Source: an optimization exercise on an open RTL-to-GDS flow (aim: small area). Production flows keep margins and buffers that such runs may drop. Only simulation tests tie the RTL to the original design; equivalence was not proved. Some runs may be left out. An edit can pass the tests and still lose a function that they never use. Power and IR drop assume default switching activity.

**design/flow/design.v**
```verilog
module breakout(
    input  logic clk,
    input  logic right,
    input  logic left,
    input  logic reset,
    output logic [2:0] red,
    output logic [2:0] green,
    output logic [2:0] blue,
    output logic hsync,
    output logic vsync
    );
function automatic logic geq(input logic [9:0] x, input logic [9:0] k);
  geq = 1'b1;
  for (int i = 0; i < 10; i++) geq = k[i] ? (x[i] & geq) : (x[i] | geq);
endfunction
function automatic logic leq(input logic [9:0] x, input logic [9:0] k);
  leq = !geq(x, k + 10'd1);
endfunction
logic [9:0] hc, vc;
wire hend = hc[9] & hc[8] & (&hc[4:0]);         
wire vend = vc[9] & vc[3];                      
always_ff @(posedge clk)
  if (reset) begin
    hc <= 0; vc <= 0;
  end else if (hend) begin
    hc <= 0;
    vc <= vend ? 10'd0 : vc + 10'd1;
  end else
    hc <= hc + 10'd1;
assign hsync = (|hc[9:7]) | (hc[6] & hc[5]);    
assign vsync = |vc[9:1];                        
wire ax = !(hc[9] & (hc[8] | hc[7]));            
wire ay = !(vc[9] | (&vc[8:5]));                 
wire area = ax & ay;
wire top    = ax & !geq(vc, 10'd11);             
wire bottom = ax & (vc[9:2] == 8'b01110111);     
wire lft    = ay & (hc[9:2] == 8'd0);            
wire rgt    = ay & (hc[9:2] == 8'b10011111) & (hc[1] | hc[0]);   
wire border = lft | rgt | top;
wire h0     = (hc == 10'd0);
wire v480   = (vc == 10'd480);
wire eof    = h0 & v480;
logic [8:0] padp;      
logic [9:0] nbx;       
logic [8:0] nby;       
logic xdir, ydir, xb, yb;
logic [5:0] mt;        
logic [99:0] q;
logic cur;         
logic hitflag;     
logic filling;     
logic wide, fast;  
wire pup = right;
wire pdn = left & !right;
logic [8:0] pt;
logic pones, pzeros;
always_comb begin
  pt[0] = pup | pdn;
  pt[1] = pup ? !padp[0] : (pdn & padp[0]);
  pones  = pup & (padp[1] | padp[0]);
  pzeros = pdn & !(padp[1] & padp[0]);
  for (int i = 2; i < 9; i++) begin
    pt[i] = pones | pzeros;
    pones  = pones & padp[i];
    pzeros = pzeros & !padp[i];
  end
end
always_ff @(posedge clk)
  if (reset) padp <= 9'd280;
  else padp <= padp ^ pt;
logic [6:0] pe;
logic pc;
always_comb begin
  pc = 1'b1;
  for (int i = 0; i < 7; i++) begin
    pe[i] = hc[i] ^ !padp[i] ^ pc;
    pc = (hc[i] & !padp[i]) | (hc[i] & pc) | (!padp[i] & pc);
  end
end
wire [2:0] phi = {1'b0, padp[8:7]} + {2'b0, !pc};
wire prange = (|pe[6:2]) & (wide ? !(pe[6] & pe[5] & pe[4] & pe[3] & (pe[2] | pe[1] | pe[0]))
                                 : !geq({3'b0, pe}, 10'd85));
wire paddle = (vc[9:3] == 7'b0110111) & (hc[9:7] == phi) & prange;
wire xplus = xdir ^ xb;
wire yplus = ydir ^ yb;
wire [9:0] xdelta = xplus ? (fast ? 10'h3FB : 10'h3FD) : (fast ? 10'd5 : 10'd3);
wire [8:0] ydelta = yplus ? (fast ? 9'h1FB : 9'h1FD) : (fast ? 9'd5 : 9'd3);
wire [9:0] xop = hc | (eof ? xdelta : 10'd0);           
wire [9:0] yop = eof ? {1'b0, ydelta} : vc;
logic [10:0] xs;
logic xc;
always_comb begin
  xc = !eof;
  for (int i = 0; i < 10; i++) begin
    xs[i] = xop[i] ^ nbx[i] ^ xc;
    xc = (xop[i] & nbx[i]) | (xop[i] & xc) | (nbx[i] & xc);
  end
  xs[10] = xc;
end
logic [10:0] ys;
logic yc;
wire [10:0] ya = {1'b0, yop};
wire [10:0] yb_ = {2'b11, nby};
always_comb begin
  yc = !eof;
  for (int i = 0; i < 11; i++) begin
    ys[i] = ya[i] ^ yb_[i] ^ yc;
    yc = (ya[i] & yb_[i]) | (ya[i] & yc) | (yb_[i] & yc);
  end
end
wire bx0 = &nbx;                                   
wire by0 = &nby;                                   
wire xwin = h0 ? bx0 : (xs[10] & (xs[9:3] == 7'd0) & !(xs[2] & xs[1]));
wire ywin = eof ? (geq({1'b0, nby}, 10'd31) & !geq({1'b0, nby}, 10'd37))
                : (!ys[10] & (ys[9:3] == 7'd0) & !(ys[2] & ys[1]));
wire ball = xwin & ywin;
wire zero = bx0 & by0;
logic [7:0] row;
logic incol, c5, c6;
always_comb begin
  for (int r = 0; r < 8; r++) row[r] = geq(vc, 30 + 30*r) && leq(vc, 50 + 30*r);
  incol = 1'b0;
  for (int c = 0; c < 12; c++)
    incol = incol | (geq(hc, 13 + 52*c) && leq(hc, 55 + 52*c));
  c5 = geq(hc, 273) && leq(hc, 315);
  c6 = geq(hc, 325) && leq(hc, 367);
end
wire inrow = |row;
wire inbrick = inrow & incol;
wire hit = ball & inbrick;
wire tap = (row[0] & q[0])  | (row[1] & q[1])  | (row[2] & q[2])  | (row[3] & q[3]) |
           (row[4] & q[24]) | (row[5] & q[25]) | (row[6] & q[26]) | (row[7] & q[27]);
wire wb = hitflag & !incol;    
wire bpix = cur & !hitflag & inbrick;
wire bR = bpix & (row[0] | row[1] | row[6] | row[7]);
wire bB = bpix & (row[2] | row[3]);
wire bG = bpix & !row[0] & !row[1] & !(row[2] & (c5 | c6));
logic [99:0] qn;
always_comb begin
  qn = {q[0] | filling, q[99:1]};
  qn[55] = q[56] & !(wb & row[0]);
  qn[56] = q[57] & !(wb & row[1]);
  qn[57] = q[58] & !(wb & row[2]);
  qn[58] = q[59] & !(wb & row[3]);
  qn[79] = q[80] & !(wb & row[4]);
  qn[80] = q[81] & !(wb & row[5]);
  qn[81] = q[82] & !(wb & row[6]);
  qn[82] = q[83] & !(wb & row[7]);
end
always_ff @(posedge clk) begin
  filling <= reset | (filling & !hend);
  hitflag <= hit | (hitflag & incol);
  q <= qn;
  if (!incol) cur <= tap;
  wide <= !filling & (wide | (hit & row[2] & c5));
  fast <= !filling & (fast | (hit & row[2] & c6));
end
wire missed = area & (mt != 0);
wire common = missed | border | paddle | ball;
wire ri = common | bR;
wire gi = common | bG;
wire bi = common | bB;
assign red = {3{ri}};
assign green = {3{gi}};
assign blue = {3{bi}};
always_ff @(posedge clk)
  if (reset) begin
    nbx <= 10'h3FF; nby <= 9'h1FF;
  end else if (eof) begin
    if (zero) begin
      nbx <= ~10'd25; nby <= ~9'd280;
    end else begin
      nbx <= xs[9:0];
      nby <= ys[8:0];
    end
  end
always_ff @(posedge clk)
  if (reset) begin
    xb <= 0; yb <= 0; mt <= 0; xdir <= 1; ydir <= 1;
  end else if (!eof) begin
    if (ball & (lft | rgt)) xb <= 1;
    if (ball & (top | bottom | (paddle & ydir))) yb <= 1;
    if (ball & bottom) mt <= 6'd60;
  end else if (zero) begin
    xdir <= 1; ydir <= 1; xb <= 0; yb <= 0;
  end else begin
    if (xb) xdir <= ~xdir;
    if (yb) ydir <= ~ydir;
    xb <= 0; yb <= 0;
    if (mt != 0) mt <= mt - 6'd1;
  end
endmodule
```
**design/flow/constraint.sdc**
```tcl
create_clock -name core_clock -period 8.0 [get_ports {clk}]
set_input_delay 1.6000 -clock core_clock [delete_from_list [all_inputs] [get_ports {clk}]]
set_output_delay 1.6000 -clock core_clock [all_outputs]
set_load 0.01 [all_outputs]
```
**design/flow/config.mk**
```make
export PLATFORM = sky130hd
export DESIGN_NAME = breakout
export DESIGN_NICKNAME = breakout
export VERILOG_FILES = /design/flow/design.v
export SDC_FILE = /design/flow/constraint.sdc
export NUM_CORES = 4
export LEC_CHECK = 0
export CAP_MARGIN = 20
export CORE_MARGIN = 2
export CORE_UTILIZATION = 40
export SLEW_MARGIN = 20
```
**design/flow/run.sh**
```bash
#!/bin/bash
# synth_recipe.tcl (not shown) runs the flow's synth.tcl, then flattens the netlist and writes it again
# the make line also repeats each setting of config.mk as NAME=value (left out here)
make -C /OpenROAD-flow-scripts/flow DESIGN_CONFIG=/design/flow/config.mk WORK_HOME=/design/flow/orfs CLKGATE_MAP_FILE= SYNTH_SCRIPT=/design/flow/synth_recipe.tcl finish
```
Run 1, cell classes on the final placement:
(4 px per um)
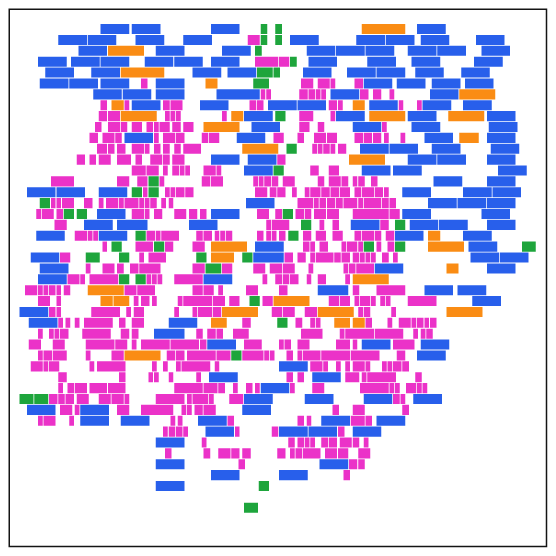
legend:
  blue:
    class: sequential cells
    cells: 163
  magenta:
    class: remaining logic cells
    cells: 490
  orange:
    class: clock drivers and dummy loads
    cells: 32
  green:
    class: remaining buffers and delay cells
    cells: 42

Run 1, the metal 3 layer:
(3 px per um)
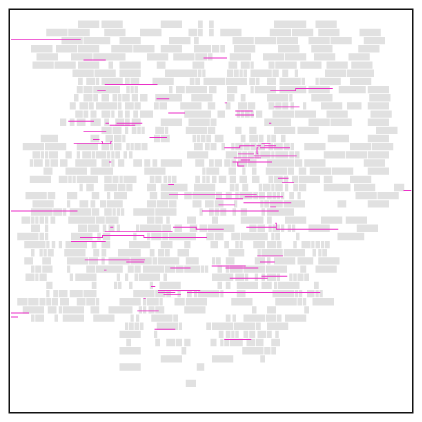
nets with wire on the layer: 43
longest straight run: 44.2 um
share of all routed wire: 4.6%

==> qor.tcl, run 1 <==
set qor(crit_path_start) {vc[9]$_SDFFE_PP0P_}
set qor(synth_top_family_by_area) {simple AND/OR/NAND/NOR gates}
set qor(number_of_global_route_vias_before_repair) 5081
set qor(use_met3_pct) 3.93
set qor(ys_seq_area_share_pct) 48.4
set qor(globalRouteMet2Util_pct) 28.1
set qor(worstSetupEndpointType) {output port}
set qor(p_sw_share_pct) 23.6
set qor(drv.max_cap_violation_count) 0
set qor(worstReg2RegEnd) {mt[1]$_SDFFE_PP0P_}
set qor(largest_register_ffs) 100
set qor(nClkBuffers) 18
set qor(fin_skew_ns) 0.00910
set qor(cts_root_buf) {clkbuf_16}
set qor(grt_max_degree) 24
set qor(worst_hold_path.num_cells) 0
set qor(syn_nets) 735
set qor(synthesis.area_mm2) 0.00676
set qor(io_buffer_count) 14
set qor(met3_wirelength_um) 685
set qor(antenna_violation_net_count_after_detailed_routing) 0
set qor(cts_buffers) 17
set qor(std_cell_rows) 47
set qor(num-multi-input-gates) 436
set qor(worst_reg2reg_setup_slack_ns) 2.05
set qor(ys_dominant_reg_cell) {dfxtp_1}
set qor(grt_pass1_wl_um) 25000
set qor(fin_crit_sh_pct) 95.7
set qor(pg_seq_uw) 829
set qor(die-height_um) 134
set qor(vdd_drop_max_mv) 0.193
set qor(die_w_um) 134
set qor(clock_power_share_pct) 48.4
set qor(multi_input_comb_area_mm2) 0.00308
set qor(layout.nets) 753
set qor(max_freq_mhz) 131
set qor(synth.mux.area_fraction_pct) 0.685
set qor(top_register) {q}
set qor(final.hold.worst_slack_ns) 0.323
set qor(post_cts_resized) 23
set qor(layout_commonest_cell) {dfxtp_1}
set qor(relSlewSlack_pct) 42.0
set qor(ff_latch_area_mm2) 0.00328
set qor(inv_count) 54
set qor(vias_per_cell) 5.26
set qor(stdcell_area_mm2) 0.00778
set qor(dominant_power_group) {the clock network}
set qor(drive_gt1_share_pct) 13.9
set qor(worstSkewPairLatency_ns) 0.43
set qor(ys_ff_latch) 163
set qor(signal_buffer_area_fraction_pct) 4.13
set qor(layout_setup_ws_ns) 0.345
set qor(grt-busiest-layer) {met2}
set qor(tritoncts) {yes}
set qor(setup_viol_count_final) 0
set qor(synth-async-reset-ratio_pct) 0
set qor(ys_types) 76
set qor(track_usage_pct) 17.5
set qor(ctsHoldBuffers) 0
set qor(timing.critical_path.buf_inv) 5
set qor(final-max-slew-violation-count) 0
set qor(critical_path.startpoint_type) {flip-flop}
set qor(drtIter0Drc) 348
set qor(boundaryPins) 15
set qor(share_comb_of_total_power_pct) 4.2
set qor(placedInstanceArea_mm2) 0.00713
set qor(critical_path.reg2reg.startpoint) {vc[9]$_SDFFE_PP0P_}
set qor(h-tree-depth) 4
set qor(synth_area_leader_cell) {dfxtp_1}
set qor(worst_path_largest_cell_delay_ns) 0.52
set qor(dominant-cell-class) {flip-flops and latches}
set qor(place.gp.congestion) 0.895
set qor(avgRoutedWirePerCell_um) 15.6
set qor(hold_path.class) {flip-flop to flip-flop}
set qor(met1_usage_pct) 22.7
set qor(worst-slew-pin-transition_ns) 0.862
set qor(die-area_mm2) 0.0179
set qor(remaining_drc_errors) 0
set qor(arithmetic_cell_share_of_the_synthesized_area_counting_full_adders_half_adders_and_majority_gates_pct) 9.04
set qor(clock_sink_count) 163
set qor(synth-simple-area-share_pct) 18.1
set qor(avgSynthCellArea_um2) 9.71
set qor(synth_top_area_share_pct) 48.0
set qor(crit_path_top_delay_cell) {or4bb_1}
set qor(clock_tree_area_fraction_pct) 7.96
set qor(via_count) 4983
set qor(clock_tree.buffer_depth) 2
set qor(comb-power_uw) 73.3
set qor(post_synth_xor_area_fraction_pct) 4.02
set qor(whs_endpoint) {q[22]$_DFF_P_}
set qor(clockNetworkPower_uw) 845
set qor(flops_and_latches) 163
set qor(run_status) {timing/DRC/antenna clean}
set qor(highest-signal-layer) {met4}
set qor(wl_met2_um) 7180
set qor(synth_enable_flop_cells) 1
set qor(rsz0062_at_grt) {no}
set qor(worst_ep_required_time_ns) 6.40
set qor(leakage_nw) 3.15
set qor(well_tap_count) 220
set qor(placeableCoreArea_mm2) 0.0165
set qor(synthesized_instance_count) 696
set qor(path_clk_slew_ns) 0.07
set qor(multi_input_gate_share_of_the_layout_cell_area_pct) 39.6
set qor(layout.non_clock_buffers) 42
set qor(complex_gate_fraction_of_the_synthesized_area_pct) 13.1
set qor(intPower_mw) 1.34
set qor(stdcell_count) 947
set qor(antenna_cells_inserted) 0
set qor(cp_top_family) {adder cells}
set qor(mostFrequentLayoutCells) {158 x dfxtp_1, 67 x nor2_1, 53 x inv_1}
set qor(report.final.hold_viol_count) 0
set qor(worst_path_most_repeated_cell) {fa_1}
set qor(setup-tns-final_ns) 0
set qor(seq-cell-share_pct) 42.1
set qor(hold_wc_startpoint) {q[23]$_DFF_P_}
set qor(floorplan.initialDensity_pct) 40.9
set qor(met1_length_um) 6700
set qor(layout.filler_cells) 1500
set qor(dp.cells) 913
set qor(seqPwrFrac_pct) 47.4
set qor(synthMostInstantiatedCell) {dfxtp_1}
set qor(post_cts.repair.setup_buffers) 0
set qor(flow.area_growth_from_synthesis_pct) 15.1
set qor(initial_antenna_violation_count) 0
set qor(synthTopCellsByArea) {dfxtp_1 48%, fa_1 6.8%, a21oi_1 3.8%, nor2_1 3.7%, inv_1 3.0%}
set qor(crit_type) {flip-flop to output port}
set qor(dp_slack_ns) 0.0635
set qor(final_routed_wirelength_across_all_metal_layers_um) 14800
Run 1, static IR drop:
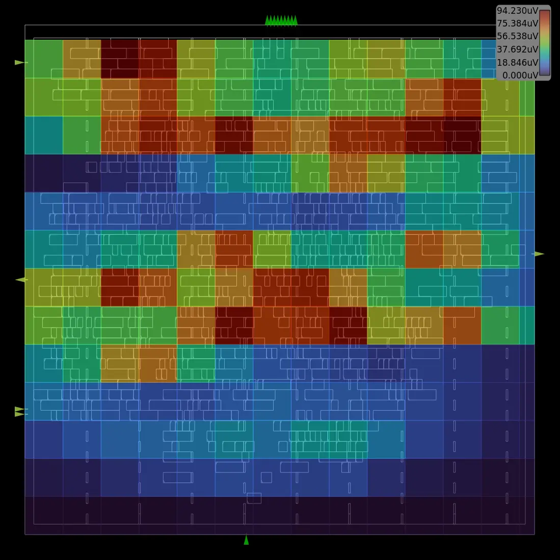
net switching power figure: 412 uW
Power, Total: 1.75 mW
power density normalized to cell area: 225 mW/mm2

Run 1, port wiring:
(4 px per um)
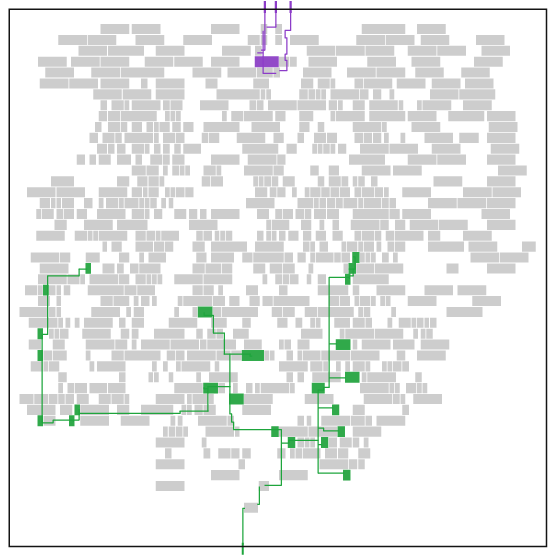
legend:
  purple:
    port: `green`
    bits: 3
    direction: output
    edge: north
    end_cells: 1
    buffers: 3
    wire: 51.4 um
  green:
    port: `reset`
    bits: 1
    direction: input
    edge: south
    end_cells: 23
    buffers: 2
    wire: 293 um

==> run 2, diff against run 1 <==
--- a/design/flow/config.mk
+++ b/design/flow/config.mk
@@ -8,4 +8,5 @@
 export CAP_MARGIN = 20
 export CORE_MARGIN = 2
 export CORE_UTILIZATION = 40
+export CTS_BUF_LIST = sky130_fd_sc_hd__clkbuf_8
 export SLEW_MARGIN = 20
Run 2, cell classes on the final placement:
(4 px per um)
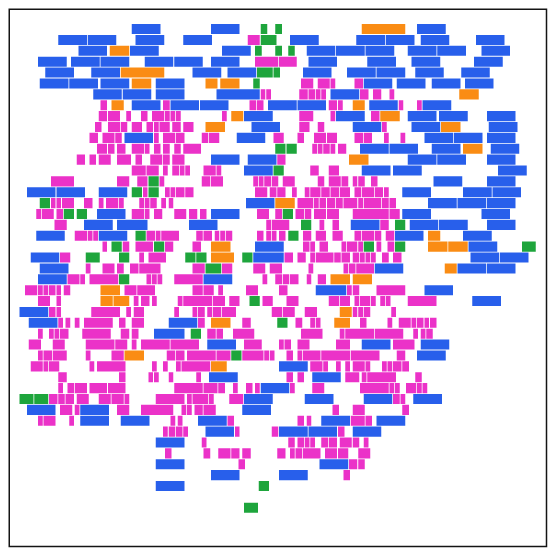
legend:
  orange:
    class: clock drivers and dummy loads
    cells: 32
  magenta:
    class: remaining logic cells
    cells: 490
  green:
    class: remaining buffers and delay cells
    cells: 43
  blue:
    class: sequential cells
    cells: 163

Run 2, the metal 3 layer:
(3 px per um)
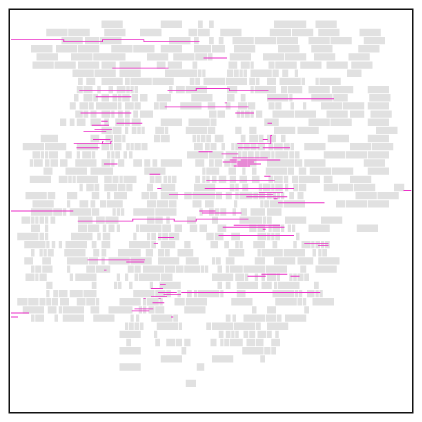
main direction: horizontal
nets with wire on the layer: 52

==> run 2 against run 1 <==
Still clean; utilization shrank 1.1 points; critical path depth rose by 1; clock skew increased by 0.0056 ns; critical path type unchanged; critical endpoint is now red[1]; largest cell class unchanged.
==> qor.tcl, run 2 <==
set qor(layout.non_clock_buffers) 43
set qor(top_register) {q}
set qor(clock_tree.buffer_depth) 2
set qor(timing.critical_path.buf_inv) 6
set qor(flops_and_latches) 163
set qor(synth_area_leader_cell) {dfxtp_1}
set qor(complex_gate_fraction_of_the_synthesized_area_pct) 13.1
set qor(std_cell_rows) 47
set qor(synthMostInstantiatedCell) {dfxtp_1}
set qor(clock_power_share_pct) 41.4
set qor(die-area_mm2) 0.0179
set qor(synth_enable_flop_cells) 1
set qor(largest_register_ffs) 100
set qor(vdd_drop_max_mv) 0.118
set qor(vias_per_cell) 5.26
set qor(worst_reg2reg_setup_slack_ns) 2.10
set qor(initial_antenna_violation_count) 0
set qor(antenna_cells_inserted) 0
set qor(worst-slew-pin-transition_ns) 0.861
set qor(globalRouteMet2Util_pct) 28.0
set qor(layout_commonest_cell) {dfxtp_1}
set qor(multi_input_gate_share_of_the_layout_cell_area_pct) 40.6
set qor(met3_wirelength_um) 818
set qor(worstReg2RegEnd) {mt[1]$_SDFFE_PP0P_}
set qor(ys_seq_area_share_pct) 48.4
set qor(layout_setup_ws_ns) 0.338
set qor(dominant-cell-class) {flip-flops and latches}
set qor(flow.area_growth_from_synthesis_pct) 12.5
set qor(ys_types) 76
set qor(synthTopCellsByArea) {dfxtp_1 48%, fa_1 6.8%, a21oi_1 3.8%, nor2_1 3.7%, inv_1 3.0%}
set qor(run_status) {timing/DRC/antenna clean}
set qor(avgSynthCellArea_um2) 9.71
set qor(final_routed_wirelength_across_all_metal_layers_um) 14700
set qor(die-height_um) 134
set qor(placedInstanceArea_mm2) 0.00713
set qor(crit_path_top_delay_cell) {or4bb_1}
set qor(ys_ff_latch) 163
set qor(post_cts.repair.setup_buffers) 0
set qor(worstSkewPairLatency_ns) 0.46
set qor(synthesized_instance_count) 696
set qor(p_sw_share_pct) 25.2
set qor(signal_buffer_area_fraction_pct) 4.33
set qor(synth-async-reset-ratio_pct) 0
set qor(synth_top_area_share_pct) 48.0
set qor(max_freq_mhz) 131
set qor(setup_viol_count_final) 0
set qor(antenna_violation_net_count_after_detailed_routing) 0
set qor(drive_gt1_share_pct) 14.1
set qor(final-max-slew-violation-count) 0
set qor(stdcell_area_mm2) 0.00760
set qor(drtIter0Drc) 346
set qor(post_cts_resized) 30
set qor(intPower_mw) 1.15
set qor(use_met3_pct) 4.61
set qor(hold_wc_startpoint) {q[23]$_DFF_P_}
set qor(crit_path_start) {vc[0]$_SDFFE_PP0P_}
set qor(nClkBuffers) 18
set qor(path_clk_slew_ns) 0.09
set qor(cts_buffers) 17
set qor(whs_endpoint) {q[22]$_DFF_P_}
set qor(mostFrequentLayoutCells) {158 x dfxtp_1, 66 x nor2_1, 52 x inv_1}
set qor(seqPwrFrac_pct) 53.8
set qor(dp.cells) 913
set qor(pg_seq_uw) 828
set qor(cts_root_buf) {clkbuf_8}
set qor(tritoncts) {yes}
set qor(met1_usage_pct) 22.8
set qor(synthesis.area_mm2) 0.00676
set qor(avgRoutedWirePerCell_um) 15.5
set qor(hold_path.class) {flip-flop to flip-flop}
set qor(highest-signal-layer) {met4}
set qor(ff_latch_area_mm2) 0.00328
set qor(well_tap_count) 220
set qor(met1_length_um) 6670
set qor(floorplan.initialDensity_pct) 40.9
set qor(share_comb_of_total_power_pct) 4.7
set qor(comb-power_uw) 73.1
Run 2, port wiring:
(4 px per um)
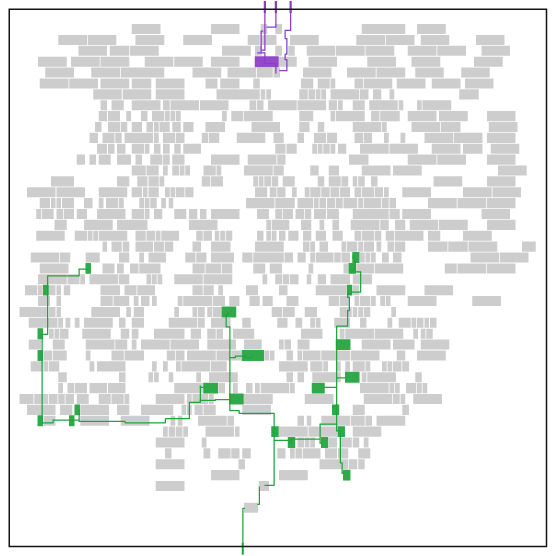
legend:
  green:
    port: `reset`
    bits: 1
    direction: input
    edge: south
    end_cells: 23
    buffers: 2
    wire: 287 um
  purple:
    port: `green`
    bits: 3
    direction: output
    edge: north
    end_cells: 1
    buffers: 3
    wire: 52.3 um

==> run 3, diff against run 2 <==
==> design/flow/flow/run.sh (new file) <==
#!/bin/bash
# Layout flow: the standard synthesis, then the combinational logic is
# mapped again with an area-oriented ABC script (every register, its name and
# its cell are kept), then the standard layout from the floorplan on.
set -euo pipefail
F=$(cd "$(dirname "${BASH_SOURCE[0]}")" && pwd)
W=$(pwd)
R=$W/orfs/results/$FLOW_PLATFORM/breakout/base
LIB=$FLOW_HOME/platforms/sky130hd/lib/sky130_fd_sc_hd__tt_025C_1v80.lib

bash standard.sh synth > synth_standard.log 2>&1
cp $R/1_2_yosys.v $W/netlist_standard.v

python3 $F/gen_models.py $LIB $W/comb_models.v > gen_models.log 2>&1
sed -e "s#LIBFILE#$LIB#g" -e "s#MODELS#$W/comb_models.v#" -e "s#NETLIST#$W/netlist_standard.v#" \
    -e "s#SCRIPT#$F/area.abc#" -e "s#STATFILE#$W/remap_stat.txt#" -e "s#OUTFILE#$W/netlist_remapped.v#" \
    $F/remap.ys.tmpl > $W/remap.ys
yosys -s $W/remap.ys > remap_yosys.log 2>&1

cp $W/netlist_remapped.v $R/1_2_yosys.v
rm -f $R/1_synth.odb $R/1_synth.sdc
bash standard.sh finish > layout.log 2>&1
==> design/flow/flow/area.abc (new file) <==
strash; dch -f; amap; strash; dch -f; amap; topo
==> design/flow/flow/gen_models.py (new file) <==
#!/usr/bin/env python3
# Writes Verilog models of the combinational cells of a liberty file.
import re, sys
lib = open(sys.argv[1]).read()
out = open(sys.argv[2], 'w')
i = 0
n = len(lib)
def block_end(s, start):
    depth = 0
    j = start
    while j < len(s):
        c = s[j]
        if c == '{': depth += 1
        elif c == '}':
            depth -= 1
            if depth == 0: return j
        j += 1
    return -1
count = 0
for m in re.finditer(r'\n\s*cell\s*\(\s*"?([\w]+)"?\s*\)\s*\{', lib):
    name = m.group(1)
    b0 = lib.index('{', m.start())
    b1 = block_end(lib, b0)
    body = lib[b0+1:b1]
    if re.search(r'\n\s*(ff|latch|statetable|ff_bank)\s*\(', body): continue
    if 'three_state' in body: continue
    pins = []
    for pm in re.finditer(r'\n\s*pin\s*\(\s*"?([\w]+)"?\s*\)\s*\{', body):
        p0 = body.index('{', pm.start()); p1 = block_end(body, p0)
        pb = body[p0+1:p1]
        d = re.search(r'direction\s*:\s*"?(\w+)"?', pb)
        f = re.search(r'\n\s*function\s*:\s*"([^"]*)"', pb)
        pins.append((pm.group(1), d.group(1) if d else None, f.group(1) if f else None))
    outs = [p for p in pins if p[1] == 'output']
    ins = [p for p in pins if p[1] == 'input']
    if not outs or any(p[2] is None for p in outs): continue
    ports = [p[0] for p in ins] + [p[0] for p in outs]
    out.write('module %s(%s);\n' % (name, ', '.join(ports)))
    for p in ins: out.write('  input %s;\n' % p[0])
    for p in outs:
        e = p[2].replace('+', '|').replace('*', '&')
        out.write('  output %s;\n  assign %s = %s;\n' % (p[0], p[0], e))
    out.write('endmodule\n')
    count += 1
print(count, 'combinational cells')
==> design/flow/flow/remap.ys.tmpl (new file) <==
read_liberty -lib LIBFILE
read_verilog -overwrite MODELS
read_verilog NETLIST
hierarchy -top breakout
flatten
techmap
opt -purge
abc -liberty LIBFILE -dont_use sky130_fd_sc_hd__probe_p_8 -dont_use sky130_fd_sc_hd__probec_p_8 -dont_use *lpflow* -script SCRIPT
opt_clean -purge
hilomap -singleton -hicell sky130_fd_sc_hd__conb_1 HI -locell sky130_fd_sc_hd__conb_1 LO
splitnets
opt_clean -purge
tee -o STATFILE stat -liberty LIBFILE
write_verilog -noattr -nohex -nodec OUTFILE
==> design/flow/standard.sh (new file) <==
#!/bin/bash
# synth_recipe.tcl (not shown) runs the flow's synth.tcl, then flattens the netlist and writes it again
# the make line also repeats each setting of config.mk as NAME=value (left out here)
make -C /OpenROAD-flow-scripts/flow DESIGN_CONFIG=/design/flow/config.mk WORK_HOME=/design/flow/orfs CLKGATE_MAP_FILE= SYNTH_SCRIPT=/design/flow/synth_recipe.tcl "${@:-finish}"
removed: design/flow/run.sh
Run 3, cell classes on the final placement:
(4 px per um)
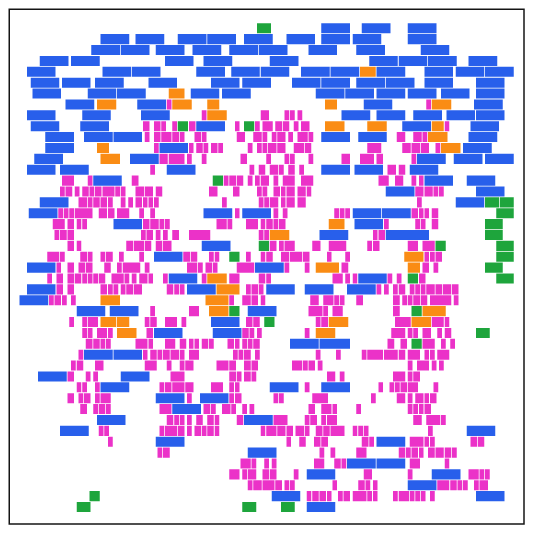
legend:
  green:
    class: remaining buffers and delay cells
    cells: 26
  orange:
    class: clock drivers and dummy loads
    cells: 32
  blue:
    class: sequential cells
    cells: 163
  magenta:
    class: remaining logic cells
    cells: 594

Run 3, port wiring:
(4 px per um)
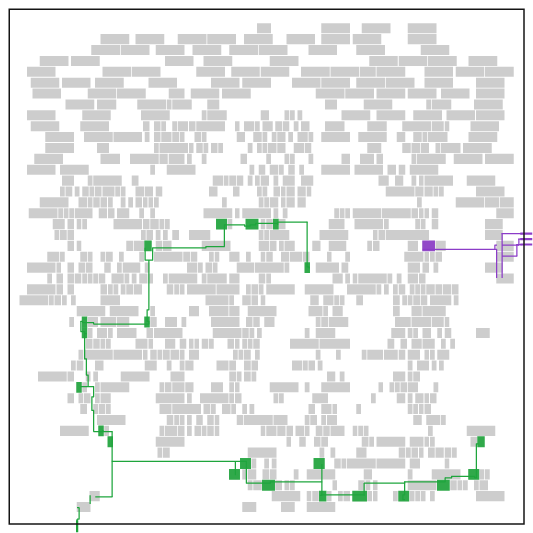
legend:
  purple:
    port: `green`
    bits: 3
    direction: output
    edge: east
    end_cells: 1
    buffers: 3
    wire: 57.1 um
  green:
    port: `reset`
    bits: 1
    direction: input
    edge: south
    end_cells: 21
    buffers: 2
    wire: 295 um

==> run 3 against run 2 <==
Still clean on timing, DRC and antenna; design area is 6.0% lower; sequential share of layout area is 2.7 points higher; global-route usage is 2.3 points higher; final cell count is 5.8% higher; area after synthesis is 8.5% lower; sequential power is 0.6% lower; first-iteration DRC count is 46% higher; worst setup slack better by 0.19 ns; clock skew is 0.0021 ns lower.
==> qor.tcl, run 3 <==
set qor(fin_skew_ns) 0.0126
set qor(boundaryPins) 15
set qor(rsz0062_at_grt) {no}
set qor(cts_root_buf) {clkbuf_8}
set qor(via_count) 5477
set qor(met1_length_um) 7540
set qor(layout.nets) 806
set qor(post_cts_resized) 1
set qor(worstPathCellList) {nor2_1 -> nand2_1 -> or3_4 -> nor4_2 -> clkinv_1 -> o21ai_1 -> nor2_1 -> o21ai_1 -> o21ai_0 -> o22ai_1 -> nand2_1 -> o21ai_0 -> nand2_1 -> o21ai_0 -> o21ai_0 -> or4b_1 -> or4_1 -> o21a_1 -> a221oi_2 -> buf_4 -> nor4_2 -> o21ai_0 -> clkdlybuf4s50_1}
set qor(floorplan.initialDensity_pct) 40.8
set qor(cts_buffers) 17
set qor(worst_path_largest_cell_delay_ns) 0.60
set qor(comb-power_uw) 58.0
set qor(cp_top_family) {simple AND/OR/NAND/NOR gates}
set qor(flow.area_growth_from_synthesis_pct) 15.5
set qor(critical_path.startpoint_type) {flip-flop}
set qor(report.final.hold_viol_count) 0
set qor(max_freq_mhz) 134
set qor(worst_path_most_repeated_cell) {o21ai_0}
set qor(worst-path-max-fanout) 9
set qor(timing.critical_path.buf_inv) 3
set qor(layout.filler_cells) 1439
set qor(run_status) {timing/DRC/antenna clean}
set qor(worstSkewPairLatency_ns) 0.45
set qor(number_of_global_route_vias_before_repair) 5064
set qor(synthesis.area_mm2) 0.00618
set qor(drv.max_cap_violation_count) 0
set qor(crit_path_top_delay_cell) {clkdlybuf4s50_1}
set qor(stdcell_area_mm2) 0.00714
set qor(placedInstanceArea_mm2) 0.00663
set qor(dominant-cell-class) {flip-flops and latches}
set qor(path_clk_slew_ns) 0.10
set qor(die_w_um) 128
set qor(clock_power_share_pct) 40.3
set qor(final.hold.worst_slack_ns) 0.318
set qor(well_tap_count) 188
set qor(multi_input_gate_share_of_the_layout_cell_area_pct) 37.7
set qor(fin_crit_sh_pct) 93.4
set qor(die-height_um) 128
set qor(flops_and_latches) 163
set qor(dp_slack_ns) 0.461
set qor(crit_path_start) {hc[2]$_SDFF_PP0_}
set qor(worstSetupEndpointType) {output port}
set qor(setup-tns-final_ns) 0
set qor(relSlewSlack_pct) 56.0
set qor(layout_setup_ws_ns) 0.525
set qor(grt-busiest-layer) {met2}
set qor(critical_path.reg2reg.startpoint) {hc[2]$_SDFF_PP0_}
set qor(die-area_mm2) 0.0165
set qor(remaining_drc_errors) 0
set qor(highest-signal-layer) {met4}
set qor(seqPwrFrac_pct) 55.8
set qor(pg_seq_uw) 823
set qor(avgSynthCellArea_um2) 8.17
set qor(place.gp.congestion) 0.899
set qor(num-multi-input-gates) 520
set qor(tritoncts) {yes}
set qor(grt_max_degree) 22
set qor(dominant_power_group) {sequential cells}
set qor(clock_tree.buffer_depth) 2
set qor(drt_first_pass_iters) 5
set qor(drive_gt1_share_pct) 6.99
set qor(multi_input_comb_area_mm2) 0.00269
set qor(drtIter0Drc) 506
set qor(clock_tree_area_fraction_pct) 5.75
set qor(worst-slew-pin-transition_ns) 0.654
set qor(antenna_cells_inserted) 0
set qor(setup_viol_count_final) 0
set qor(std_cell_rows) 45
set qor(mostFrequentLayoutCells) {167 x nor2_1, 161 x dfxtp_1, 73 x clkinv_1}
set qor(use_met3_pct) 5.07
set qor(whs_endpoint) {q[90]$_DFF_P_}
set qor(avgRoutedWirePerCell_um) 15.6
set qor(ctsHoldBuffers) 0
set qor(placeableCoreArea_mm2) 0.0151
set qor(leakage_nw) 2.61
set qor(syn_nets) 761
set qor(worst_hold_path.num_cells) 0
set qor(seq-cell-share_pct) 45.8
set qor(clockNetworkPower_uw) 594
set qor(h-tree-depth) 4
set qor(met1_usage_pct) 26.5
set qor(top_register) {q}
set qor(track_usage_pct) 19.5
set qor(crit_type) {flip-flop to output port}
set qor(io_buffer_count) 14
set qor(layout.non_clock_buffers) 26
set qor(final_routed_wirelength_across_all_metal_layers_um) 15600
set qor(hold_path.class) {flip-flop to flip-flop}
set qor(share_comb_of_total_power_pct) 3.9
set qor(worst_ep_required_time_ns) 6.40
set qor(nClkBuffers) 18
set qor(post_cts.repair.setup_buffers) 0
set qor(hold_wc_startpoint) {q[91]$_DFF_P_}
set qor(worst_reg2reg_setup_slack_ns) 2.93
set qor(initial_antenna_violation_count) 0
set qor(globalRouteMet2Util_pct) 29.7
set qor(ys.warnings.count) 1
set qor(worstReg2RegEnd) {mt[1]$_SDFFE_PP0P_}
set qor(met3_wirelength_um) 905
set qor(wl_met2_um) 6710
set qor(largest_register_ffs) 100
set qor(stdcell_count) 1003
set qor(layout_commonest_cell) {nor2_1}
set qor(clock_sink_count) 163
set qor(intPower_mw) 1.08
Run 3, the metal 3 layer:
(3 px per um)
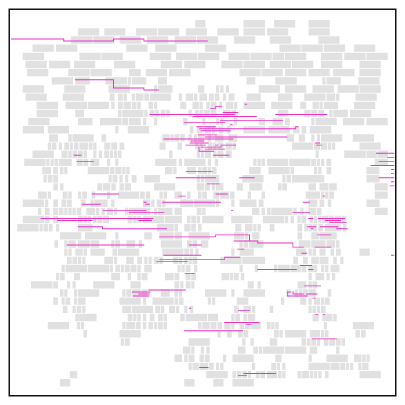
wire length on this layer: 906 um
nets with wire on the layer: 74
share of all routed wire: 5.8%

==> run 4, diff against run 3 <==
--- a/design/flow/design.v
+++ b/design/flow/design.v
@@ -49,7 +49,8 @@
 logic cur;         
 logic hitflag;     
 logic filling;     
-logic wide, fast;  
+logic wide;        
+wire fast = !q[26];    
 wire pup = right;
 wire pdn = left & !right;
 logic [8:0] pt;
@@ -97,13 +98,13 @@
   end
   xs[10] = xc;
 end
-logic [10:0] ys;
+logic [9:0] ys;
 logic yc;
-wire [10:0] ya = {1'b0, yop};
-wire [10:0] yb_ = {2'b11, nby};
+wire [9:0] ya = yop;
+wire [9:0] yb_ = {1'b1, nby};
 always_comb begin
   yc = !eof;
-  for (int i = 0; i < 11; i++) begin
+  for (int i = 0; i < 10; i++) begin
     ys[i] = ya[i] ^ yb_[i] ^ yc;
     yc = (ya[i] & yb_[i]) | (ya[i] & yc) | (yb_[i] & yc);
   end
@@ -112,18 +113,17 @@
 wire by0 = &nby;                                   
 wire xwin = h0 ? bx0 : (xs[10] & (xs[9:3] == 7'd0) & !(xs[2] & xs[1]));
 wire ywin = eof ? (geq({1'b0, nby}, 10'd31) & !geq({1'b0, nby}, 10'd37))
-                : (!ys[10] & (ys[9:3] == 7'd0) & !(ys[2] & ys[1]));
+                : ((ys[9:3] == 7'd0) & !(ys[2] & ys[1]));
 wire ball = xwin & ywin;
 wire zero = bx0 & by0;
 logic [7:0] row;
-logic incol, c5, c6;
+logic incol, c56;
 always_comb begin
   for (int r = 0; r < 8; r++) row[r] = geq(vc, 30 + 30*r) && leq(vc, 50 + 30*r);
   incol = 1'b0;
   for (int c = 0; c < 12; c++)
     incol = incol | (geq(hc, 13 + 52*c) && leq(hc, 55 + 52*c));
-  c5 = geq(hc, 273) && leq(hc, 315);
-  c6 = geq(hc, 325) && leq(hc, 367);
+  c56 = geq(hc, 273) && leq(hc, 367);
 end
 wire inrow = |row;
 wire inbrick = inrow & incol;
@@ -134,7 +134,7 @@
 wire bpix = cur & !hitflag & inbrick;
 wire bR = bpix & (row[0] | row[1] | row[6] | row[7]);
 wire bB = bpix & (row[2] | row[3]);
-wire bG = bpix & !row[0] & !row[1] & !(row[2] & (c5 | c6));
+wire bG = bpix & !row[0] & !row[1] & !(row[2] & c56);
 logic [99:0] qn;
 always_comb begin
   qn = {q[0] | filling, q[99:1]};
@@ -152,8 +152,7 @@
   hitflag <= hit | (hitflag & incol);
   q <= qn;
   if (!incol) cur <= tap;
-  wide <= !filling & (wide | (hit & row[2] & c5));
-  fast <= !filling & (fast | (hit & row[2] & c6));
+  if (h0) wide <= !q[74];
 end
 wire missed = area & (mt != 0);
 wire common = missed | border | paddle | ball;
--- a/design/flow/flow/run.sh
+++ b/design/flow/flow/run.sh
@@ -1,7 +1,8 @@
 #!/bin/bash
 # Layout flow: the standard synthesis, then the combinational logic is
 # mapped again with an area-oriented ABC script (every register, its name and
-# its cell are kept), then the standard layout from the floorplan on.
+# its cell are kept), then the standard layout from the floorplan on,
+# with the make settings listed in make_args.txt (one per line).
 set -euo pipefail
 F=$(cd "$(dirname "${BASH_SOURCE[0]}")" && pwd)
 W=$(pwd)
@@ -19,4 +20,8 @@
 
 cp $W/netlist_remapped.v $R/1_2_yosys.v
 rm -f $R/1_synth.odb $R/1_synth.sdc
-bash standard.sh finish > layout.log 2>&1
+ARGS=()
+if [[ -f $F/make_args.txt ]]; then
+  while IFS= read -r line; do [[ -n "$line" ]] && ARGS+=("$line"); done < $F/make_args.txt
+fi
+bash standard.sh "${ARGS[@]}" finish > layout.log 2>&1
==> design/flow/flow/make_args.txt (new file) <==
CTS_ARGS=-sink_clustering_enable -sink_clustering_size 30 -sink_clustering_max_diameter 100 -repair_clock_nets -buf_list sky130_fd_sc_hd__clkbuf_8 -dont_use_dummy_load
BUFFER_PORTS_ARGS=-buffer_cell sky130_fd_sc_hd__buf_1
Run 4, signal wires by layer:
(3 px per um)
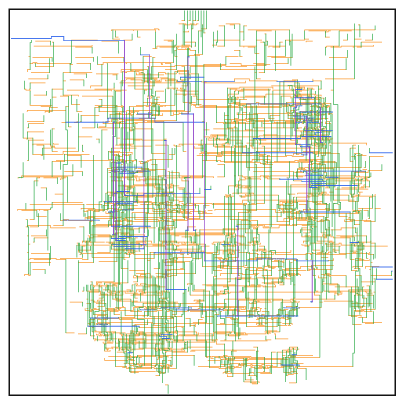
legend:
  purple:
    layer: M4
    wire_length: 501 um
  blue:
    layer: M3
    wire_length: 721 um
  green:
    layer: M2
    wire_length: 6930 um
  orange:
    layer: M1
    wire_length: 7120 um

Run 4, the metal 3 layer:
(3 px per um)
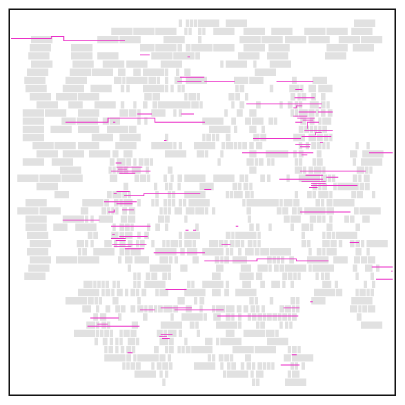
nets with wire on the layer: 63
longest straight run: 26.7 um
main direction: horizontal
wire length on this layer: 721 um
share of all routed wire: 4.7%

==> run 4 against run 3 <==
Still clean; via count shrank 0.51%; maximum frequency rose by 3.1%; first-iteration DRC count fell by 2.0%; sequential share of layout area is 1.9 points higher; utilization fell by 2.0 points; non-clock buffer count unchanged; global-route usage decreased by 0.27 points; final cell count decreased by 1.6%; critical endpoint is now blue[2]; largest power group unchanged.
==> qor.tcl, run 4 <==
set qor(mostFrequentLayoutCells) {159 x dfxtp_1, 154 x nor2_1, 79 x clkinv_1}
set qor(report.final.hold_viol_count) 0
set qor(clockNetworkPower_uw) 437
set qor(met1_length_um) 7120
set qor(num-multi-input-gates) 512
set qor(cts_buffers) 17
set qor(avgRoutedWirePerCell_um) 15.5
set qor(worst_path_most_repeated_cell) {o21ai_0}
set qor(crit_path_start) {hc[4]$_SDFF_PP0_}
set qor(clock_sink_count) 162
set qor(highest-signal-layer) {met4}
set qor(seq-cell-share_pct) 47.8
set qor(via_count) 5449
set qor(clock_tree.buffer_depth) 2
set qor(antenna_violation_net_count_after_detailed_routing) 0
set qor(worst_path_largest_cell_delay_ns) 0.49
set qor(ys.warnings.count) 1
set qor(worstSkewPairLatency_ns) 0.46
set qor(grt_max_degree) 21
set qor(worstSetupEndpointType) {output port}
set qor(critical_path.reg2reg.startpoint) {hc[4]$_SDFF_PP0_}
set qor(share_comb_of_total_power_pct) 4.4
set qor(finalPower_mw) 1.31
set qor(ctsHoldBuffers) 0
set qor(final-max-slew-violation-count) 0
set qor(track_usage_pct) 19.3
set qor(setup_viol_count_final) 0
set qor(die-area_mm2) 0.0164
set qor(flow.area_growth_from_synthesis_pct) 10.8
set qor(cp_top_family) {compound AO/OA/AOI/OAI gates}
set qor(number_of_global_route_vias_before_repair) 5018
set qor(crit_path_top_delay_cell) {or4b_1}
set qor(worstReg2RegEnd) {mt[1]$_SDFFE_PP0P_}
set qor(worst-path-max-fanout) 12
set qor(use_met3_pct) 4.72
set qor(well_tap_count) 188
set qor(place.gp.congestion) 0.906
set qor(worst_ep_required_time_ns) 6.40
set qor(io_buffer_count) 14
set qor(crit_type) {flip-flop to output port}
set qor(layout_setup_ws_ns) 0.746
set qor(initial_antenna_violation_count) 0
set qor(nClkBuffers) 17
set qor(remaining_drc_errors) 0
set qor(tritoncts) {yes}
set qor(worst-slew-pin-transition_ns) 0.821
set qor(met3_wirelength_um) 720
set qor(p_sw_share_pct) 22.4
set qor(drive_gt1_share_pct) 5.13
set qor(layout.nets) 805
set qor(final.hold.worst_slack_ns) 0.320
set qor(grt_pass1_wl_um) 24700
set qor(die_w_um) 128
set qor(layout_commonest_cell) {dfxtp_1}
set qor(boundaryPins) 15
set qor(stdcell_area_mm2) 0.00683
set qor(multi_input_comb_area_mm2) 0.00264
set qor(post_cts.repair.setup_buffers) 0
set qor(dp.cells) 963
set qor(run_status) {timing/DRC/antenna clean}
set qor(flops_and_latches) 162
set qor(std_cell_rows) 45
set qor(setup-tns-final_ns) 0
set qor(fin_skew_ns) 0.0374
set qor(antenna_cells_inserted) 0
set qor(drt_first_pass_iters) 5
set qor(hold_path.class) {flip-flop to flip-flop}
set qor(leakage_nw) 2.51
set qor(top_register) {q}
set qor(multi_input_gate_share_of_the_layout_cell_area_pct) 38.6
set qor(ff_latch_area_mm2) 0.00326
set qor(grt-busiest-layer) {met2}
set qor(timing.critical_path.buf_inv) 4
set qor(worst_hold_path.num_cells) 0
set qor(largest_register_ffs) 100
set qor(dominant-cell-class) {flip-flops and latches}
set qor(signal_buffer_area_fraction_pct) 2.09
set qor(layout.filler_cells) 1471
set qor(vdd_drop_max_mv) 0.143
set qor(die-height_um) 128
set qor(intPower_mw) 1.02
set qor(seqPwrFrac_pct) 62.3
set qor(inv_count) 82
set qor(hold_wc_startpoint) {q[30]$_DFF_P_}
set qor(drv.max_cap_violation_count) 0
Run 4, port wiring:
(4 px per um)
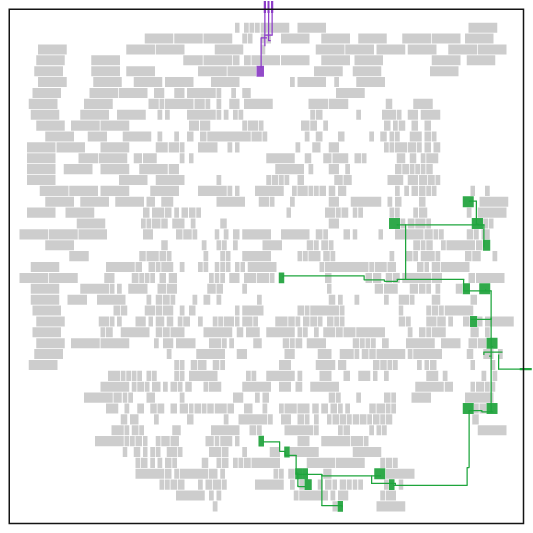
legend:
  green:
    port: `reset`
    bits: 1
    direction: input
    edge: east
    end_cells: 19
    buffers: 2
    wire: 267 um
  purple:
    port: `green`
    bits: 3
    direction: output
    edge: north
    end_cells: 1
    buffers: 3
    wire: 33.4 um

==> run 5, diff against run 4 <==
==> design/flow/flow/make_args.txt (replaced) <==
CTS_ARGS=-sink_clustering_enable -sink_clustering_size 40 -sink_clustering_max_diameter 200 -repair_clock_nets -buf_list sky130_fd_sc_hd__clkbuf_16 -dont_use_dummy_load
BUFFER_PORTS_ARGS=-buffer_cell sky130_fd_sc_hd__buf_1
Run 5, the metal 3 layer:
(3 px per um)
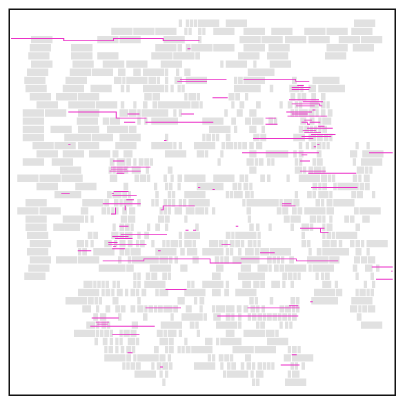
main direction: horizontal
wire length on this layer: 776 um
longest straight run: 26.7 um

Run 5, cell classes on the final placement:
(4 px per um)
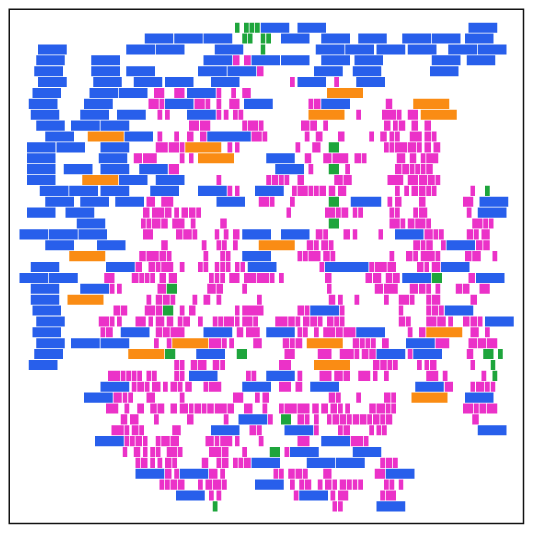
legend:
  blue:
    class: sequential cells
    cells: 162
  magenta:
    class: remaining logic cells
    cells: 594
  green:
    class: remaining buffers and delay cells
    cells: 26
  orange:
    class: clock-net drivers
    cells: 17

==> run 5 against run 4 <==
Still clean; design area rose by 2.8%; area after synthesis did not move; clock power rose by 47%; sequential power barely moved; final cell count did not move; sequential share of layout area fell by 1.3 points; critical endpoint unchanged; highest routed layer unchanged.
==> qor.tcl, run 5 <==
set qor(place.gp.congestion) 0.906
set qor(hpwlAfterDp_um) 11100
set qor(report.final.hold_viol_count) 0
set qor(vdd_drop_max_mv) 0.149
set qor(layout.filler_cells) 1438
set qor(track_usage_pct) 19.3
set qor(clockNetworkPower_uw) 644
set qor(met3_wirelength_um) 776
set qor(remaining_drc_errors) 0
set qor(layout_commonest_cell) {dfxtp_1}
set qor(die-height_um) 128
set qor(tritoncts) {yes}
set qor(clock_power_share_pct) 42.3
set qor(path_clk_slew_ns) 0.06
set qor(grt_max_degree) 21
set qor(worst_hold_path.num_cells) 0
set qor(worstSkewPairLatency_ns) 0.42
set qor(r2r.worst_path.cells) 27
set qor(highest-signal-layer) {met4}
set qor(globalRouteMet2Util_pct) 31.8
set qor(dominant_power_group) {sequential cells}
set qor(dp_slack_ns) 0.570
set qor(worstReg2RegEnd) {mt[1]$_SDFFE_PP0P_}
set qor(ctsHoldBuffers) 0
set qor(layout.non_clock_buffers) 26
set qor(overflow_left_after_global_routing) 0
set qor(flow.area_growth_from_synthesis_pct) 13.9
set qor(nClkBuffers) 17
set qor(clock_tree_area_fraction_pct) 6.06
set qor(timing.critical_path.buf_inv) 4
set qor(critical_path_cell_count) 27
set qor(finalPower_mw) 1.52
set qor(cp_top_family) {compound AO/OA/AOI/OAI gates}
set qor(drive_gt1_share_pct) 5.13
set qor(avgSynthCellArea_um2) 8.16
set qor(placedInstanceArea_mm2) 0.00649
set qor(clock_sink_count) 162
set qor(hold_wc_startpoint) {q[79]$_DFF_P_}
set qor(use_met3_pct) 4.34
set qor(cts_root_buf) {clkbuf_16}
set qor(dominant-cell-class) {flip-flops and latches}
set qor(syn_nets) 760
set qor(timing.critical_path.to) {blue[2]}
set qor(post_cts.repair.setup_buffers) 0
set qor(hold_path.class) {flip-flop to flip-flop}
set qor(worst_path_most_repeated_cell) {o21ai_0}
set qor(pg_seq_uw) 821
set qor(drtIter0Drc) 504
set qor(floorplan.initialDensity_pct) 40.7
set qor(rsz0062_at_grt) {no}
set qor(drt_first_pass_iters) 6
set qor(via_count) 5478
set qor(inv_count) 82
set qor(cts_buffers) 17
set qor(fin_crit_ns) 7.21
set qor(vias_per_cell) 5.55
set qor(die-area_mm2) 0.0164
set qor(fin_crit_sh_pct) 90.2
set qor(worst_reg2reg_setup_slack_ns) 2.27
set qor(drv.max_cap_violation_count) 0
set qor(antenna_cells_inserted) 0
set qor(clock_tree.buffer_depth) 2
set qor(postLayoutCoreUtil_pct) 46.4
set qor(ys.warnings.count) 1
set qor(ff_latch_area_mm2) 0.00326
set qor(setup-tns-final_ns) 0
set qor(met1_length_um) 7060
set qor(number_of_global_route_vias_before_repair) 5056
set qor(worstSetupEndpointType) {output port}
set qor(critical_path.startpoint_type) {flip-flop}
set qor(worst-slew-pin-transition_ns) 0.827
set qor(synthesized_instance_count) 756
set qor(stdcell_area_mm2) 0.00702
set qor(die_w_um) 128
set qor(h-tree-depth) 4
set qor(std_cell_rows) 45
set qor(boundaryPins) 15
set qor(crit_path_start) {hc[4]$_SDFF_PP0_}
set qor(power_density_mw_per_mm2) 217
set qor(initial_antenna_violation_count) 0
set qor(stdcell_count) 987
set qor(worst_ep_required_time_ns) 6.40
set qor(final_routed_wirelength_across_all_metal_layers_um) 15400
set qor(worst-path-max-fanout) 12
set qor(p_sw_share_pct) 21.1
set qor(synthesis.area_mm2) 0.00617
set qor(crit_path_top_delay_cell) {or4b_1}
set qor(seq-cell-share_pct) 46.5
set qor(timing.critical_path.arrival_ns) 5.61
set qor(post_cts_resized) 0
set qor(largest_register_ffs) 100
set qor(avgRoutedWirePerCell_um) 15.6
set qor(io_buffer_count) 14
set qor(total_switching_power_uw) 321
set qor(flops_and_latches) 162
set qor(fin_skew_ns) 0.0248
set qor(max_freq_mhz) 139
set qor(mostFrequentLayoutCells) {159 x dfxtp_1, 154 x nor2_1, 79 x clkinv_1}
set qor(multi_input_comb_area_mm2) 0.00264
set qor(top_register) {q}
set qor(seqPwrFrac_pct) 53.9
set qor(layout_setup_ws_ns) 0.785
set qor(crit_type) {flip-flop to output port}
set qor(critical_path.reg2reg.startpoint) {hc[4]$_SDFF_PP0_}
set qor(layout.nets) 805
set qor(whs_endpoint) {q[78]$_DFF_P_}
set qor(signal_buffer_area_fraction_pct) 2.03
set qor(dp.cells) 963
set qor(wl_met2_um) 7070
set qor(worst_path_largest_cell_delay_ns) 0.49
set qor(num-multi-input-gates) 512
set qor(share_comb_of_total_power_pct) 3.8
set qor(grt-busiest-layer) {met2}
set qor(grt_pass1_wl_um) 25000
set qor(final-max-slew-violation-count) 0
set qor(run_status) {timing/DRC/antenna clean}
set qor(comb-power_uw) 58.2
set qor(placeableCoreArea_mm2) 0.0151
set qor(leakage_nw) 2.60
set qor(setup_viol_count_final) 0
set qor(relSlewSlack_pct) 44.4
set qor(final.hold.worst_slack_ns) 0.320
set qor(intPower_mw) 1.20
set qor(well_tap_count) 188
set qor(met1_usage_pct) 24.6
set qor(multi_input_gate_share_of_the_layout_cell_area_pct) 37.5
set qor(antenna_violation_net_count_after_detailed_routing) 0
Run 5, port wiring:
(4 px per um)
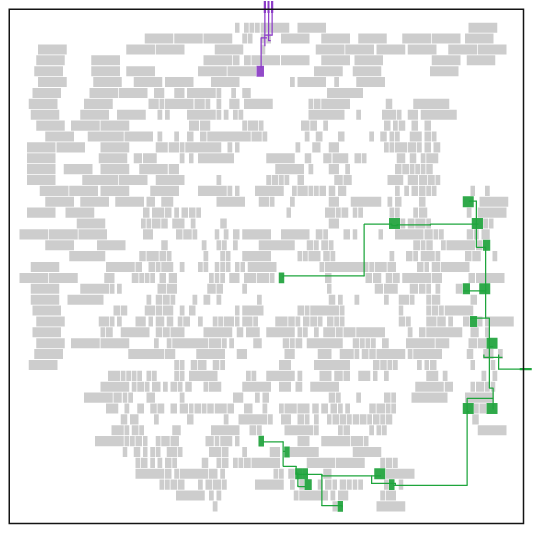
legend:
  purple:
    port: `green`
    bits: 3
    direction: output
    edge: north
    end_cells: 1
    buffers: 3
    wire: 33.4 um
  green:
    port: `reset`
    bits: 1
    direction: input
    edge: east
    end_cells: 19
    buffers: 2
    wire: 260 um

==> run 6, diff against run 5 <==
==> design/flow/flow/make_args.txt (replaced) <==
CTS_ARGS=-sink_clustering_enable -repair_clock_nets -buf_list sky130_fd_sc_hd__clkbuf_8 -dont_use_dummy_load
BUFFER_PORTS_ARGS=-buffer_cell sky130_fd_sc_hd__buf_1
--- a/design/flow/config.mk
+++ b/design/flow/config.mk
@@ -7,6 +7,7 @@
 export LEC_CHECK = 0
 export CAP_MARGIN = 20
 export CORE_MARGIN = 2
-export CORE_UTILIZATION = 40
+export CORE_UTILIZATION = 60
 export CTS_BUF_LIST = sky130_fd_sc_hd__clkbuf_8
+export GPL_TIMING_DRIVEN = 0
 export SLEW_MARGIN = 20
Run 6, the metal 3 layer:
(4 px per um)
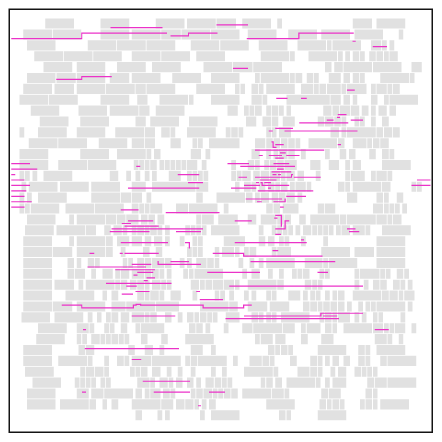
share of all routed wire: 6.1%
main direction: horizontal
wire length on this layer: 854 um
nets with wire on the layer: 83

Run 6, signal wires by layer:
(4 px per um)
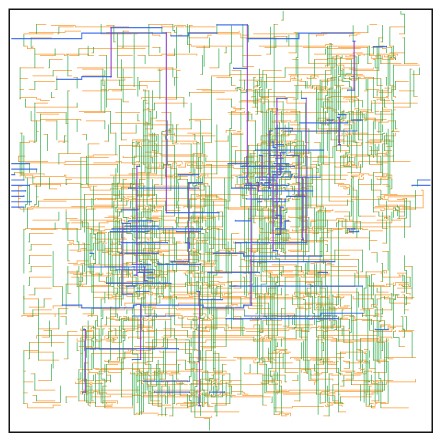
legend:
  blue:
    layer: M3
    wire_length: 854 um
  orange:
    layer: M1
    wire_length: 6360 um
  green:
    layer: M2
    wire_length: 6390 um
  purple:
    layer: M4
    wire_length: 418 um

==> run 6 against run 5 <==
Maximum frequency decreased by 3.8%; register-to-register slack lost 0.27 ns; sequential power is essentially flat; first-iteration DRC count down 6.9%; non-clock buffer count is 7 lower; global-route usage up 6.7 points; worst setup slack worse by 0.28 ns; utilization rose by 20 points; design area shrank 4.0%; wire length decreased by 9.0%.
==> qor.tcl, run 6 <==
set qor(ys.warnings.count) 1
set qor(initial_antenna_violation_count) 0
set qor(placedInstanceArea_mm2) 0.00641
set qor(critical_path.reg2reg.startpoint) {hc[6]$_SDFF_PP0_}
set qor(layout.filler_cells) 879
set qor(placeableCoreArea_mm2) 0.0101
set qor(tritoncts) {yes}
set qor(whs_endpoint) {q[62]$_DFF_P_}
set qor(stdcell_area_mm2) 0.00674
set qor(grt_pass1_wl_um) 23000
set qor(grt_max_degree) 20
set qor(layout_setup_ws_ns) 0.504
set qor(dp_slack_ns) -0.289
set qor(met3_wirelength_um) 854
set qor(flops_and_latches) 162
set qor(largest_register_ffs) 100
set qor(wl_met2_um) 6390
set qor(highest-signal-layer) {met4}
set qor(hold_wc_startpoint) {q[63]$_DFF_P_}
set qor(fin_crit_sh_pct) 93.7
set qor(dominant_power_group) {sequential cells}
set qor(flow.area_growth_from_synthesis_pct) 9.33
set qor(clock_sink_count) 162
set qor(cts_buffers) 17
set qor(r2r.worst_path.cells) 26
set qor(met1_usage_pct) 33.8
set qor(remaining_drc_errors) 0
set qor(overflow_left_after_global_routing) 0
set qor(post_cts.repair.setup_buffers) 1
set qor(p_sw_share_pct) 21.9
set qor(use_met3_pct) 6.12
set qor(mostFrequentLayoutCells) {159 x dfxtp_1, 156 x nor2_1, 79 x clkinv_1}
set qor(final-max-slew-violation-count) 0
set qor(num-multi-input-gates) 512
set qor(ff_latch_area_mm2) 0.00326
set qor(worstSetupEndpointType) {output port}
set qor(drv.max_cap_violation_count) 0
set qor(critical_path.startpoint_type) {flip-flop}
set qor(antenna_violation_net_count_after_detailed_routing) 0
set qor(timing.critical_path.buf_inv) 4
set qor(seq-cell-share_pct) 48.4
set qor(drtIter0Drc) 469
set qor(globalRouteMet2Util_pct) 41.3
set qor(hold_path.class) {flip-flop to flip-flop}
set qor(die_w_um) 105
set qor(drt_first_pass_iters) 6
set qor(clock_tree_area_fraction_pct) 3.47
set qor(worst-slew-pin-transition_ns) 0.925
set qor(fin_skew_ns) 0.0256
set qor(worstReg2RegEnd) {mt[1]$_SDFFE_PP0P_}
set qor(die-area_mm2) 0.0111
set qor(h-tree-depth) 4
set qor(comb-power_uw) 56.8
set qor(floorplan.initialDensity_pct) 60.8
set qor(synthesis.area_mm2) 0.00617
set qor(clock_tree.buffer_depth) 2
set qor(timing.critical_path.arrival_ns) 5.90
set qor(vdd_drop_max_mv) 0.286
set qor(final_routed_wirelength_across_all_metal_layers_um) 14000
set qor(crit_path_top_delay_cell) {or4b_1}
set qor(ctsHoldBuffers) 0
set qor(critical_path_cell_count) 26
set qor(grt-busiest-layer) {met2}
set qor(clockNetworkPower_uw) 428
set qor(antenna_cells_inserted) 0
set qor(crit_path_start) {hc[6]$_SDFF_PP0_}
set qor(pg_seq_uw) 820
set qor(post_cts_resized) 3
set qor(max_freq_mhz) 133
set qor(worst_reg2reg_setup_slack_ns) 2.00
set qor(drive_gt1_share_pct) 4.80
set qor(layout_commonest_cell) {dfxtp_1}
set qor(worst_hold_path.num_cells) 0
set qor(worst_ep_required_time_ns) 6.40
set qor(worst_path_largest_cell_delay_ns) 0.51
set qor(setup-tns-final_ns) 0
set qor(cts_root_buf) {clkbuf_8}
set qor(seqPwrFrac_pct) 62.8
set qor(well_tap_count) 136
set qor(relSlewSlack_pct) 37.4
set qor(run_status) {timing/DRC/antenna clean}
set qor(share_comb_of_total_power_pct) 4.3
set qor(track_usage_pct) 26.0
set qor(timing.critical_path.to) {green[1]}
set qor(worst-path-max-fanout) 12
set qor(met1_length_um) 6350
set qor(final.hold.worst_slack_ns) 0.315
set qor(setup_viol_count_final) 0
set qor(place.gp.congestion) 0.934
set qor(vias_per_cell) 5.87
set qor(inv_count) 82
set qor(fin_crit_ns) 7.50
set qor(multi_input_gate_share_of_the_layout_cell_area_pct) 39.6
set qor(die-height_um) 105
set qor(hpwlAfterDp_um) 10000
set qor(number_of_global_route_vias_before_repair) 4995
set qor(clock_power_share_pct) 32.8
set qor(syn_nets) 760
set qor(crit_type) {flip-flop to output port}
set qor(postLayoutCoreUtil_pct) 66.5
set qor(multi_input_comb_area_mm2) 0.00267
set qor(layout.nets) 798
set qor(via_count) 5446
set qor(boundaryPins) 15
set qor(path_clk_slew_ns) 0.09
set qor(report.final.hold_viol_count) 0
set qor(worst_path_most_repeated_cell) {o21ai_0}
set qor(leakage_nw) 2.50
set qor(layout.non_clock_buffers) 19
set qor(signal_buffer_area_fraction_pct) 1.30
set qor(top_register) {q}
set qor(avgRoutedWirePerCell_um) 15.1
set qor(dominant-cell-class) {flip-flops and latches}
set qor(avgSynthCellArea_um2) 8.16
set qor(io_buffer_count) 14
set qor(nClkBuffers) 17
set qor(stdcell_count) 928
set qor(dp.cells) 907
set qor(std_cell_rows) 37
set qor(cp_top_family) {compound AO/OA/AOI/OAI gates}
set qor(synthesized_instance_count) 756
set qor(worstSkewPairLatency_ns) 0.45
Run 6, static IR drop:
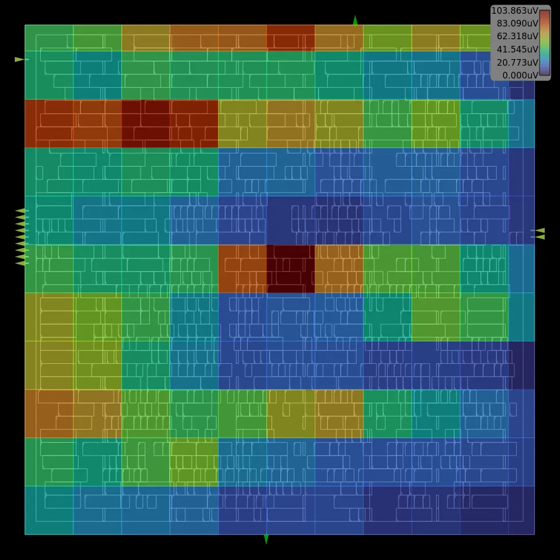
net switching power figure: 286 uW
Cell Int Power: 1.02 mW
power density normalized to cell area: 194 mW/mm2
Power, Total: 1.31 mW

==> run 7, diff against run 6 <==
==> design/flow/flow/area.abc (replaced) <==
strash; dc2; &get -n; &deepsyn -T 30; &put; dc2; dch -f; amap; topo
Run 7, cell classes on the final placement:
(4 px per um)
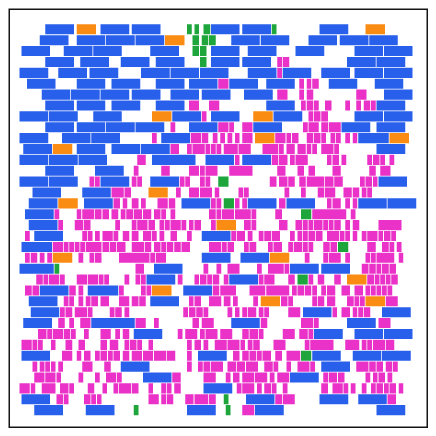
legend:
  blue:
    class: sequential cells
    cells: 162
  magenta:
    class: remaining logic cells
    cells: 554
  orange:
    class: clock-net drivers
    cells: 17
  green:
    class: remaining buffers and delay cells
    cells: 20

Run 7, signal wires by layer:
(4 px per um)
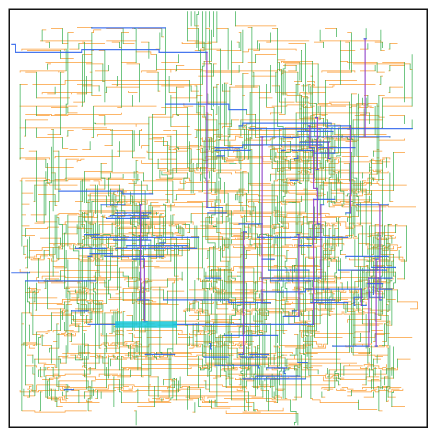
legend:
  cyan:
    layer: M5
    wire_length: 13.8 um
  orange:
    layer: M1
    wire_length: 6240 um
  blue:
    layer: M3
    wire_length: 838 um
  green:
    layer: M2
    wire_length: 6280 um
  purple:
    layer: M4
    wire_length: 375 um

==> run 7 against run 6 <==
First-iteration DRC count down 16%; hold slack worse by 0.0079 ns; synthesized cell count down 5.3%; design area down 0.61%; clock skew up 0.0033 ns; die area down 2.4%; count of clock-buffer cells in the layout unchanged; utilization up 2.4 points; area after synthesis down 2.5%; critical endpoint is now blue[2]; largest power group unchanged.
==> qor.tcl, run 7 <==
set qor(run_status) {timing/DRC/antenna clean}
set qor(post_cts_resized) 18
set qor(fin_skew_ns) 0.0288
set qor(layout.filler_cells) 821
set qor(remaining_drc_errors) 0
set qor(worst-path-max-fanout) 11
set qor(hold_wc_startpoint) {q[60]$_DFF_P_}
set qor(grt-busiest-layer) {met2}
set qor(mostFrequentLayoutCells) {156 x dfxtp_1, 132 x nor2_1, 77 x clkinv_1}
set qor(layout.non_clock_buffers) 20
set qor(p_sw_share_pct) 22.7
set qor(crit_type) {flip-flop to output port}
set qor(vdd_drop_max_mv) 0.181
set qor(clock_tree.buffer_depth) 2
set qor(tritoncts) {yes}
set qor(met3_wirelength_um) 837
set qor(die-area_mm2) 0.0108
set qor(critical_path_cell_count) 37
set qor(flow.area_growth_from_synthesis_pct) 11.5
set qor(comb-power_uw) 81.3
set qor(timing.critical_path.buf_inv) 5
set qor(multi_input_gate_share_of_the_layout_cell_area_pct) 38.9
set qor(setup_viol_count_final) 0
set qor(stdcell_count) 886
set qor(power_density_mw_per_mm2) 199
set qor(hold_path.class) {flip-flop to flip-flop}
set qor(initial_antenna_violation_count) 1
set qor(worstReg2RegEnd) {mt[0]$_SDFFE_PP0P_}
set qor(worst-slew-pin-transition_ns) 1.07
set qor(grt_pass1_wl_um) 22500
set qor(inv_count) 81
set qor(met1_usage_pct) 34.5
set qor(crit_path_top_delay_cell) {dfxtp_4}
set qor(h-tree-depth) 4
set qor(cp_top_family) {compound AO/OA/AOI/OAI gates}
set qor(place.gp.congestion) 0.913
set qor(dominant-cell-class) {flip-flops and latches}
set qor(use_met3_pct) 7.52
set qor(worstSetupEndpointType) {output port}
set qor(hpwlAfterDp_um) 9530
set qor(antenna_cells_inserted) 0
set qor(seq-cell-share_pct) 48.8
set qor(worstSkewPairLatency_ns) 0.45
set qor(critical_path.reg2reg.startpoint) {hc[9]$_SDFF_PP0_}
set qor(layout_setup_ws_ns) 0.399
set qor(clock_power_share_pct) 32.4
set qor(ff_latch_area_mm2) 0.00327
set qor(share_comb_of_total_power_pct) 6.1
set qor(placeableCoreArea_mm2) 0.00973
set qor(dp_slack_ns) -0.993
set qor(stdcell_area_mm2) 0.00670
set qor(finalPower_mw) 1.33
set qor(clockNetworkPower_uw) 431
set qor(boundaryPins) 15
set qor(via_count) 5186
set qor(relSlewSlack_pct) 29.0
set qor(globalRouteMet2Util_pct) 40.0
set qor(r2r.worst_path.cells) 35
set qor(seqPwrFrac_pct) 61.5
set qor(worst_ep_required_time_ns) 6.40
set qor(postLayoutCoreUtil_pct) 68.9
set qor(drt_first_pass_iters) 6
set qor(overflow_left_after_global_routing) 0
set qor(path_clk_slew_ns) 0.08
set qor(cts_root_buf) {clkbuf_8}
set qor(critical_path.startpoint_type) {flip-flop}
set qor(die-height_um) 104
set qor(crit_path_start) {hc[9]$_SDFF_PP0_}
set qor(multi_input_comb_area_mm2) 0.00261
set qor(die_w_um) 104
set qor(setup-tns-final_ns) 0
set qor(pg_seq_uw) 820
set qor(vias_per_cell) 5.85
set qor(worst_hold_path.num_cells) 0
set qor(layout_commonest_cell) {dfxtp_1}
set qor(drv.max_cap_violation_count) 0
set qor(grt_max_degree) 22
set qor(post_cts.repair.setup_buffers) 3
set qor(nClkBuffers) 17
set qor(floorplan.initialDensity_pct) 61.8
set qor(clock_sink_count) 162
set qor(fin_crit_ns) 7.60
set qor(leakage_nw) 2.44
set qor(cts_buffers) 17
set qor(synthesized_instance_count) 716
set qor(worst_reg2reg_setup_slack_ns) 1.93
set qor(timing.critical_path.arrival_ns) 6.00
set qor(total_switching_power_uw) 303
set qor(final-max-slew-violation-count) 0
set qor(well_tap_count) 133
set qor(wl_met2_um) 6280
set qor(ctsHoldBuffers) 0
set qor(synthesis.area_mm2) 0.00601
set qor(track_usage_pct) 26.1
set qor(layout.nets) 759
set qor(top_register) {q}
set qor(worst_path_most_repeated_cell) {o21ai_2}
set qor(dominant_power_group) {sequential cells}
set qor(whs_endpoint) {q[59]$_DFF_P_}
set qor(drive_gt1_share_pct) 9.03
set qor(intPower_mw) 1.03
set qor(drtIter0Drc) 392
set qor(worst_path_largest_cell_delay_ns) 0.39
set qor(report.final.hold_viol_count) 0
set qor(antenna_violation_net_count_after_detailed_routing) 0
set qor(final.hold.worst_slack_ns) 0.307
set qor(fin_crit_sh_pct) 95.0
set qor(dp.cells) 863
set qor(largest_register_ffs) 100
set qor(met1_length_um) 6240
set qor(avgRoutedWirePerCell_um) 15.5
set qor(flops_and_latches) 162
set qor(number_of_global_route_vias_before_repair) 4741
set qor(highest-signal-layer) {met5}
set qor(avgSynthCellArea_um2) 8.40
set qor(signal_buffer_area_fraction_pct) 1.59
set qor(clock_tree_area_fraction_pct) 3.49
set qor(num-multi-input-gates) 473
set qor(syn_nets) 720
set qor(placedInstanceArea_mm2) 0.00624
set qor(final_routed_wirelength_across_all_metal_layers_um) 13700
set qor(ys.warnings.count) 1
set qor(std_cell_rows) 36
set qor(max_freq_mhz) 132
set qor(timing.critical_path.to) {blue[2]}
set qor(io_buffer_count) 14
Run 7, the metal 3 layer:
(4 px per um)
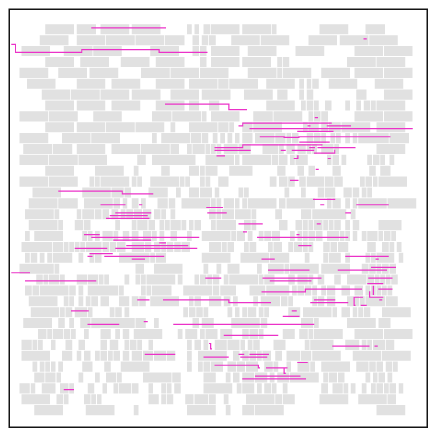
nets with wire on the layer: 64
main direction: horizontal
share of all routed wire: 6.1%

==> run 8, diff against run 7 <==
==> design/flow/flow/area.abc (replaced) <==
strash; dch -f; amap; strash; dch -f; amap; topo
--- a/design/flow/config.mk
+++ b/design/flow/config.mk
@@ -7,7 +7,6 @@
 export LEC_CHECK = 0
 export CAP_MARGIN = 20
 export CORE_MARGIN = 2
-export CORE_UTILIZATION = 60
+export CORE_UTILIZATION = 40
 export CTS_BUF_LIST = sky130_fd_sc_hd__clkbuf_8
-export GPL_TIMING_DRIVEN = 0
 export SLEW_MARGIN = 20
Run 8, static IR drop:
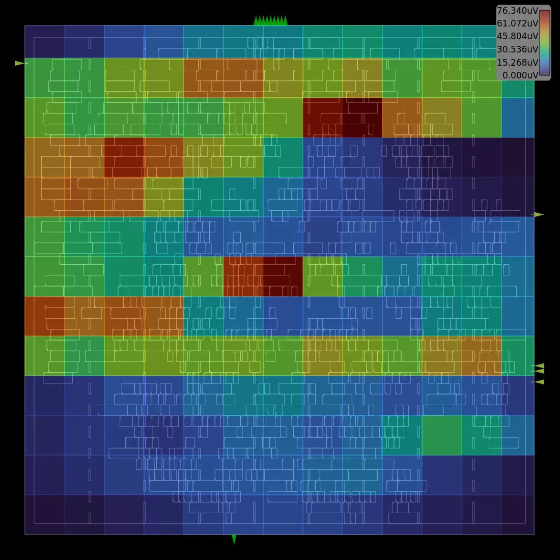
power density normalized to cell area: 192 mW/mm2
Power, Total: 1.31 mW

==> run 8 against run 7 <==
Design area up 1.9%; largest cell class unchanged; synthesized cell count up 5.6%; clock skew up 0.0086 ns; sequential power about the same; register-to-register slack better by 0.33 ns; sequential share of layout area down 1.0 points; utilization down 24 points; area after synthesis up 2.6%; critical path type unchanged; non-clock buffer count up 6; sequential cell count unchanged; still clean; die area up 52%; first-iteration DRC count up 27%.
==> qor.tcl, run 8 <==
set qor(use_met3_pct) 4.72
set qor(grt_max_degree) 21
set qor(dp.cells) 963
set qor(inv_count) 82
set qor(total_switching_power_uw) 295
set qor(met1_length_um) 7120
set qor(intPower_mw) 1.02
set qor(fin_skew_ns) 0.0374
set qor(worstReg2RegEnd) {mt[1]$_SDFFE_PP0P_}
set qor(dominant_power_group) {sequential cells}
set qor(dp_slack_ns) 0.570
set qor(multi_input_comb_area_mm2) 0.00264
set qor(track_usage_pct) 19.3
set qor(largest_register_ffs) 100
set qor(via_count) 5449
set qor(run_status) {timing/DRC/antenna clean}
set qor(leakage_nw) 2.51
set qor(crit_type) {flip-flop to output port}
set qor(worst_reg2reg_setup_slack_ns) 2.26
set qor(layout_setup_ws_ns) 0.746
set qor(clock_sink_count) 162
set qor(placeableCoreArea_mm2) 0.0151
set qor(num-multi-input-gates) 512
set qor(share_comb_of_total_power_pct) 4.4
set qor(r2r.worst_path.cells) 27
set qor(hold_path.class) {flip-flop to flip-flop}
set qor(die-height_um) 128
set qor(avgRoutedWirePerCell_um) 15.5
set qor(post_cts.repair.setup_buffers) 0
set qor(crit_path_top_delay_cell) {or4b_1}
set qor(grt_pass1_wl_um) 24700
set qor(multi_input_gate_share_of_the_layout_cell_area_pct) 38.6
set qor(layout.nets) 805
set qor(synthesized_instance_count) 756
set qor(timing.critical_path.buf_inv) 4
set qor(comb-power_uw) 57.8
set qor(fin_crit_sh_pct) 90.7
set qor(number_of_global_route_vias_before_repair) 5018
set qor(remaining_drc_errors) 0
set qor(drv.max_cap_violation_count) 0
set qor(final.hold.worst_slack_ns) 0.320
set qor(worstSetupEndpointType) {output port}
set qor(setup_viol_count_final) 0
set qor(final-max-slew-violation-count) 0
set qor(vias_per_cell) 5.52
set qor(overflow_left_after_global_routing) 0
set qor(final_routed_wirelength_across_all_metal_layers_um) 15300
set qor(vdd_drop_max_mv) 0.143
set qor(globalRouteMet2Util_pct) 31.0
set qor(report.final.hold_viol_count) 0
set qor(flow.area_growth_from_synthesis_pct) 10.8
set qor(antenna_violation_net_count_after_detailed_routing) 0
set qor(post_cts_resized) 0
set qor(worst_path_most_repeated_cell) {o21ai_0}
set qor(initial_antenna_violation_count) 0
set qor(critical_path.reg2reg.startpoint) {hc[4]$_SDFF_PP0_}
set qor(seqPwrFrac_pct) 62.3
set qor(well_tap_count) 188
set qor(drt_first_pass_iters) 5
set qor(layout.filler_cells) 1471
set qor(whs_endpoint) {q[29]$_DFF_P_}
set qor(boundaryPins) 15
set qor(drive_gt1_share_pct) 5.13
set qor(met1_usage_pct) 24.5
set qor(flops_and_latches) 162
set qor(worst_path_largest_cell_delay_ns) 0.49
set qor(relSlewSlack_pct) 44.8
set qor(ff_latch_area_mm2) 0.00326
set qor(h-tree-depth) 4
set qor(critical_path_cell_count) 27
set qor(nClkBuffers) 17
set qor(clock_power_share_pct) 33.3
set qor(layout.non_clock_buffers) 26
set qor(pg_seq_uw) 820
set qor(timing.critical_path.to) {blue[2]}
set qor(place.gp.congestion) 0.906
set qor(die-area_mm2) 0.0164
set qor(path_clk_slew_ns) 0.10
set qor(hold_wc_startpoint) {q[30]$_DFF_P_}
set qor(cts_buffers) 17
set qor(highest-signal-layer) {met4}
set qor(antenna_cells_inserted) 0
set qor(fin_crit_ns) 7.25
set qor(mostFrequentLayoutCells) {159 x dfxtp_1, 154 x nor2_1, 79 x clkinv_1}
set qor(worstSkewPairLatency_ns) 0.46
set qor(stdcell_count) 987
set qor(clock_tree_area_fraction_pct) 3.42
set qor(met3_wirelength_um) 720
set qor(signal_buffer_area_fraction_pct) 2.09
set qor(ctsHoldBuffers) 0
set qor(seq-cell-share_pct) 47.8
set qor(ys.warnings.count) 1
set qor(stdcell_area_mm2) 0.00683
set qor(layout_commonest_cell) {dfxtp_1}
set qor(worst-slew-pin-transition_ns) 0.821
set qor(clock_tree.buffer_depth) 2
set qor(setup-tns-final_ns) 0
set qor(cp_top_family) {compound AO/OA/AOI/OAI gates}
set qor(die_w_um) 128
set qor(drtIter0Drc) 496
set qor(grt-busiest-layer) {met2}
Run 8, cell classes on the final placement:
(4 px per um)
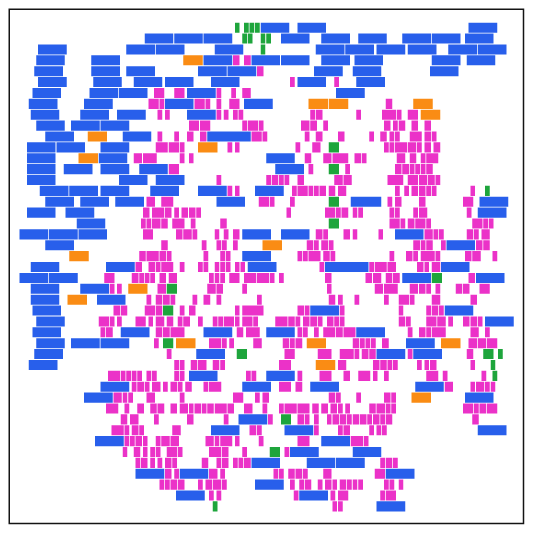
legend:
  green:
    class: remaining buffers and delay cells
    cells: 26
  orange:
    class: clock-net drivers
    cells: 17
  magenta:
    class: remaining logic cells
    cells: 594
  blue:
    class: sequential cells
    cells: 162

==> run 9, diff against run 8 <==
--- a/design/flow/design.v
+++ b/design/flow/design.v
@@ -41,8 +41,8 @@
 wire v480   = (vc == 10'd480);
 wire eof    = h0 & v480;
 logic [8:0] padp;      
-logic [9:0] nbx;       
-logic [8:0] nby;       
+logic [10:0] xcnt;
+logic [9:0] ycnt;
 logic xdir, ydir, xb, yb;
 logic [5:0] mt;        
 logic [99:0] q;
@@ -84,38 +84,27 @@
 wire paddle = (vc[9:3] == 7'b0110111) & (hc[9:7] == phi) & prange;
 wire xplus = xdir ^ xb;
 wire yplus = ydir ^ yb;
-wire [9:0] xdelta = xplus ? (fast ? 10'h3FB : 10'h3FD) : (fast ? 10'd5 : 10'd3);
-wire [8:0] ydelta = yplus ? (fast ? 9'h1FB : 9'h1FD) : (fast ? 9'd5 : 9'd3);
-wire [9:0] xop = hc | (eof ? xdelta : 10'd0);           
-wire [9:0] yop = eof ? {1'b0, ydelta} : vc;
-logic [10:0] xs;
-logic xc;
-always_comb begin
-  xc = !eof;
-  for (int i = 0; i < 10; i++) begin
-    xs[i] = xop[i] ^ nbx[i] ^ xc;
-    xc = (xop[i] & nbx[i]) | (xop[i] & xc) | (nbx[i] & xc);
-  end
-  xs[10] = xc;
-end
-logic [9:0] ys;
-logic yc;
-wire [9:0] ya = yop;
-wire [9:0] yb_ = {1'b1, nby};
-always_comb begin
-  yc = !eof;
-  for (int i = 0; i < 10; i++) begin
-    ys[i] = ya[i] ^ yb_[i] ^ yc;
-    yc = (ya[i] & yb_[i]) | (ya[i] & yc) | (yb_[i] & yc);
-  end
-end
-wire bx0 = &nbx;                                   
-wire by0 = &nby;                                   
-wire xwin = h0 ? bx0 : (xs[10] & (xs[9:3] == 7'd0) & !(xs[2] & xs[1]));
-wire ywin = eof ? (geq({1'b0, nby}, 10'd31) & !geq({1'b0, nby}, 10'd37))
-                : ((ys[9:3] == 7'd0) & !(ys[2] & ys[1]));
+wire bx0 = (xcnt == 11'd1023);                     
+wire by0 = (ycnt == 10'd480);                      
+wire zero = bx0 & by0;
+wire [9:0] xk = zero ? 10'd1000 : xplus ? (fast ? 10'd1020 : 10'd1022) : (fast ? 10'd6 : 10'd4);
+wire [10:0] xadd = eof ? {1'b0, xk} : hend ? 11'd1249 : 11'd1;    
+wire [10:0] xsum = xcnt + xadd;
+always_ff @(posedge clk)
+  if (reset) xcnt <= 11'd1023;
+  else if (eof) xcnt <= {xsum[9:0] == 10'd0, xsum[9:0]};
+  else xcnt <= xsum;
+wire ywrap = yplus ? (ycnt[9:3] == 7'b1111100) & (fast ? !(ycnt[2] & ycnt[1]) : !ycnt[2])
+                   : (fast ? (ycnt >= 10'd476) & (ycnt <= 10'd480) : (ycnt >= 10'd478) & (ycnt <= 10'd480));
+wire [9:0] yk = zero ? 10'd744 :
+                {ywrap ^ yplus, {6{yplus}}, yplus ? (fast ? 3'b011 : 3'b101) : (fast ? 3'b101 : 3'b011)};
+wire [9:0] yadd = eof ? yk : hend ? (vend ? 10'd504 : 10'd1) : 10'd0;    
+always_ff @(posedge clk)
+  if (reset) ycnt <= 10'd0;
+  else ycnt <= ycnt + yadd;
+wire xwin = (xcnt == 11'd1023) | ((xcnt[10:3] == 8'b10000000) & !(xcnt[2] & (xcnt[1] | xcnt[0])));    
+wire ywin = (ycnt[9:3] == 7'd0) & !(ycnt[2] & ycnt[1]);    
 wire ball = xwin & ywin;
-wire zero = bx0 & by0;
 logic [7:0] row;
 logic incol, c56;
 always_comb begin
@@ -164,17 +153,6 @@
 assign blue = {3{bi}};
 always_ff @(posedge clk)
   if (reset) begin
-    nbx <= 10'h3FF; nby <= 9'h1FF;
-  end else if (eof) begin
-    if (zero) begin
-      nbx <= ~10'd25; nby <= ~9'd280;
-    end else begin
-      nbx <= xs[9:0];
-      nby <= ys[8:0];
-    end
-  end
-always_ff @(posedge clk)
-  if (reset) begin
     xb <= 0; yb <= 0; mt <= 0; xdir <= 1; ydir <= 1;
   end else if (!eof) begin
     if (ball & (lft | rgt)) xb <= 1;
==> design/flow/flow/area.abc (replaced) <==
strash; dc2; &get -n; &deepsyn -T 30; &put; dc2; dch -f; amap; topo
--- a/design/flow/config.mk
+++ b/design/flow/config.mk
@@ -7,6 +7,7 @@
 export LEC_CHECK = 0
 export CAP_MARGIN = 20
 export CORE_MARGIN = 2
-export CORE_UTILIZATION = 40
+export CORE_UTILIZATION = 60
 export CTS_BUF_LIST = sky130_fd_sc_hd__clkbuf_8
+export GPL_TIMING_DRIVEN = 0
 export SLEW_MARGIN = 20
Run 9, signal wires by layer:
(4 px per um)
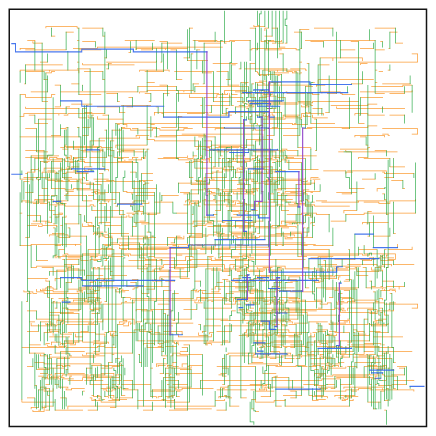
legend:
  green:
    layer: M2
    wire_length: 5790 um
  blue:
    layer: M3
    wire_length: 500 um
  purple:
    layer: M4
    wire_length: 247 um
  orange:
    layer: M1
    wire_length: 5850 um

Run 9, static IR drop:
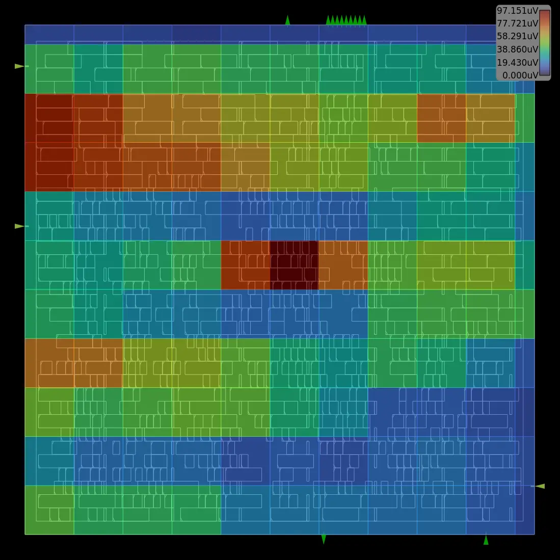
power density normalized to cell area: 220 mW/mm2
net switching power figure: 347 uW

==> run 9 against run 8 <==
Still clean on timing, DRC and antenna; sequential power increased by 4.6%; maximum frequency rose by 22%; synthesized cell count is 6.6% lower; critical path type is now flip-flop to flip-flop; critical endpoint is now ycnt[7]$_SDFF_PP0_.
==> qor.tcl, run 9 <==
set qor(vias_per_cell) 5.67
set qor(drive_gt1_share_pct) 2.44
set qor(via_count) 4930
set qor(crit_path_start) {hc[7]$_SDFF_PP0_}
set qor(remaining_drc_errors) 0
set qor(layout_commonest_cell) {dfxtp_1}
set qor(initial_antenna_violation_count) 0
set qor(clock_power_share_pct) 30.2
set qor(die-area_mm2) 0.0108
set qor(ctsHoldBuffers) 0
set qor(cp_top_family) {simple AND/OR/NAND/NOR gates}
set qor(h-tree-depth) 4
set qor(clock_sink_count) 164
set qor(floorplan.initialDensity_pct) 61.6
set qor(relSlewSlack_pct) 49.4
set qor(avgRoutedWirePerCell_um) 14.2
set qor(drtIter0Drc) 276
set qor(cts_buffers) 17
set qor(highest-signal-layer) {met4}
set qor(die-height_um) 104
set qor(nClkBuffers) 17
set qor(well_tap_count) 133
set qor(timing.critical_path.to) {ycnt[7]$_SDFF_PP0_}
set qor(intPower_mw) 1.07
set qor(multi_input_comb_area_mm2) 0.00237
set qor(drt_first_pass_iters) 5
set qor(dominant-cell-class) {flip-flops and latches}
set qor(fin_skew_ns) 0.0239
set qor(grt-busiest-layer) {met2}
set qor(final.hold.worst_slack_ns) 0.321
set qor(synthesis.area_mm2) 0.00600
set qor(final-max-slew-violation-count) 0
set qor(worstSkewPairLatency_ns) 0.44
set qor(p_sw_share_pct) 24.5
set qor(synthesized_instance_count) 706
set qor(layout.nets) 743
set qor(hold_wc_startpoint) {q[21]$_DFF_P_}
set qor(worst-slew-pin-transition_ns) 0.749
set qor(number_of_global_route_vias_before_repair) 4798
set qor(flow.area_growth_from_synthesis_pct) 7.58
set qor(placedInstanceArea_mm2) 0.00622
set qor(stdcell_count) 870
set qor(cts_root_buf) {clkbuf_8}
set qor(antenna_cells_inserted) 0
set qor(critical_path.startpoint_type) {flip-flop}
set qor(syn_nets) 710
set qor(overflow_left_after_global_routing) 0
set qor(report.final.hold_viol_count) 0
set qor(worstSetupEndpointType) {flip-flop}
set qor(critical_path_cell_count) 27
set qor(clock_tree_area_fraction_pct) 3.63
set qor(worstReg2RegEnd) {ycnt[7]$_SDFF_PP0_}
set qor(post_cts.repair.setup_buffers) 0
set qor(die_w_um) 104
set qor(rsz0062_at_grt) {no}
set qor(path_clk_slew_ns) 0.08
set qor(seqPwrFrac_pct) 60.5
set qor(postLayoutCoreUtil_pct) 66.3
set qor(crit_path_top_delay_cell) {nor4bb_1}
set qor(timing.critical_path.arrival_ns) 6.27
set qor(stdcell_area_mm2) 0.00645
set qor(avgSynthCellArea_um2) 8.49
set qor(flops_and_latches) 164
set qor(met1_usage_pct) 31.6
set qor(grt_pass1_wl_um) 21600
set qor(hold_path.class) {flip-flop to flip-flop}
set qor(layout.filler_cells) 871
set qor(largest_registers) {q x100, xcnt x11}
set qor(clockNetworkPower_uw) 429
set qor(ff_latch_area_mm2) 0.00330
set qor(setup-tns-final_ns) 0
set qor(tritoncts) {yes}
set qor(worst_ep_required_time_ns) 8.33
set qor(drv.max_cap_violation_count) 0
set qor(r2r.worst_path.cells) 27
set qor(dominant_power_group) {sequential cells}
set qor(met3_wirelength_um) 500
set qor(top_register) {q}
set qor(crit_type) {flip-flop to flip-flop}
set qor(layout.non_clock_buffers) 14
set qor(mostFrequentLayoutCells) {162 x dfxtp_1, 134 x nor2_1, 86 x clkinv_1}
set qor(worst_hold_path.num_cells) 0
set qor(antenna_violation_net_count_after_detailed_routing) 0
set qor(dp.cells) 853
set qor(num-multi-input-gates) 456
set qor(dp_slack_ns) 2.21
set qor(worst-path-max-fanout) 6
set qor(whs_endpoint) {q[20]$_DFF_P_}
set qor(fin_crit_ns) 5.94
set qor(hpwlAfterDp_um) 9050
set qor(finalPower_mw) 1.42
set qor(wl_met2_um) 5790
set qor(layout_setup_ws_ns) 2.06
set qor(post_cts_resized) 0
set qor(track_usage_pct) 24.7
set qor(setup_viol_count_final) 0
set qor(worst_reg2reg_setup_slack_ns) 2.06
set qor(critical_path.reg2reg.startpoint) {hc[7]$_SDFF_PP0_}
set qor(run_status) {timing/DRC/antenna clean}
set qor(place.gp.congestion) 0.925
set qor(signal_buffer_area_fraction_pct) 0.834
set qor(share_comb_of_total_power_pct) 9.3
set qor(worst_path_most_repeated_cell) {nor2_1}
set qor(timing.critical_path.buf_inv) 5
set qor(use_met3_pct) 6.33
set qor(worst_path_largest_cell_delay_ns) 0.63
set qor(met1_length_um) 5850
set qor(final_routed_wirelength_across_all_metal_layers_um) 12400
set qor(largest_register_ffs) 100
set qor(placeableCoreArea_mm2) 0.00973
set qor(std_cell_rows) 36
set qor(leakage_nw) 2.26
set qor(comb-power_uw) 132
set qor(pg_seq_uw) 858
set qor(fin_crit_sh_pct) 74.2
set qor(clock_tree.buffer_depth) 2
set qor(inv_count) 86
set qor(vdd_drop_max_mv) 0.185
set qor(boundaryPins) 15
set qor(grt_max_degree) 38
set qor(multi_input_gate_share_of_the_layout_cell_area_pct) 36.7
set qor(max_freq_mhz) 168
set qor(seq-cell-share_pct) 51.2
set qor(io_buffer_count) 14
set qor(ys.warnings.count) 1
set qor(globalRouteMet2Util_pct) 40.4
Run 9, the metal 3 layer:
(4 px per um)
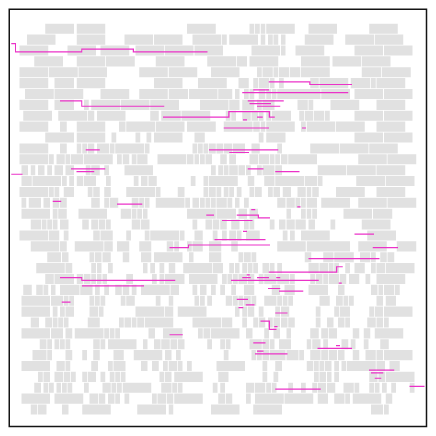
main direction: horizontal
longest straight run: 26.2 um

==> run 10, diff against run 9 <==
==> design/flow/flow/make_args.txt (replaced) <==
CTS_ARGS=-repair_clock_nets -buf_list sky130_fd_sc_hd__clkbuf_8 -dont_use_dummy_load
BUFFER_PORTS_ARGS=-buffer_cell sky130_fd_sc_hd__buf_1
Run 10, cell classes on the final placement:
(4 px per um)
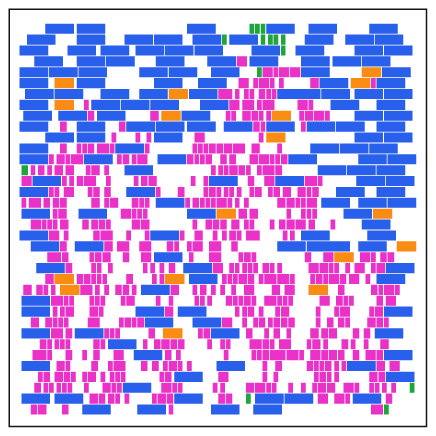
legend:
  magenta:
    class: remaining logic cells
    cells: 542
  blue:
    class: sequential cells
    cells: 164
  orange:
    class: clock-net drivers
    cells: 17
  green:
    class: remaining buffers and delay cells
    cells: 14

==> run 10 against run 9 <==
Sequential share of layout area stayed put; sequential power hardly changed; wire length stayed put; design area stayed put; global-route usage stayed put; non-clock buffer count stayed put; count of clock-buffer cells in the layout stayed put; total power stayed put; largest cell class unchanged; largest power group unchanged.
==> qor.tcl, run 10 <==
set qor(run_status) {timing/DRC/antenna clean}
set qor(cts_buffers) 17
set qor(share_comb_of_total_power_pct) 9.3
set qor(worst_path_most_repeated_cell) {nor2_1}
set qor(clock_sink_count) 164
set qor(avgSynthCellArea_um2) 8.49
set qor(timing.critical_path.to) {ycnt[7]$_SDFF_PP0_}
set qor(drtIter0Drc) 276
set qor(drv.max_cap_violation_count) 0
set qor(worst_ep_required_time_ns) 8.33
set qor(antenna_cells_inserted) 0
set qor(die-height_um) 104
set qor(rsz0062_at_grt) {no}
set qor(top_register) {q}
set qor(largest_register_ffs) 100
set qor(dp_slack_ns) 2.21
set qor(comb-power_uw) 132
set qor(final-max-slew-violation-count) 0
set qor(avgRoutedWirePerCell_um) 14.2
set qor(largest_registers) {q x100, xcnt x11}
set qor(vias_per_cell) 5.67
set qor(highest-signal-layer) {met4}
set qor(worstSkewPairLatency_ns) 0.44
set qor(drive_gt1_share_pct) 2.44
set qor(crit_path_start) {hc[7]$_SDFF_PP0_}
set qor(ff_latch_area_mm2) 0.00330
set qor(clock_tree.buffer_depth) 2
set qor(inv_count) 86
set qor(final_routed_wirelength_across_all_metal_layers_um) 12400
set qor(postLayoutCoreUtil_pct) 66.3
set qor(seq-cell-share_pct) 51.2
set qor(cts_root_buf) {clkbuf_8}
set qor(vdd_drop_max_mv) 0.185
set qor(die_w_um) 104
set qor(clock_tree_area_fraction_pct) 3.63
set qor(layout.filler_cells) 871
set qor(well_tap_count) 133
set qor(fin_skew_ns) 0.0239
set qor(drt_first_pass_iters) 5
set qor(setup-tns-final_ns) 0
set qor(critical_path.startpoint_type) {flip-flop}
set qor(cp_top_family) {simple AND/OR/NAND/NOR gates}
set qor(layout_commonest_cell) {dfxtp_1}
set qor(nClkBuffers) 17
set qor(worst_path_largest_cell_delay_ns) 0.63
set qor(critical_path_cell_count) 27
set qor(finalPower_mw) 1.42
set qor(worstSetupEndpointType) {flip-flop}
set qor(tritoncts) {yes}
set qor(dominant-cell-class) {flip-flops and latches}
set qor(num-multi-input-gates) 456
set qor(layout.nets) 743
set qor(max_freq_mhz) 168
set qor(timing.critical_path.buf_inv) 5
set qor(mostFrequentLayoutCells) {162 x dfxtp_1, 134 x nor2_1, 86 x clkinv_1}
set qor(multi_input_gate_share_of_the_layout_cell_area_pct) 36.7
set qor(use_met3_pct) 6.33
set qor(syn_nets) 710
set qor(fin_crit_sh_pct) 74.2
set qor(signal_buffer_area_fraction_pct) 0.834
set qor(intPower_mw) 1.07
set qor(boundaryPins) 15
set qor(stdcell_area_mm2) 0.00645
set qor(p_sw_share_pct) 24.5
set qor(worst-path-max-fanout) 6
set qor(layout.non_clock_buffers) 14
set qor(dominant_power_group) {sequential cells}
set qor(ys.warnings.count) 1
set qor(relSlewSlack_pct) 49.4
set qor(report.final.hold_viol_count) 0
set qor(grt-busiest-layer) {met2}
set qor(leakage_nw) 2.26
set qor(critical_path.reg2reg.startpoint) {hc[7]$_SDFF_PP0_}
set qor(synthesized_instance_count) 706
set qor(path_clk_slew_ns) 0.08
set qor(pg_seq_uw) 858
set qor(post_cts.repair.setup_buffers) 0
set qor(worst_reg2reg_setup_slack_ns) 2.06
set qor(clock_power_share_pct) 30.2
set qor(via_count) 4930
set qor(grt_max_degree) 38
set qor(post_cts_resized) 0
set qor(met1_length_um) 5850
set qor(met3_wirelength_um) 500
set qor(io_buffer_count) 14
set qor(hpwlAfterDp_um) 9050
set qor(layout_setup_ws_ns) 2.06
set qor(clockNetworkPower_uw) 429
set qor(initial_antenna_violation_count) 0
set qor(worst_hold_path.num_cells) 0
set qor(globalRouteMet2Util_pct) 40.4
set qor(hold_path.class) {flip-flop to flip-flop}
set qor(grt_pass1_wl_um) 21600
set qor(final.hold.worst_slack_ns) 0.321
set qor(placeableCoreArea_mm2) 0.00973
set qor(setup_viol_count_final) 0
set qor(r2r.worst_path.cells) 27
set qor(fin_crit_ns) 5.94
set qor(synthesis.area_mm2) 0.00600
set qor(whs_endpoint) {q[20]$_DFF_P_}
set qor(flops_and_latches) 164
set qor(place.gp.congestion) 0.925
set qor(worst-slew-pin-transition_ns) 0.749
set qor(wl_met2_um) 5790
set qor(multi_input_comb_area_mm2) 0.00237
set qor(track_usage_pct) 24.7
set qor(die-area_mm2) 0.0108
set qor(overflow_left_after_global_routing) 0
set qor(worstReg2RegEnd) {ycnt[7]$_SDFF_PP0_}
set qor(placedInstanceArea_mm2) 0.00622
set qor(seqPwrFrac_pct) 60.5
set qor(antenna_violation_net_count_after_detailed_routing) 0
set qor(crit_type) {flip-flop to flip-flop}
set qor(flow.area_growth_from_synthesis_pct) 7.58
set qor(number_of_global_route_vias_before_repair) 4798
set qor(dp.cells) 853
set qor(power_density_mw_per_mm2) 220
set qor(hold_wc_startpoint) {q[21]$_DFF_P_}
set qor(crit_path_top_delay_cell) {nor4bb_1}
set qor(floorplan.initialDensity_pct) 61.6
set qor(std_cell_rows) 36
set qor(remaining_drc_errors) 0
set qor(met1_usage_pct) 31.6
set qor(timing.critical_path.arrival_ns) 6.27
set qor(ctsHoldBuffers) 0
set qor(total_switching_power_uw) 347
set qor(h-tree-depth) 4
set qor(stdcell_count) 870
Run 10, port wiring:
(6 px per um)
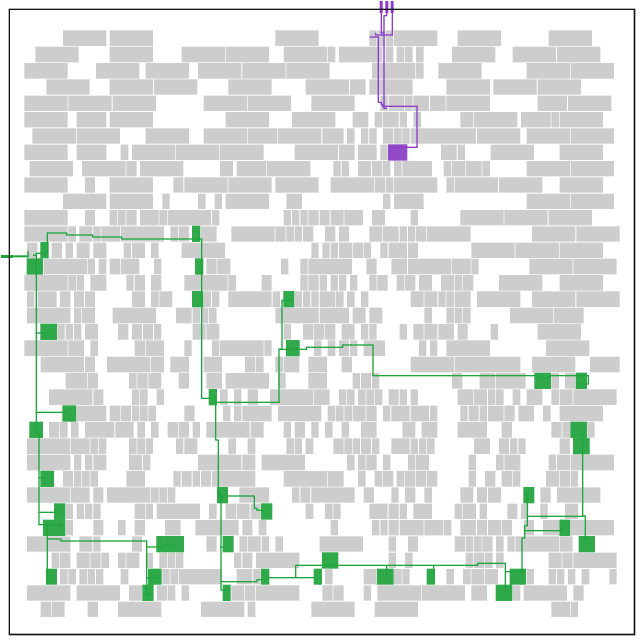
legend:
  purple:
    port: `green`
    bits: 3
    direction: output
    edge: north
    end_cells: 1
    buffers: 3
    wire: 58.9 um
  green:
    port: `reset`
    bits: 1
    direction: input
    edge: west
    end_cells: 37
    buffers: 1
    wire: 423 um

==> run 11, diff against run 10 <==
==> design/flow/flow/make_args.txt (replaced) <==
CTS_ARGS=-sink_clustering_enable -repair_clock_nets -buf_list "sky130_fd_sc_hd__clkbuf_4 sky130_fd_sc_hd__clkbuf_8" -dont_use_dummy_load
BUFFER_PORTS_ARGS=-buffer_cell sky130_fd_sc_hd__buf_1
==> run 11 against run 10 <==
The flow now stops in clock tree synthesis; area after synthesis unchanged; synthesized cell count unchanged.
==> qor.tcl, run 11 <==
set qor(run_status) {stopped before the end}
set qor(stop_stage) {clock tree synthesis}
set qor(error) {[ERROR STA-0564] clock_tree_synthesis positional arguments not supported.}
set qor(boundaryPins) 15
set qor(ys.warnings.count) 1
set qor(placedInstanceArea_mm2) 0.00622
set qor(io_buffer_count) 14
set qor(die-height_um) 104
set qor(synthesized_instance_count) 706
set qor(floorplan.initialDensity_pct) 61.6
set qor(place.gp.congestion) 0.925
set qor(synthesis.area_mm2) 0.00600
set qor(avgSynthCellArea_um2) 8.49
set qor(dp.cells) 853
set qor(die_w_um) 104
set qor(syn_nets) 710
set qor(std_cell_rows) 36
set qor(hpwlAfterDp_um) 9050
set qor(dp_slack_ns) 2.21
==> run 12, diff against run 11 <==
--- a/design/flow/design.v
+++ b/design/flow/design.v
@@ -152,18 +152,21 @@
 assign green = {3{gi}};
 assign blue = {3{bi}};
 always_ff @(posedge clk)
-  if (reset) begin
-    xb <= 0; yb <= 0; mt <= 0; xdir <= 1; ydir <= 1;
-  end else if (!eof) begin
+  if (reset) mt <= 0;
+  else if (!eof) begin
+    if (ball & bottom) mt <= 6'd60;
+  end else if (!zero) begin
+    if (mt != 0) mt <= mt - 6'd1;
+  end
+always_ff @(posedge clk)
+  if (!eof) begin
     if (ball & (lft | rgt)) xb <= 1;
     if (ball & (top | bottom | (paddle & ydir))) yb <= 1;
-    if (ball & bottom) mt <= 6'd60;
   end else if (zero) begin
     xdir <= 1; ydir <= 1; xb <= 0; yb <= 0;
   end else begin
     if (xb) xdir <= ~xdir;
     if (yb) ydir <= ~ydir;
     xb <= 0; yb <= 0;
-    if (mt != 0) mt <= mt - 6'd1;
   end
 endmodule
==> design/flow/flow/make_args.txt (replaced) <==
CTS_ARGS=-repair_clock_nets -buf_list sky130_fd_sc_hd__clkbuf_8 -sink_clustering_enable -balance_levels -sink_clustering_size 25 -sink_clustering_max_diameter 200 -dont_use_dummy_load
BUFFER_PORTS_ARGS=-buffer_cell sky130_fd_sc_hd__buf_1
Run 12, the metal 3 layer:
(4 px per um)
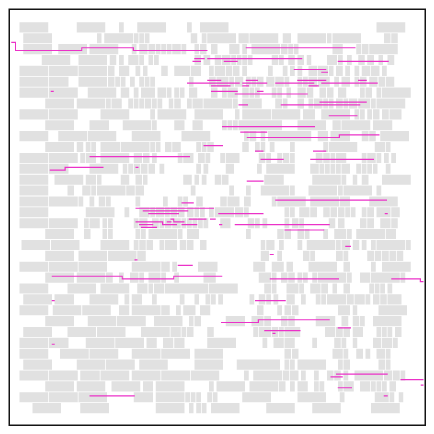
share of all routed wire: 5.8%
wire length on this layer: 701 um
main direction: horizontal
nets with wire on the layer: 51

Run 12, port wiring:
(6 px per um)
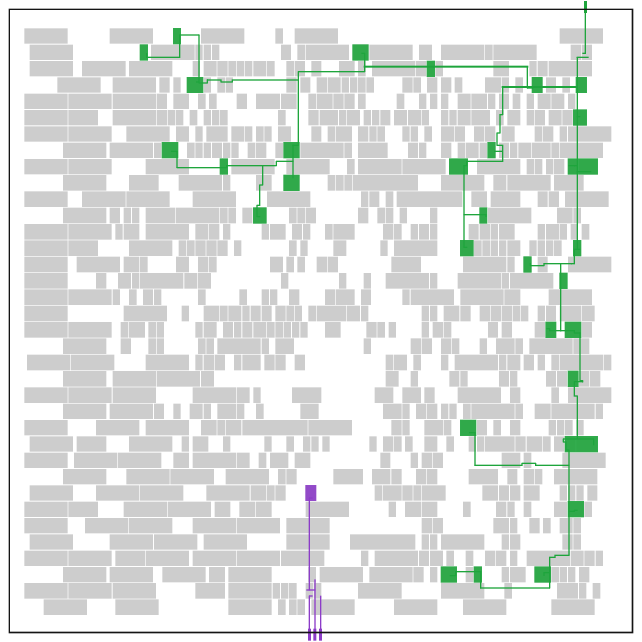
legend:
  purple:
    port: `green`
    bits: 3
    direction: output
    edge: south
    end_cells: 1
    buffers: 3
    wire: 37.1 um
  green:
    port: `reset`
    bits: 1
    direction: input
    edge: north
    end_cells: 32
    buffers: 1
    wire: 366 um

==> run 12 against run 11 <==
Now clean on timing, DRC and antenna; area after synthesis shrank 0.69%; synthesized cell count shrank 0.99%.
==> qor.tcl, run 12 <==
set qor(flow.area_growth_from_synthesis_pct) 7.63
set qor(grt-busiest-layer) {met2}
set qor(met1_usage_pct) 31.6
set qor(die-area_mm2) 0.0107
set qor(layout.non_clock_buffers) 14
set qor(share_comb_of_total_power_pct) 8.9
set qor(synthesis.area_mm2) 0.00595
set qor(synthesized_instance_count) 699
set qor(postLayoutCoreUtil_pct) 66.2
set qor(crit_path_top_delay_cell) {dfxtp_1}
set qor(clock_sink_count) 164
set qor(clock_tree.buffer_depth) 2
set qor(dp_slack_ns) 2.63
set qor(remaining_drc_errors) 0
set qor(worst-slew-pin-transition_ns) 0.675
set qor(fin_skew_ns) 0.0251
set qor(track_usage_pct) 23.6
set qor(wl_met2_um) 5450
set qor(seq-cell-share_pct) 51.9
set qor(post_cts_resized) 0
set qor(placedInstanceArea_mm2) 0.00617
set qor(mostFrequentLayoutCells) {160 x dfxtp_1, 144 x nor2_1, 78 x clkinv_1}
set qor(worst_ep_required_time_ns) 6.40
set qor(largest_registers) {q x100, xcnt x11}
set qor(ys.warnings.count) 1
set qor(layout_commonest_cell) {dfxtp_1}
set qor(place.gp.congestion) 0.945
set qor(critical_path_cell_count) 16
set qor(fin_crit_ns) 5.75
set qor(worstReg2RegEnd) {xcnt[9]$_SDFF_PP1_}
set qor(via_count) 4911
set qor(stdcell_count) 863
set qor(globalRouteMet2Util_pct) 35.9
set qor(initial_antenna_violation_count) 0
set qor(layout_setup_ws_ns) 2.25
set qor(pg_seq_uw) 859
set qor(report.final.hold_viol_count) 0
set qor(ctsHoldBuffers) 0
set qor(drtIter0Drc) 381
set qor(die-height_um) 104
set qor(worstSetupEndpointType) {output port}
set qor(final-max-slew-violation-count) 0
set qor(avgSynthCellArea_um2) 8.52
set qor(vias_per_cell) 5.69
set qor(number_of_global_route_vias_before_repair) 4478
set qor(cp_top_family) {compound AO/OA/AOI/OAI gates}
set qor(tritoncts) {yes}
set qor(leakage_nw) 2.31
set qor(placeableCoreArea_mm2) 0.00968
set qor(timing.critical_path.to) {blue[0]}
set qor(std_cell_rows) 36
set qor(antenna_violation_net_count_after_detailed_routing) 0
set qor(stdcell_area_mm2) 0.00641
set qor(largest_register_ffs) 100
set qor(cts_root_buf) {clkbuf_8}
set qor(vdd_drop_max_mv) 0.170
set qor(inv_count) 78
set qor(crit_path_start) {hc[3]$_SDFF_PP0_}
set qor(signal_buffer_area_fraction_pct) 0.840
set qor(well_tap_count) 133
set qor(timing.critical_path.arrival_ns) 4.15
set qor(whs_endpoint) {q[84]$_DFF_P_}
set qor(syn_nets) 703
set qor(setup-tns-final_ns) 0
set qor(drv.max_cap_violation_count) 0
set qor(clockNetworkPower_uw) 420
set qor(final_routed_wirelength_across_all_metal_layers_um) 12200
set qor(total_switching_power_uw) 332
set qor(avgRoutedWirePerCell_um) 14.1
set qor(die_w_um) 104
set qor(layout.filler_cells) 828
set qor(worst_path_largest_cell_delay_ns) 0.50
set qor(overflow_left_after_global_routing) 0
set qor(intPower_mw) 1.07
set qor(p_sw_share_pct) 23.7
set qor(fin_crit_sh_pct) 71.8
set qor(path_clk_slew_ns) 0.08
set qor(hold_wc_startpoint) {q[85]$_DFF_P_}
set qor(worst_hold_path.num_cells) 0
set qor(hold_path.class) {flip-flop to flip-flop}
set qor(comb-power_uw) 125
set qor(num-multi-input-gates) 457
set qor(ff_latch_area_mm2) 0.00332
set qor(seqPwrFrac_pct) 61.2
set qor(crit_type) {flip-flop to output port}
set qor(clock_power_share_pct) 29.9
set qor(nClkBuffers) 17
set qor(dp.cells) 846
set qor(dominant-cell-class) {flip-flops and latches}
set qor(flops_and_latches) 164
set qor(layout.nets) 736
set qor(drt_first_pass_iters) 5
set qor(use_met3_pct) 5.98
set qor(run_status) {timing/DRC/antenna clean}
set qor(io_buffer_count) 14
set qor(antenna_cells_inserted) 0
set qor(final.hold.worst_slack_ns) 0.312
set qor(worst_path_most_repeated_cell) {o21ai_0}
set qor(critical_path.startpoint_type) {flip-flop}
set qor(top_register) {q}
set qor(relSlewSlack_pct) 54.6
set qor(max_freq_mhz) 174
set qor(worstPathCellList) {clkinv_1 -> a22oi_1 -> o21ai_0 -> o21ai_0 -> nand2_1 -> o21ai_0 -> nand2_1 -> o21ai_0 -> o21ai_0 -> nor4b_1 -> a2111oi_0 -> nand4_1 -> o31ai_1 -> nor4b_1 -> o21ai_0 -> buf_1}
set qor(worstSkewPairLatency_ns) 0.44
set qor(dominant_power_group) {sequential cells}
set qor(clock_tree_area_fraction_pct) 3.65
set qor(grt_pass1_wl_um) 20500
set qor(highest-signal-layer) {met4}
set qor(rsz0062_at_grt) {no}
set qor(floorplan.initialDensity_pct) 61.5
set qor(worst-path-max-fanout) 10
set qor(h-tree-depth) 4
set qor(cts_buffers) 17
set qor(worst_reg2reg_setup_slack_ns) 3.04
Run 12, signal wires by layer:
(4 px per um)
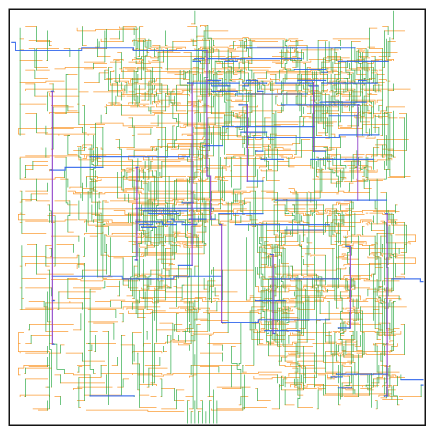
legend:
  orange:
    layer: M1
    wire_length: 5660 um
  blue:
    layer: M3
    wire_length: 701 um
  purple:
    layer: M4
    wire_length: 345 um
  green:
    layer: M2
    wire_length: 5450 um

==> run 13, diff against run 12 <==
==> design/flow/flow/make_args.txt (replaced) <==
CTS_ARGS=-sink_clustering_enable -sink_clustering_levels 1 -sink_clustering_size 25 -sink_clustering_max_diameter 150 -repair_clock_nets -buf_list sky130_fd_sc_hd__clkbuf_8 -dont_use_dummy_load
BUFFER_PORTS_ARGS=-buffer_cell sky130_fd_sc_hd__buf_1
Run 13, static IR drop:
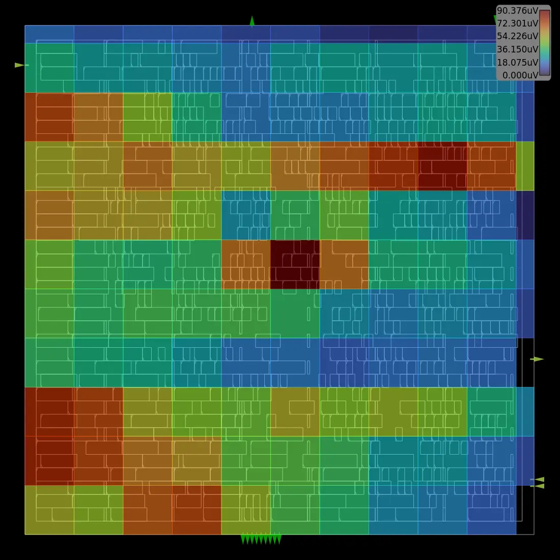
net switching power figure: 332 uW
Cell Int Power: 1.07 mW
power density normalized to cell area: 219 mW/mm2
Power, Total: 1.40 mW

==> run 13 against run 12 <==
Critical endpoint unchanged; global-route usage did not move; sequential power barely moved; count of clock-buffer cells in the layout did not move; largest cell class unchanged; largest power group unchanged; area after synthesis did not move; register-to-register slack barely moved; design area did not move; wire length did not move; still clean; sequential share of layout area did not move; die area did not move.
==> qor.tcl, run 13 <==
set qor(drv.max_cap_violation_count) 0
set qor(worst_ep_required_time_ns) 6.40
set qor(worstSetupEndpointType) {output port}
set qor(placeableCoreArea_mm2) 0.00968
set qor(initial_antenna_violation_count) 0
set qor(post_cts.repair.setup_buffers) 0
set qor(report.final.hold_viol_count) 0
set qor(clock_sink_count) 164
set qor(clock_tree.buffer_depth) 2
set qor(placedInstanceArea_mm2) 0.00617
set qor(antenna_cells_inserted) 0
set qor(dominant_power_group) {sequential cells}
set qor(rsz0062_at_grt) {no}
set qor(wl_met2_um) 5450
set qor(seqPwrFrac_pct) 61.2
set qor(syn_nets) 703
set qor(ctsHoldBuffers) 0
set qor(layout.filler_cells) 828
set qor(critical_path.reg2reg.startpoint) {hc[8]$_SDFF_PP0_}
set qor(setup_viol_count_final) 0
set qor(stdcell_count) 863
set qor(worst_reg2reg_setup_slack_ns) 3.04
set qor(layout.nets) 736
set qor(top_register) {q}
set qor(largest_register_ffs) 100
set qor(number_of_global_route_vias_before_repair) 4478
set qor(timing.critical_path.to) {blue[0]}
set qor(leakage_nw) 2.31
set qor(crit_path_top_delay_cell) {dfxtp_1}
set qor(fin_crit_ns) 5.75
set qor(met3_wirelength_um) 701
set qor(drive_gt1_share_pct) 2.47
set qor(remaining_drc_errors) 0
set qor(largest_registers) {q x100, xcnt x11}
set qor(ys.warnings.count) 1
set qor(h-tree-depth) 4
set qor(io_buffer_count) 14
set qor(grt_max_degree) 33
set qor(share_comb_of_total_power_pct) 8.9
set qor(track_usage_pct) 23.6
set qor(fin_skew_ns) 0.0251
set qor(nClkBuffers) 17
set qor(overflow_left_after_global_routing) 0
set qor(run_status) {timing/DRC/antenna clean}
set qor(stdcell_area_mm2) 0.00641
set qor(clock_tree_area_fraction_pct) 3.65
set qor(mostFrequentLayoutCells) {160 x dfxtp_1, 144 x nor2_1, 78 x clkinv_1}
set qor(pg_seq_uw) 859
set qor(r2r.worst_path.cells) 24
set qor(final-max-slew-violation-count) 0
set qor(die-area_mm2) 0.0107
set qor(critical_path_cell_count) 16
set qor(fin_crit_sh_pct) 71.8
set qor(worst-slew-pin-transition_ns) 0.675
set qor(final_routed_wirelength_across_all_metal_layers_um) 12200
set qor(via_count) 4911
set qor(layout_commonest_cell) {dfxtp_1}
set qor(timing.critical_path.buf_inv) 2
set qor(clockNetworkPower_uw) 420
set qor(hold_wc_startpoint) {q[85]$_DFF_P_}
set qor(multi_input_gate_share_of_the_layout_cell_area_pct) 36.5
set qor(worst-path-max-fanout) 10
set qor(globalRouteMet2Util_pct) 35.9
set qor(multi_input_comb_area_mm2) 0.00234
set qor(well_tap_count) 133
set qor(synthesis.area_mm2) 0.00595
set qor(timing.critical_path.arrival_ns) 4.15
set qor(cts_root_buf) {clkbuf_8}
set qor(crit_type) {flip-flop to output port}
set qor(flow.area_growth_from_synthesis_pct) 7.63
set qor(seq-cell-share_pct) 51.9
set qor(drtIter0Drc) 381
set qor(post_cts_resized) 0
set qor(crit_path_start) {hc[3]$_SDFF_PP0_}
set qor(avgRoutedWirePerCell_um) 14.1
set qor(worst_path_most_repeated_cell) {o21ai_0}
set qor(max_freq_mhz) 174
set qor(std_cell_rows) 36
set qor(synthesized_instance_count) 699
set qor(path_clk_slew_ns) 0.08
set qor(cts_buffers) 17
set qor(met1_length_um) 5660
set qor(tritoncts) {yes}
set qor(grt-busiest-layer) {met2}
set qor(floorplan.initialDensity_pct) 61.5
set qor(layout.non_clock_buffers) 14
set qor(signal_buffer_area_fraction_pct) 0.840
set qor(inv_count) 78
set qor(postLayoutCoreUtil_pct) 66.2
set qor(clock_power_share_pct) 29.9
set qor(worstSkewPairLatency_ns) 0.44
set qor(boundaryPins) 15
set qor(cp_top_family) {compound AO/OA/AOI/OAI gates}
set qor(final.hold.worst_slack_ns) 0.312
set qor(comb-power_uw) 125
set qor(vdd_drop_max_mv) 0.170
set qor(layout_setup_ws_ns) 2.25
set qor(antenna_violation_net_count_after_detailed_routing) 0
set qor(place.gp.congestion) 0.945
set qor(hpwlAfterDp_um) 8780
set qor(vias_per_cell) 5.69
set qor(use_met3_pct) 5.98
set qor(met1_usage_pct) 31.6
set qor(hold_path.class) {flip-flop to flip-flop}
set qor(setup-tns-final_ns) 0
set qor(whs_endpoint) {q[84]$_DFF_P_}
set qor(worst_hold_path.num_cells) 0
set qor(relSlewSlack_pct) 54.6
set qor(flops_and_latches) 164
set qor(dominant-cell-class) {flip-flops and latches}
set qor(grt_pass1_wl_um) 20500
set qor(dp_slack_ns) 2.63
set qor(ff_latch_area_mm2) 0.00332
Run 13, cell classes on the final placement:
(4 px per um)
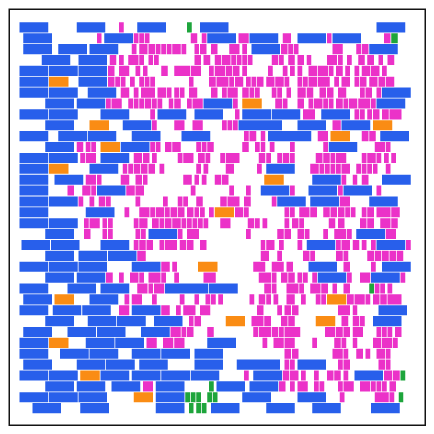
legend:
  green:
    class: remaining buffers and delay cells
    cells: 14
  magenta:
    class: remaining logic cells
    cells: 535
  blue:
    class: sequential cells
    cells: 164
  orange:
    class: clock-net drivers
    cells: 17

==> run 14, diff against run 13 <==
--- a/design/flow/design.v
+++ b/design/flow/design.v
@@ -152,21 +152,18 @@
 assign green = {3{gi}};
 assign blue = {3{bi}};
 always_ff @(posedge clk)
-  if (reset) mt <= 0;
-  else if (!eof) begin
-    if (ball & bottom) mt <= 6'd60;
-  end else if (!zero) begin
-    if (mt != 0) mt <= mt - 6'd1;
-  end
-always_ff @(posedge clk)
-  if (!eof) begin
+  if (reset) begin
+    xb <= 0; yb <= 0; mt <= 0; xdir <= 1; ydir <= 1;
+  end else if (!eof) begin
     if (ball & (lft | rgt)) xb <= 1;
     if (ball & (top | bottom | (paddle & ydir))) yb <= 1;
+    if (ball & bottom) mt <= 6'd60;
   end else if (zero) begin
     xdir <= 1; ydir <= 1; xb <= 0; yb <= 0;
   end else begin
     if (xb) xdir <= ~xdir;
     if (yb) ydir <= ~ydir;
     xb <= 0; yb <= 0;
+    if (mt != 0) mt <= mt - 6'd1;
   end
 endmodule
==> design/flow/flow/run.sh (replaced) <==
#!/bin/bash
# Layout flow: the standard synthesis; then the combinational logic is
# mapped again with area-oriented ABC scripts (every register, its name and
# its cell are kept), trying several ABC random seeds and keeping the
# smallest netlist; then the standard layout from the floorplan on, with
# the make settings listed in make_args.txt (one per line).
set -euo pipefail
F=$(cd "$(dirname "${BASH_SOURCE[0]}")" && pwd)
W=$(pwd)
R=$W/orfs/results/$FLOW_PLATFORM/breakout/base
LIB=$FLOW_HOME/platforms/sky130hd/lib/sky130_fd_sc_hd__tt_025C_1v80.lib

bash standard.sh synth > synth_standard.log 2>&1
cp $R/1_2_yosys.v $W/netlist_standard.v

python3 $F/gen_models.py $LIB $W/comb_models.v > gen_models.log 2>&1

remap() {
  local S=$1
  sed -e "s#SEED#$S#" $F/area.abc.tmpl > $W/area_$S.abc
  sed -e "s#LIBFILE#$LIB#g" -e "s#MODELS#$W/comb_models.v#" -e "s#NETLIST#$W/netlist_standard.v#" \
      -e "s#SCRIPT#$W/area_$S.abc#" -e "s#STATFILE#$W/remap_stat_$S.txt#" -e "s#OUTFILE#$W/netlist_remapped_$S.v#" \
      $F/remap.ys.tmpl > $W/remap_$S.ys
  yosys -s $W/remap_$S.ys > remap_yosys_$S.log 2>&1
}
for S in 0 1 2 3; do remap $S & done; wait
for S in 4 5 6 7; do remap $S & done; wait

BEST=""; BESTA=""
for S in 0 1 2 3 4 5 6 7; do
  A=$(awk '/Chip area/ {print $NF}' $W/remap_stat_$S.txt)
  echo "seed $S area $A" >> remap_choice.log
  if [[ -z "$BEST" ]] || awk -v a="$A" -v b="$BESTA" 'BEGIN {exit !(a < b)}'; then BEST=$S; BESTA=$A; fi
done
echo "chosen seed $BEST area $BESTA" >> remap_choice.log

cp $W/netlist_remapped_$BEST.v $R/1_2_yosys.v
rm -f $R/1_synth.odb $R/1_synth.sdc
ARGS=()
if [[ -f $F/make_args.txt ]]; then
  while IFS= read -r line; do [[ -n "$line" ]] && ARGS+=("$line"); done < $F/make_args.txt
fi
bash standard.sh "${ARGS[@]}" finish > layout.log 2>&1
==> design/flow/flow/area.abc.tmpl (new file) <==
strash; dc2; &get -n; &deepsyn -T 40 -S SEED; &put; dc2; dch -f; amap; topo
==> design/flow/flow/make_args.txt (replaced) <==
CTS_ARGS=-sink_clustering_enable -repair_clock_nets -buf_list sky130_fd_sc_hd__clkbuf_8 -dont_use_dummy_load
BUFFER_PORTS_ARGS=-buffer_cell sky130_fd_sc_hd__buf_1
removed: design/flow/flow/area.abc
Run 14, static IR drop:
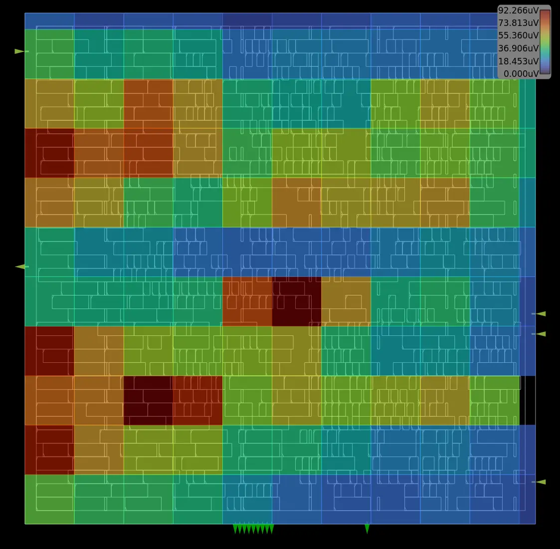
power density normalized to cell area: 224 mW/mm2
Power, Total: 1.43 mW

Run 14, cell classes on the final placement:
(4 px per um)
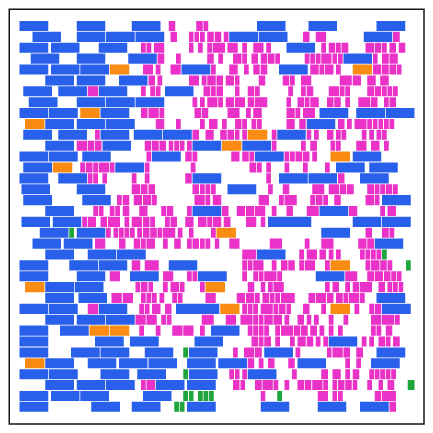
legend:
  green:
    class: remaining buffers and delay cells
    cells: 14
  orange:
    class: clock-net drivers
    cells: 17
  magenta:
    class: remaining logic cells
    cells: 533
  blue:
    class: sequential cells
    cells: 164

==> run 14 against run 13 <==
Still clean on timing, DRC and antenna; die area down 0.65%; total power grew 1.7%; worst setup slack better by 0.16 ns; first-iteration DRC count is 37% lower; wire length grew 0.51%; critical path type is now flip-flop to flip-flop; largest power group unchanged; highest routed layer unchanged.
==> qor.tcl, run 14 <==
set qor(run_status) {timing/DRC/antenna clean}
set qor(antenna_violation_net_count_after_detailed_routing) 0
set qor(ys.warnings.count) 1
set qor(setup-tns-final_ns) 0
set qor(syn_nets) 701
set qor(critical_path.startpoint_type) {flip-flop}
set qor(comb-power_uw) 136
set qor(multi_input_gate_share_of_the_layout_cell_area_pct) 36.2
set qor(crit_path_top_delay_cell) {nor4_1}
set qor(final.hold.worst_slack_ns) 0.289
set qor(cp_top_family) {simple AND/OR/NAND/NOR gates}
set qor(drt_first_pass_iters) 7
set qor(seqPwrFrac_pct) 60.4
set qor(worst_hold_path.num_cells) 0
set qor(avgRoutedWirePerCell_um) 14.2
set qor(final-max-slew-violation-count) 0
set qor(placeableCoreArea_mm2) 0.00968
set qor(stdcell_count) 861
set qor(vdd_drop_max_mv) 0.235
set qor(worst-slew-pin-transition_ns) 1.03
set qor(report.final.hold_viol_count) 0
set qor(postLayoutCoreUtil_pct) 65.8
set qor(clockNetworkPower_uw) 430
set qor(stdcell_area_mm2) 0.00637
set qor(h-tree-depth) 4
set qor(floorplan.initialDensity_pct) 61.1
set qor(worst-path-max-fanout) 10
set qor(clock_tree.buffer_depth) 2
set qor(worstSkewPairLatency_ns) 0.45
set qor(avgSynthCellArea_um2) 8.49
set qor(fin_crit_ns) 5.58
set qor(highest-signal-layer) {met4}
set qor(grt_pass1_wl_um) 20500
set qor(flow.area_growth_from_synthesis_pct) 7.68
set qor(grt-busiest-layer) {met2}
set qor(overflow_left_after_global_routing) 0
set qor(whs_endpoint) {q[40]$_DFF_P_}
set qor(layout_setup_ws_ns) 2.42
set qor(max_freq_mhz) 179
set qor(hold_wc_startpoint) {q[41]$_DFF_P_}
set qor(use_met3_pct) 8.00
set qor(globalRouteMet2Util_pct) 38.8
set qor(signal_buffer_area_fraction_pct) 0.845
set qor(worstReg2RegEnd) {xcnt[10]$_SDFF_PP0_}
set qor(met1_usage_pct) 32.8
set qor(drv.max_cap_violation_count) 0
set qor(track_usage_pct) 24.9
set qor(multi_input_comb_area_mm2) 0.00231
set qor(r2r.worst_path.cells) 23
set qor(largest_register_ffs) 100
set qor(p_sw_share_pct) 24.5
set qor(flops_and_latches) 164
set qor(top_register) {q}
set qor(via_count) 4834
set qor(vias_per_cell) 5.61
set qor(dp_slack_ns) 2.48
set qor(mostFrequentLayoutCells) {162 x dfxtp_1, 127 x nor2_1, 81 x clkinv_1}
set qor(boundaryPins) 15
set qor(cts_buffers) 17
set qor(dominant-cell-class) {flip-flops and latches}
set qor(met1_length_um) 5770
set qor(die-area_mm2) 0.0107
set qor(layout.nets) 734
set qor(initial_antenna_violation_count) 0
set qor(fin_crit_sh_pct) 69.8
set qor(drive_gt1_share_pct) 2.47
set qor(nClkBuffers) 17
set qor(final_routed_wirelength_across_all_metal_layers_um) 12200
set qor(clock_tree_area_fraction_pct) 3.67
set qor(hold_path.class) {flip-flop to flip-flop}
set qor(critical_path_cell_count) 23
set qor(post_cts.repair.setup_buffers) 0
set qor(met3_wirelength_um) 583
set qor(dp.cells) 844
set qor(io_buffer_count) 14
set qor(tritoncts) {yes}
set qor(place.gp.congestion) 0.945
set qor(worst_ep_required_time_ns) 8.33
set qor(rsz0062_at_grt) {no}
set qor(drtIter0Drc) 241
set qor(die-height_um) 103
set qor(crit_type) {flip-flop to flip-flop}
set qor(total_switching_power_uw) 350
set qor(grt_max_degree) 29
set qor(dominant_power_group) {sequential cells}
set qor(relSlewSlack_pct) 30.9
set qor(inv_count) 81
set qor(number_of_global_route_vias_before_repair) 4424
set qor(remaining_drc_errors) 0
set qor(hpwlAfterDp_um) 8940
set qor(worst_path_largest_cell_delay_ns) 0.81
set qor(post_cts_resized) 0
set qor(ff_latch_area_mm2) 0.00330
set qor(critical_path.reg2reg.startpoint) {hc[2]$_SDFF_PP0_}
set qor(fin_skew_ns) 0.0319
set qor(worstSetupEndpointType) {flip-flop}
set qor(leakage_nw) 2.27
set qor(well_tap_count) 133
set qor(timing.critical_path.buf_inv) 1
set qor(pg_seq_uw) 862
set qor(cts_root_buf) {clkbuf_8}
set qor(share_comb_of_total_power_pct) 9.5
set qor(antenna_cells_inserted) 0
set qor(layout.non_clock_buffers) 14
set qor(timing.critical_path.to) {xcnt[10]$_SDFF_PP0_}
set qor(ctsHoldBuffers) 0
set qor(synthesis.area_mm2) 0.00591
set qor(setup_viol_count_final) 0
set qor(clock_sink_count) 164
set qor(die_w_um) 103
set qor(path_clk_slew_ns) 0.09
set qor(crit_path_start) {hc[2]$_SDFF_PP0_}
set qor(layout_commonest_cell) {dfxtp_1}
set qor(worstPathCellList) {nor2_1 -> nand2_1 -> nor3_1 -> nand2_1 -> nor4_1 -> o21ai_1 -> o22ai_1 -> nand2_1 -> o22ai_1 -> clkinv_1 -> a22oi_1 -> nor3_1 -> nor2_1 -> o21ai_0 -> or2_0 -> o21ai_0 -> a21oi_1 -> o21ai_0 -> nand2_1 -> nor2_1 -> o21ai_0 -> nand2_1 -> o21ai_0}
set qor(wl_met2_um) 5630
set qor(clock_power_share_pct) 30.1
set qor(timing.critical_path.arrival_ns) 5.91
set qor(placedInstanceArea_mm2) 0.00613
set qor(largest_registers) {q x100, xcnt x11}
set qor(num-multi-input-gates) 452
set qor(synthesized_instance_count) 697
set qor(worst_reg2reg_setup_slack_ns) 2.42
set qor(intPower_mw) 1.08
set qor(std_cell_rows) 36
set qor(seq-cell-share_pct) 51.9
set qor(layout.filler_cells) 844
Run 14, the metal 3 layer:
(4 px per um)
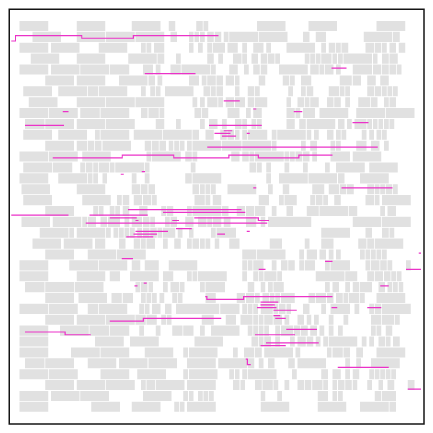
wire length on this layer: 583 um
main direction: horizontal
longest straight run: 45.1 um

## static timing again, ports no longer ideal
The flow's constraints put no driver on any port. The routed layouts listed below were extracted and timed again, unchanged, in two steps.
Step 1 (the two cells are an assumption about what drives the block):
set clk [get_ports {clk}]
set_driving_cell -lib_cell sky130_fd_sc_hd__clkbuf_16 $clk
set_driving_cell -lib_cell sky130_fd_sc_hd__buf_2 [delete_from_list [all_inputs] $clk]
Step 2 times the ports against the registers' clock, not the clock port: input delays grow and output delays shrink by t, the midpoint of the rising clock arrivals with the driver on.
Three values: ideal, step 1, step 2; two values: the first two.
| run | shift t [ns] | slack for setup (ns) | hold WS [ns] | worst setup path at the end | pins driven straight from the clock port |
|---|---|---|---|---|---|
| run 1 | 0.471 | 0.345 / 0.297 / 0.768 | 0.323 / 0.323 / 0.323 | register to output | 1 |
| run 2 | 0.491 | 0.338 / 0.302 / 0.794 | 0.324 / 0.324 / 0.324 | register to output | 1 |
| run 3 | 0.485 | 0.525 / 0.486 / 0.972 | 0.318 / 0.318 / 0.318 | register to output | 1 |
| run 4 | 0.477 | 0.746 / 0.709 / 1.186 | 0.320 / 0.320 / 0.320 | register to output | 1 |
| run 5 | 0.451 | 0.785 / 0.746 / 1.197 | 0.320 / 0.320 / 0.320 | register to output | 1 |
| run 6 | 0.471 | 0.504 / 0.469 / 0.940 | 0.315 / 0.315 / 0.315 | register to output | 1 |
| run 7 | 0.473 | 0.399 / 0.363 / 0.836 | 0.307 / 0.307 / 0.307 | register to output | 1 |
| run 8 | 0.477 | 0.746 / 0.709 / 1.186 | 0.320 / 0.320 / 0.320 | register to output | 1 |
| run 9 | 0.465 | 2.062 / 2.062 / 2.062 | 0.321 / 0.321 / 0.321 | register to register | 1 |
| run 10 | 0.465 | 2.062 / 2.062 / 2.062 | 0.321 / 0.321 / 0.321 | register to register | 1 |
| run 12 | 0.462 | 2.254 / 2.219 / 2.681 | 0.312 / 0.312 / 0.312 | register to output | 1 |
| run 13 | 0.462 | 2.254 / 2.219 / 2.681 | 0.312 / 0.312 / 0.312 | register to output | 1 |
| run 14 | 0.475 | 2.416 / 2.416 / 2.416 | 0.289 / 0.289 / 0.289 | register to register | 1 |
After both steps every run listed still meets setup and hold.
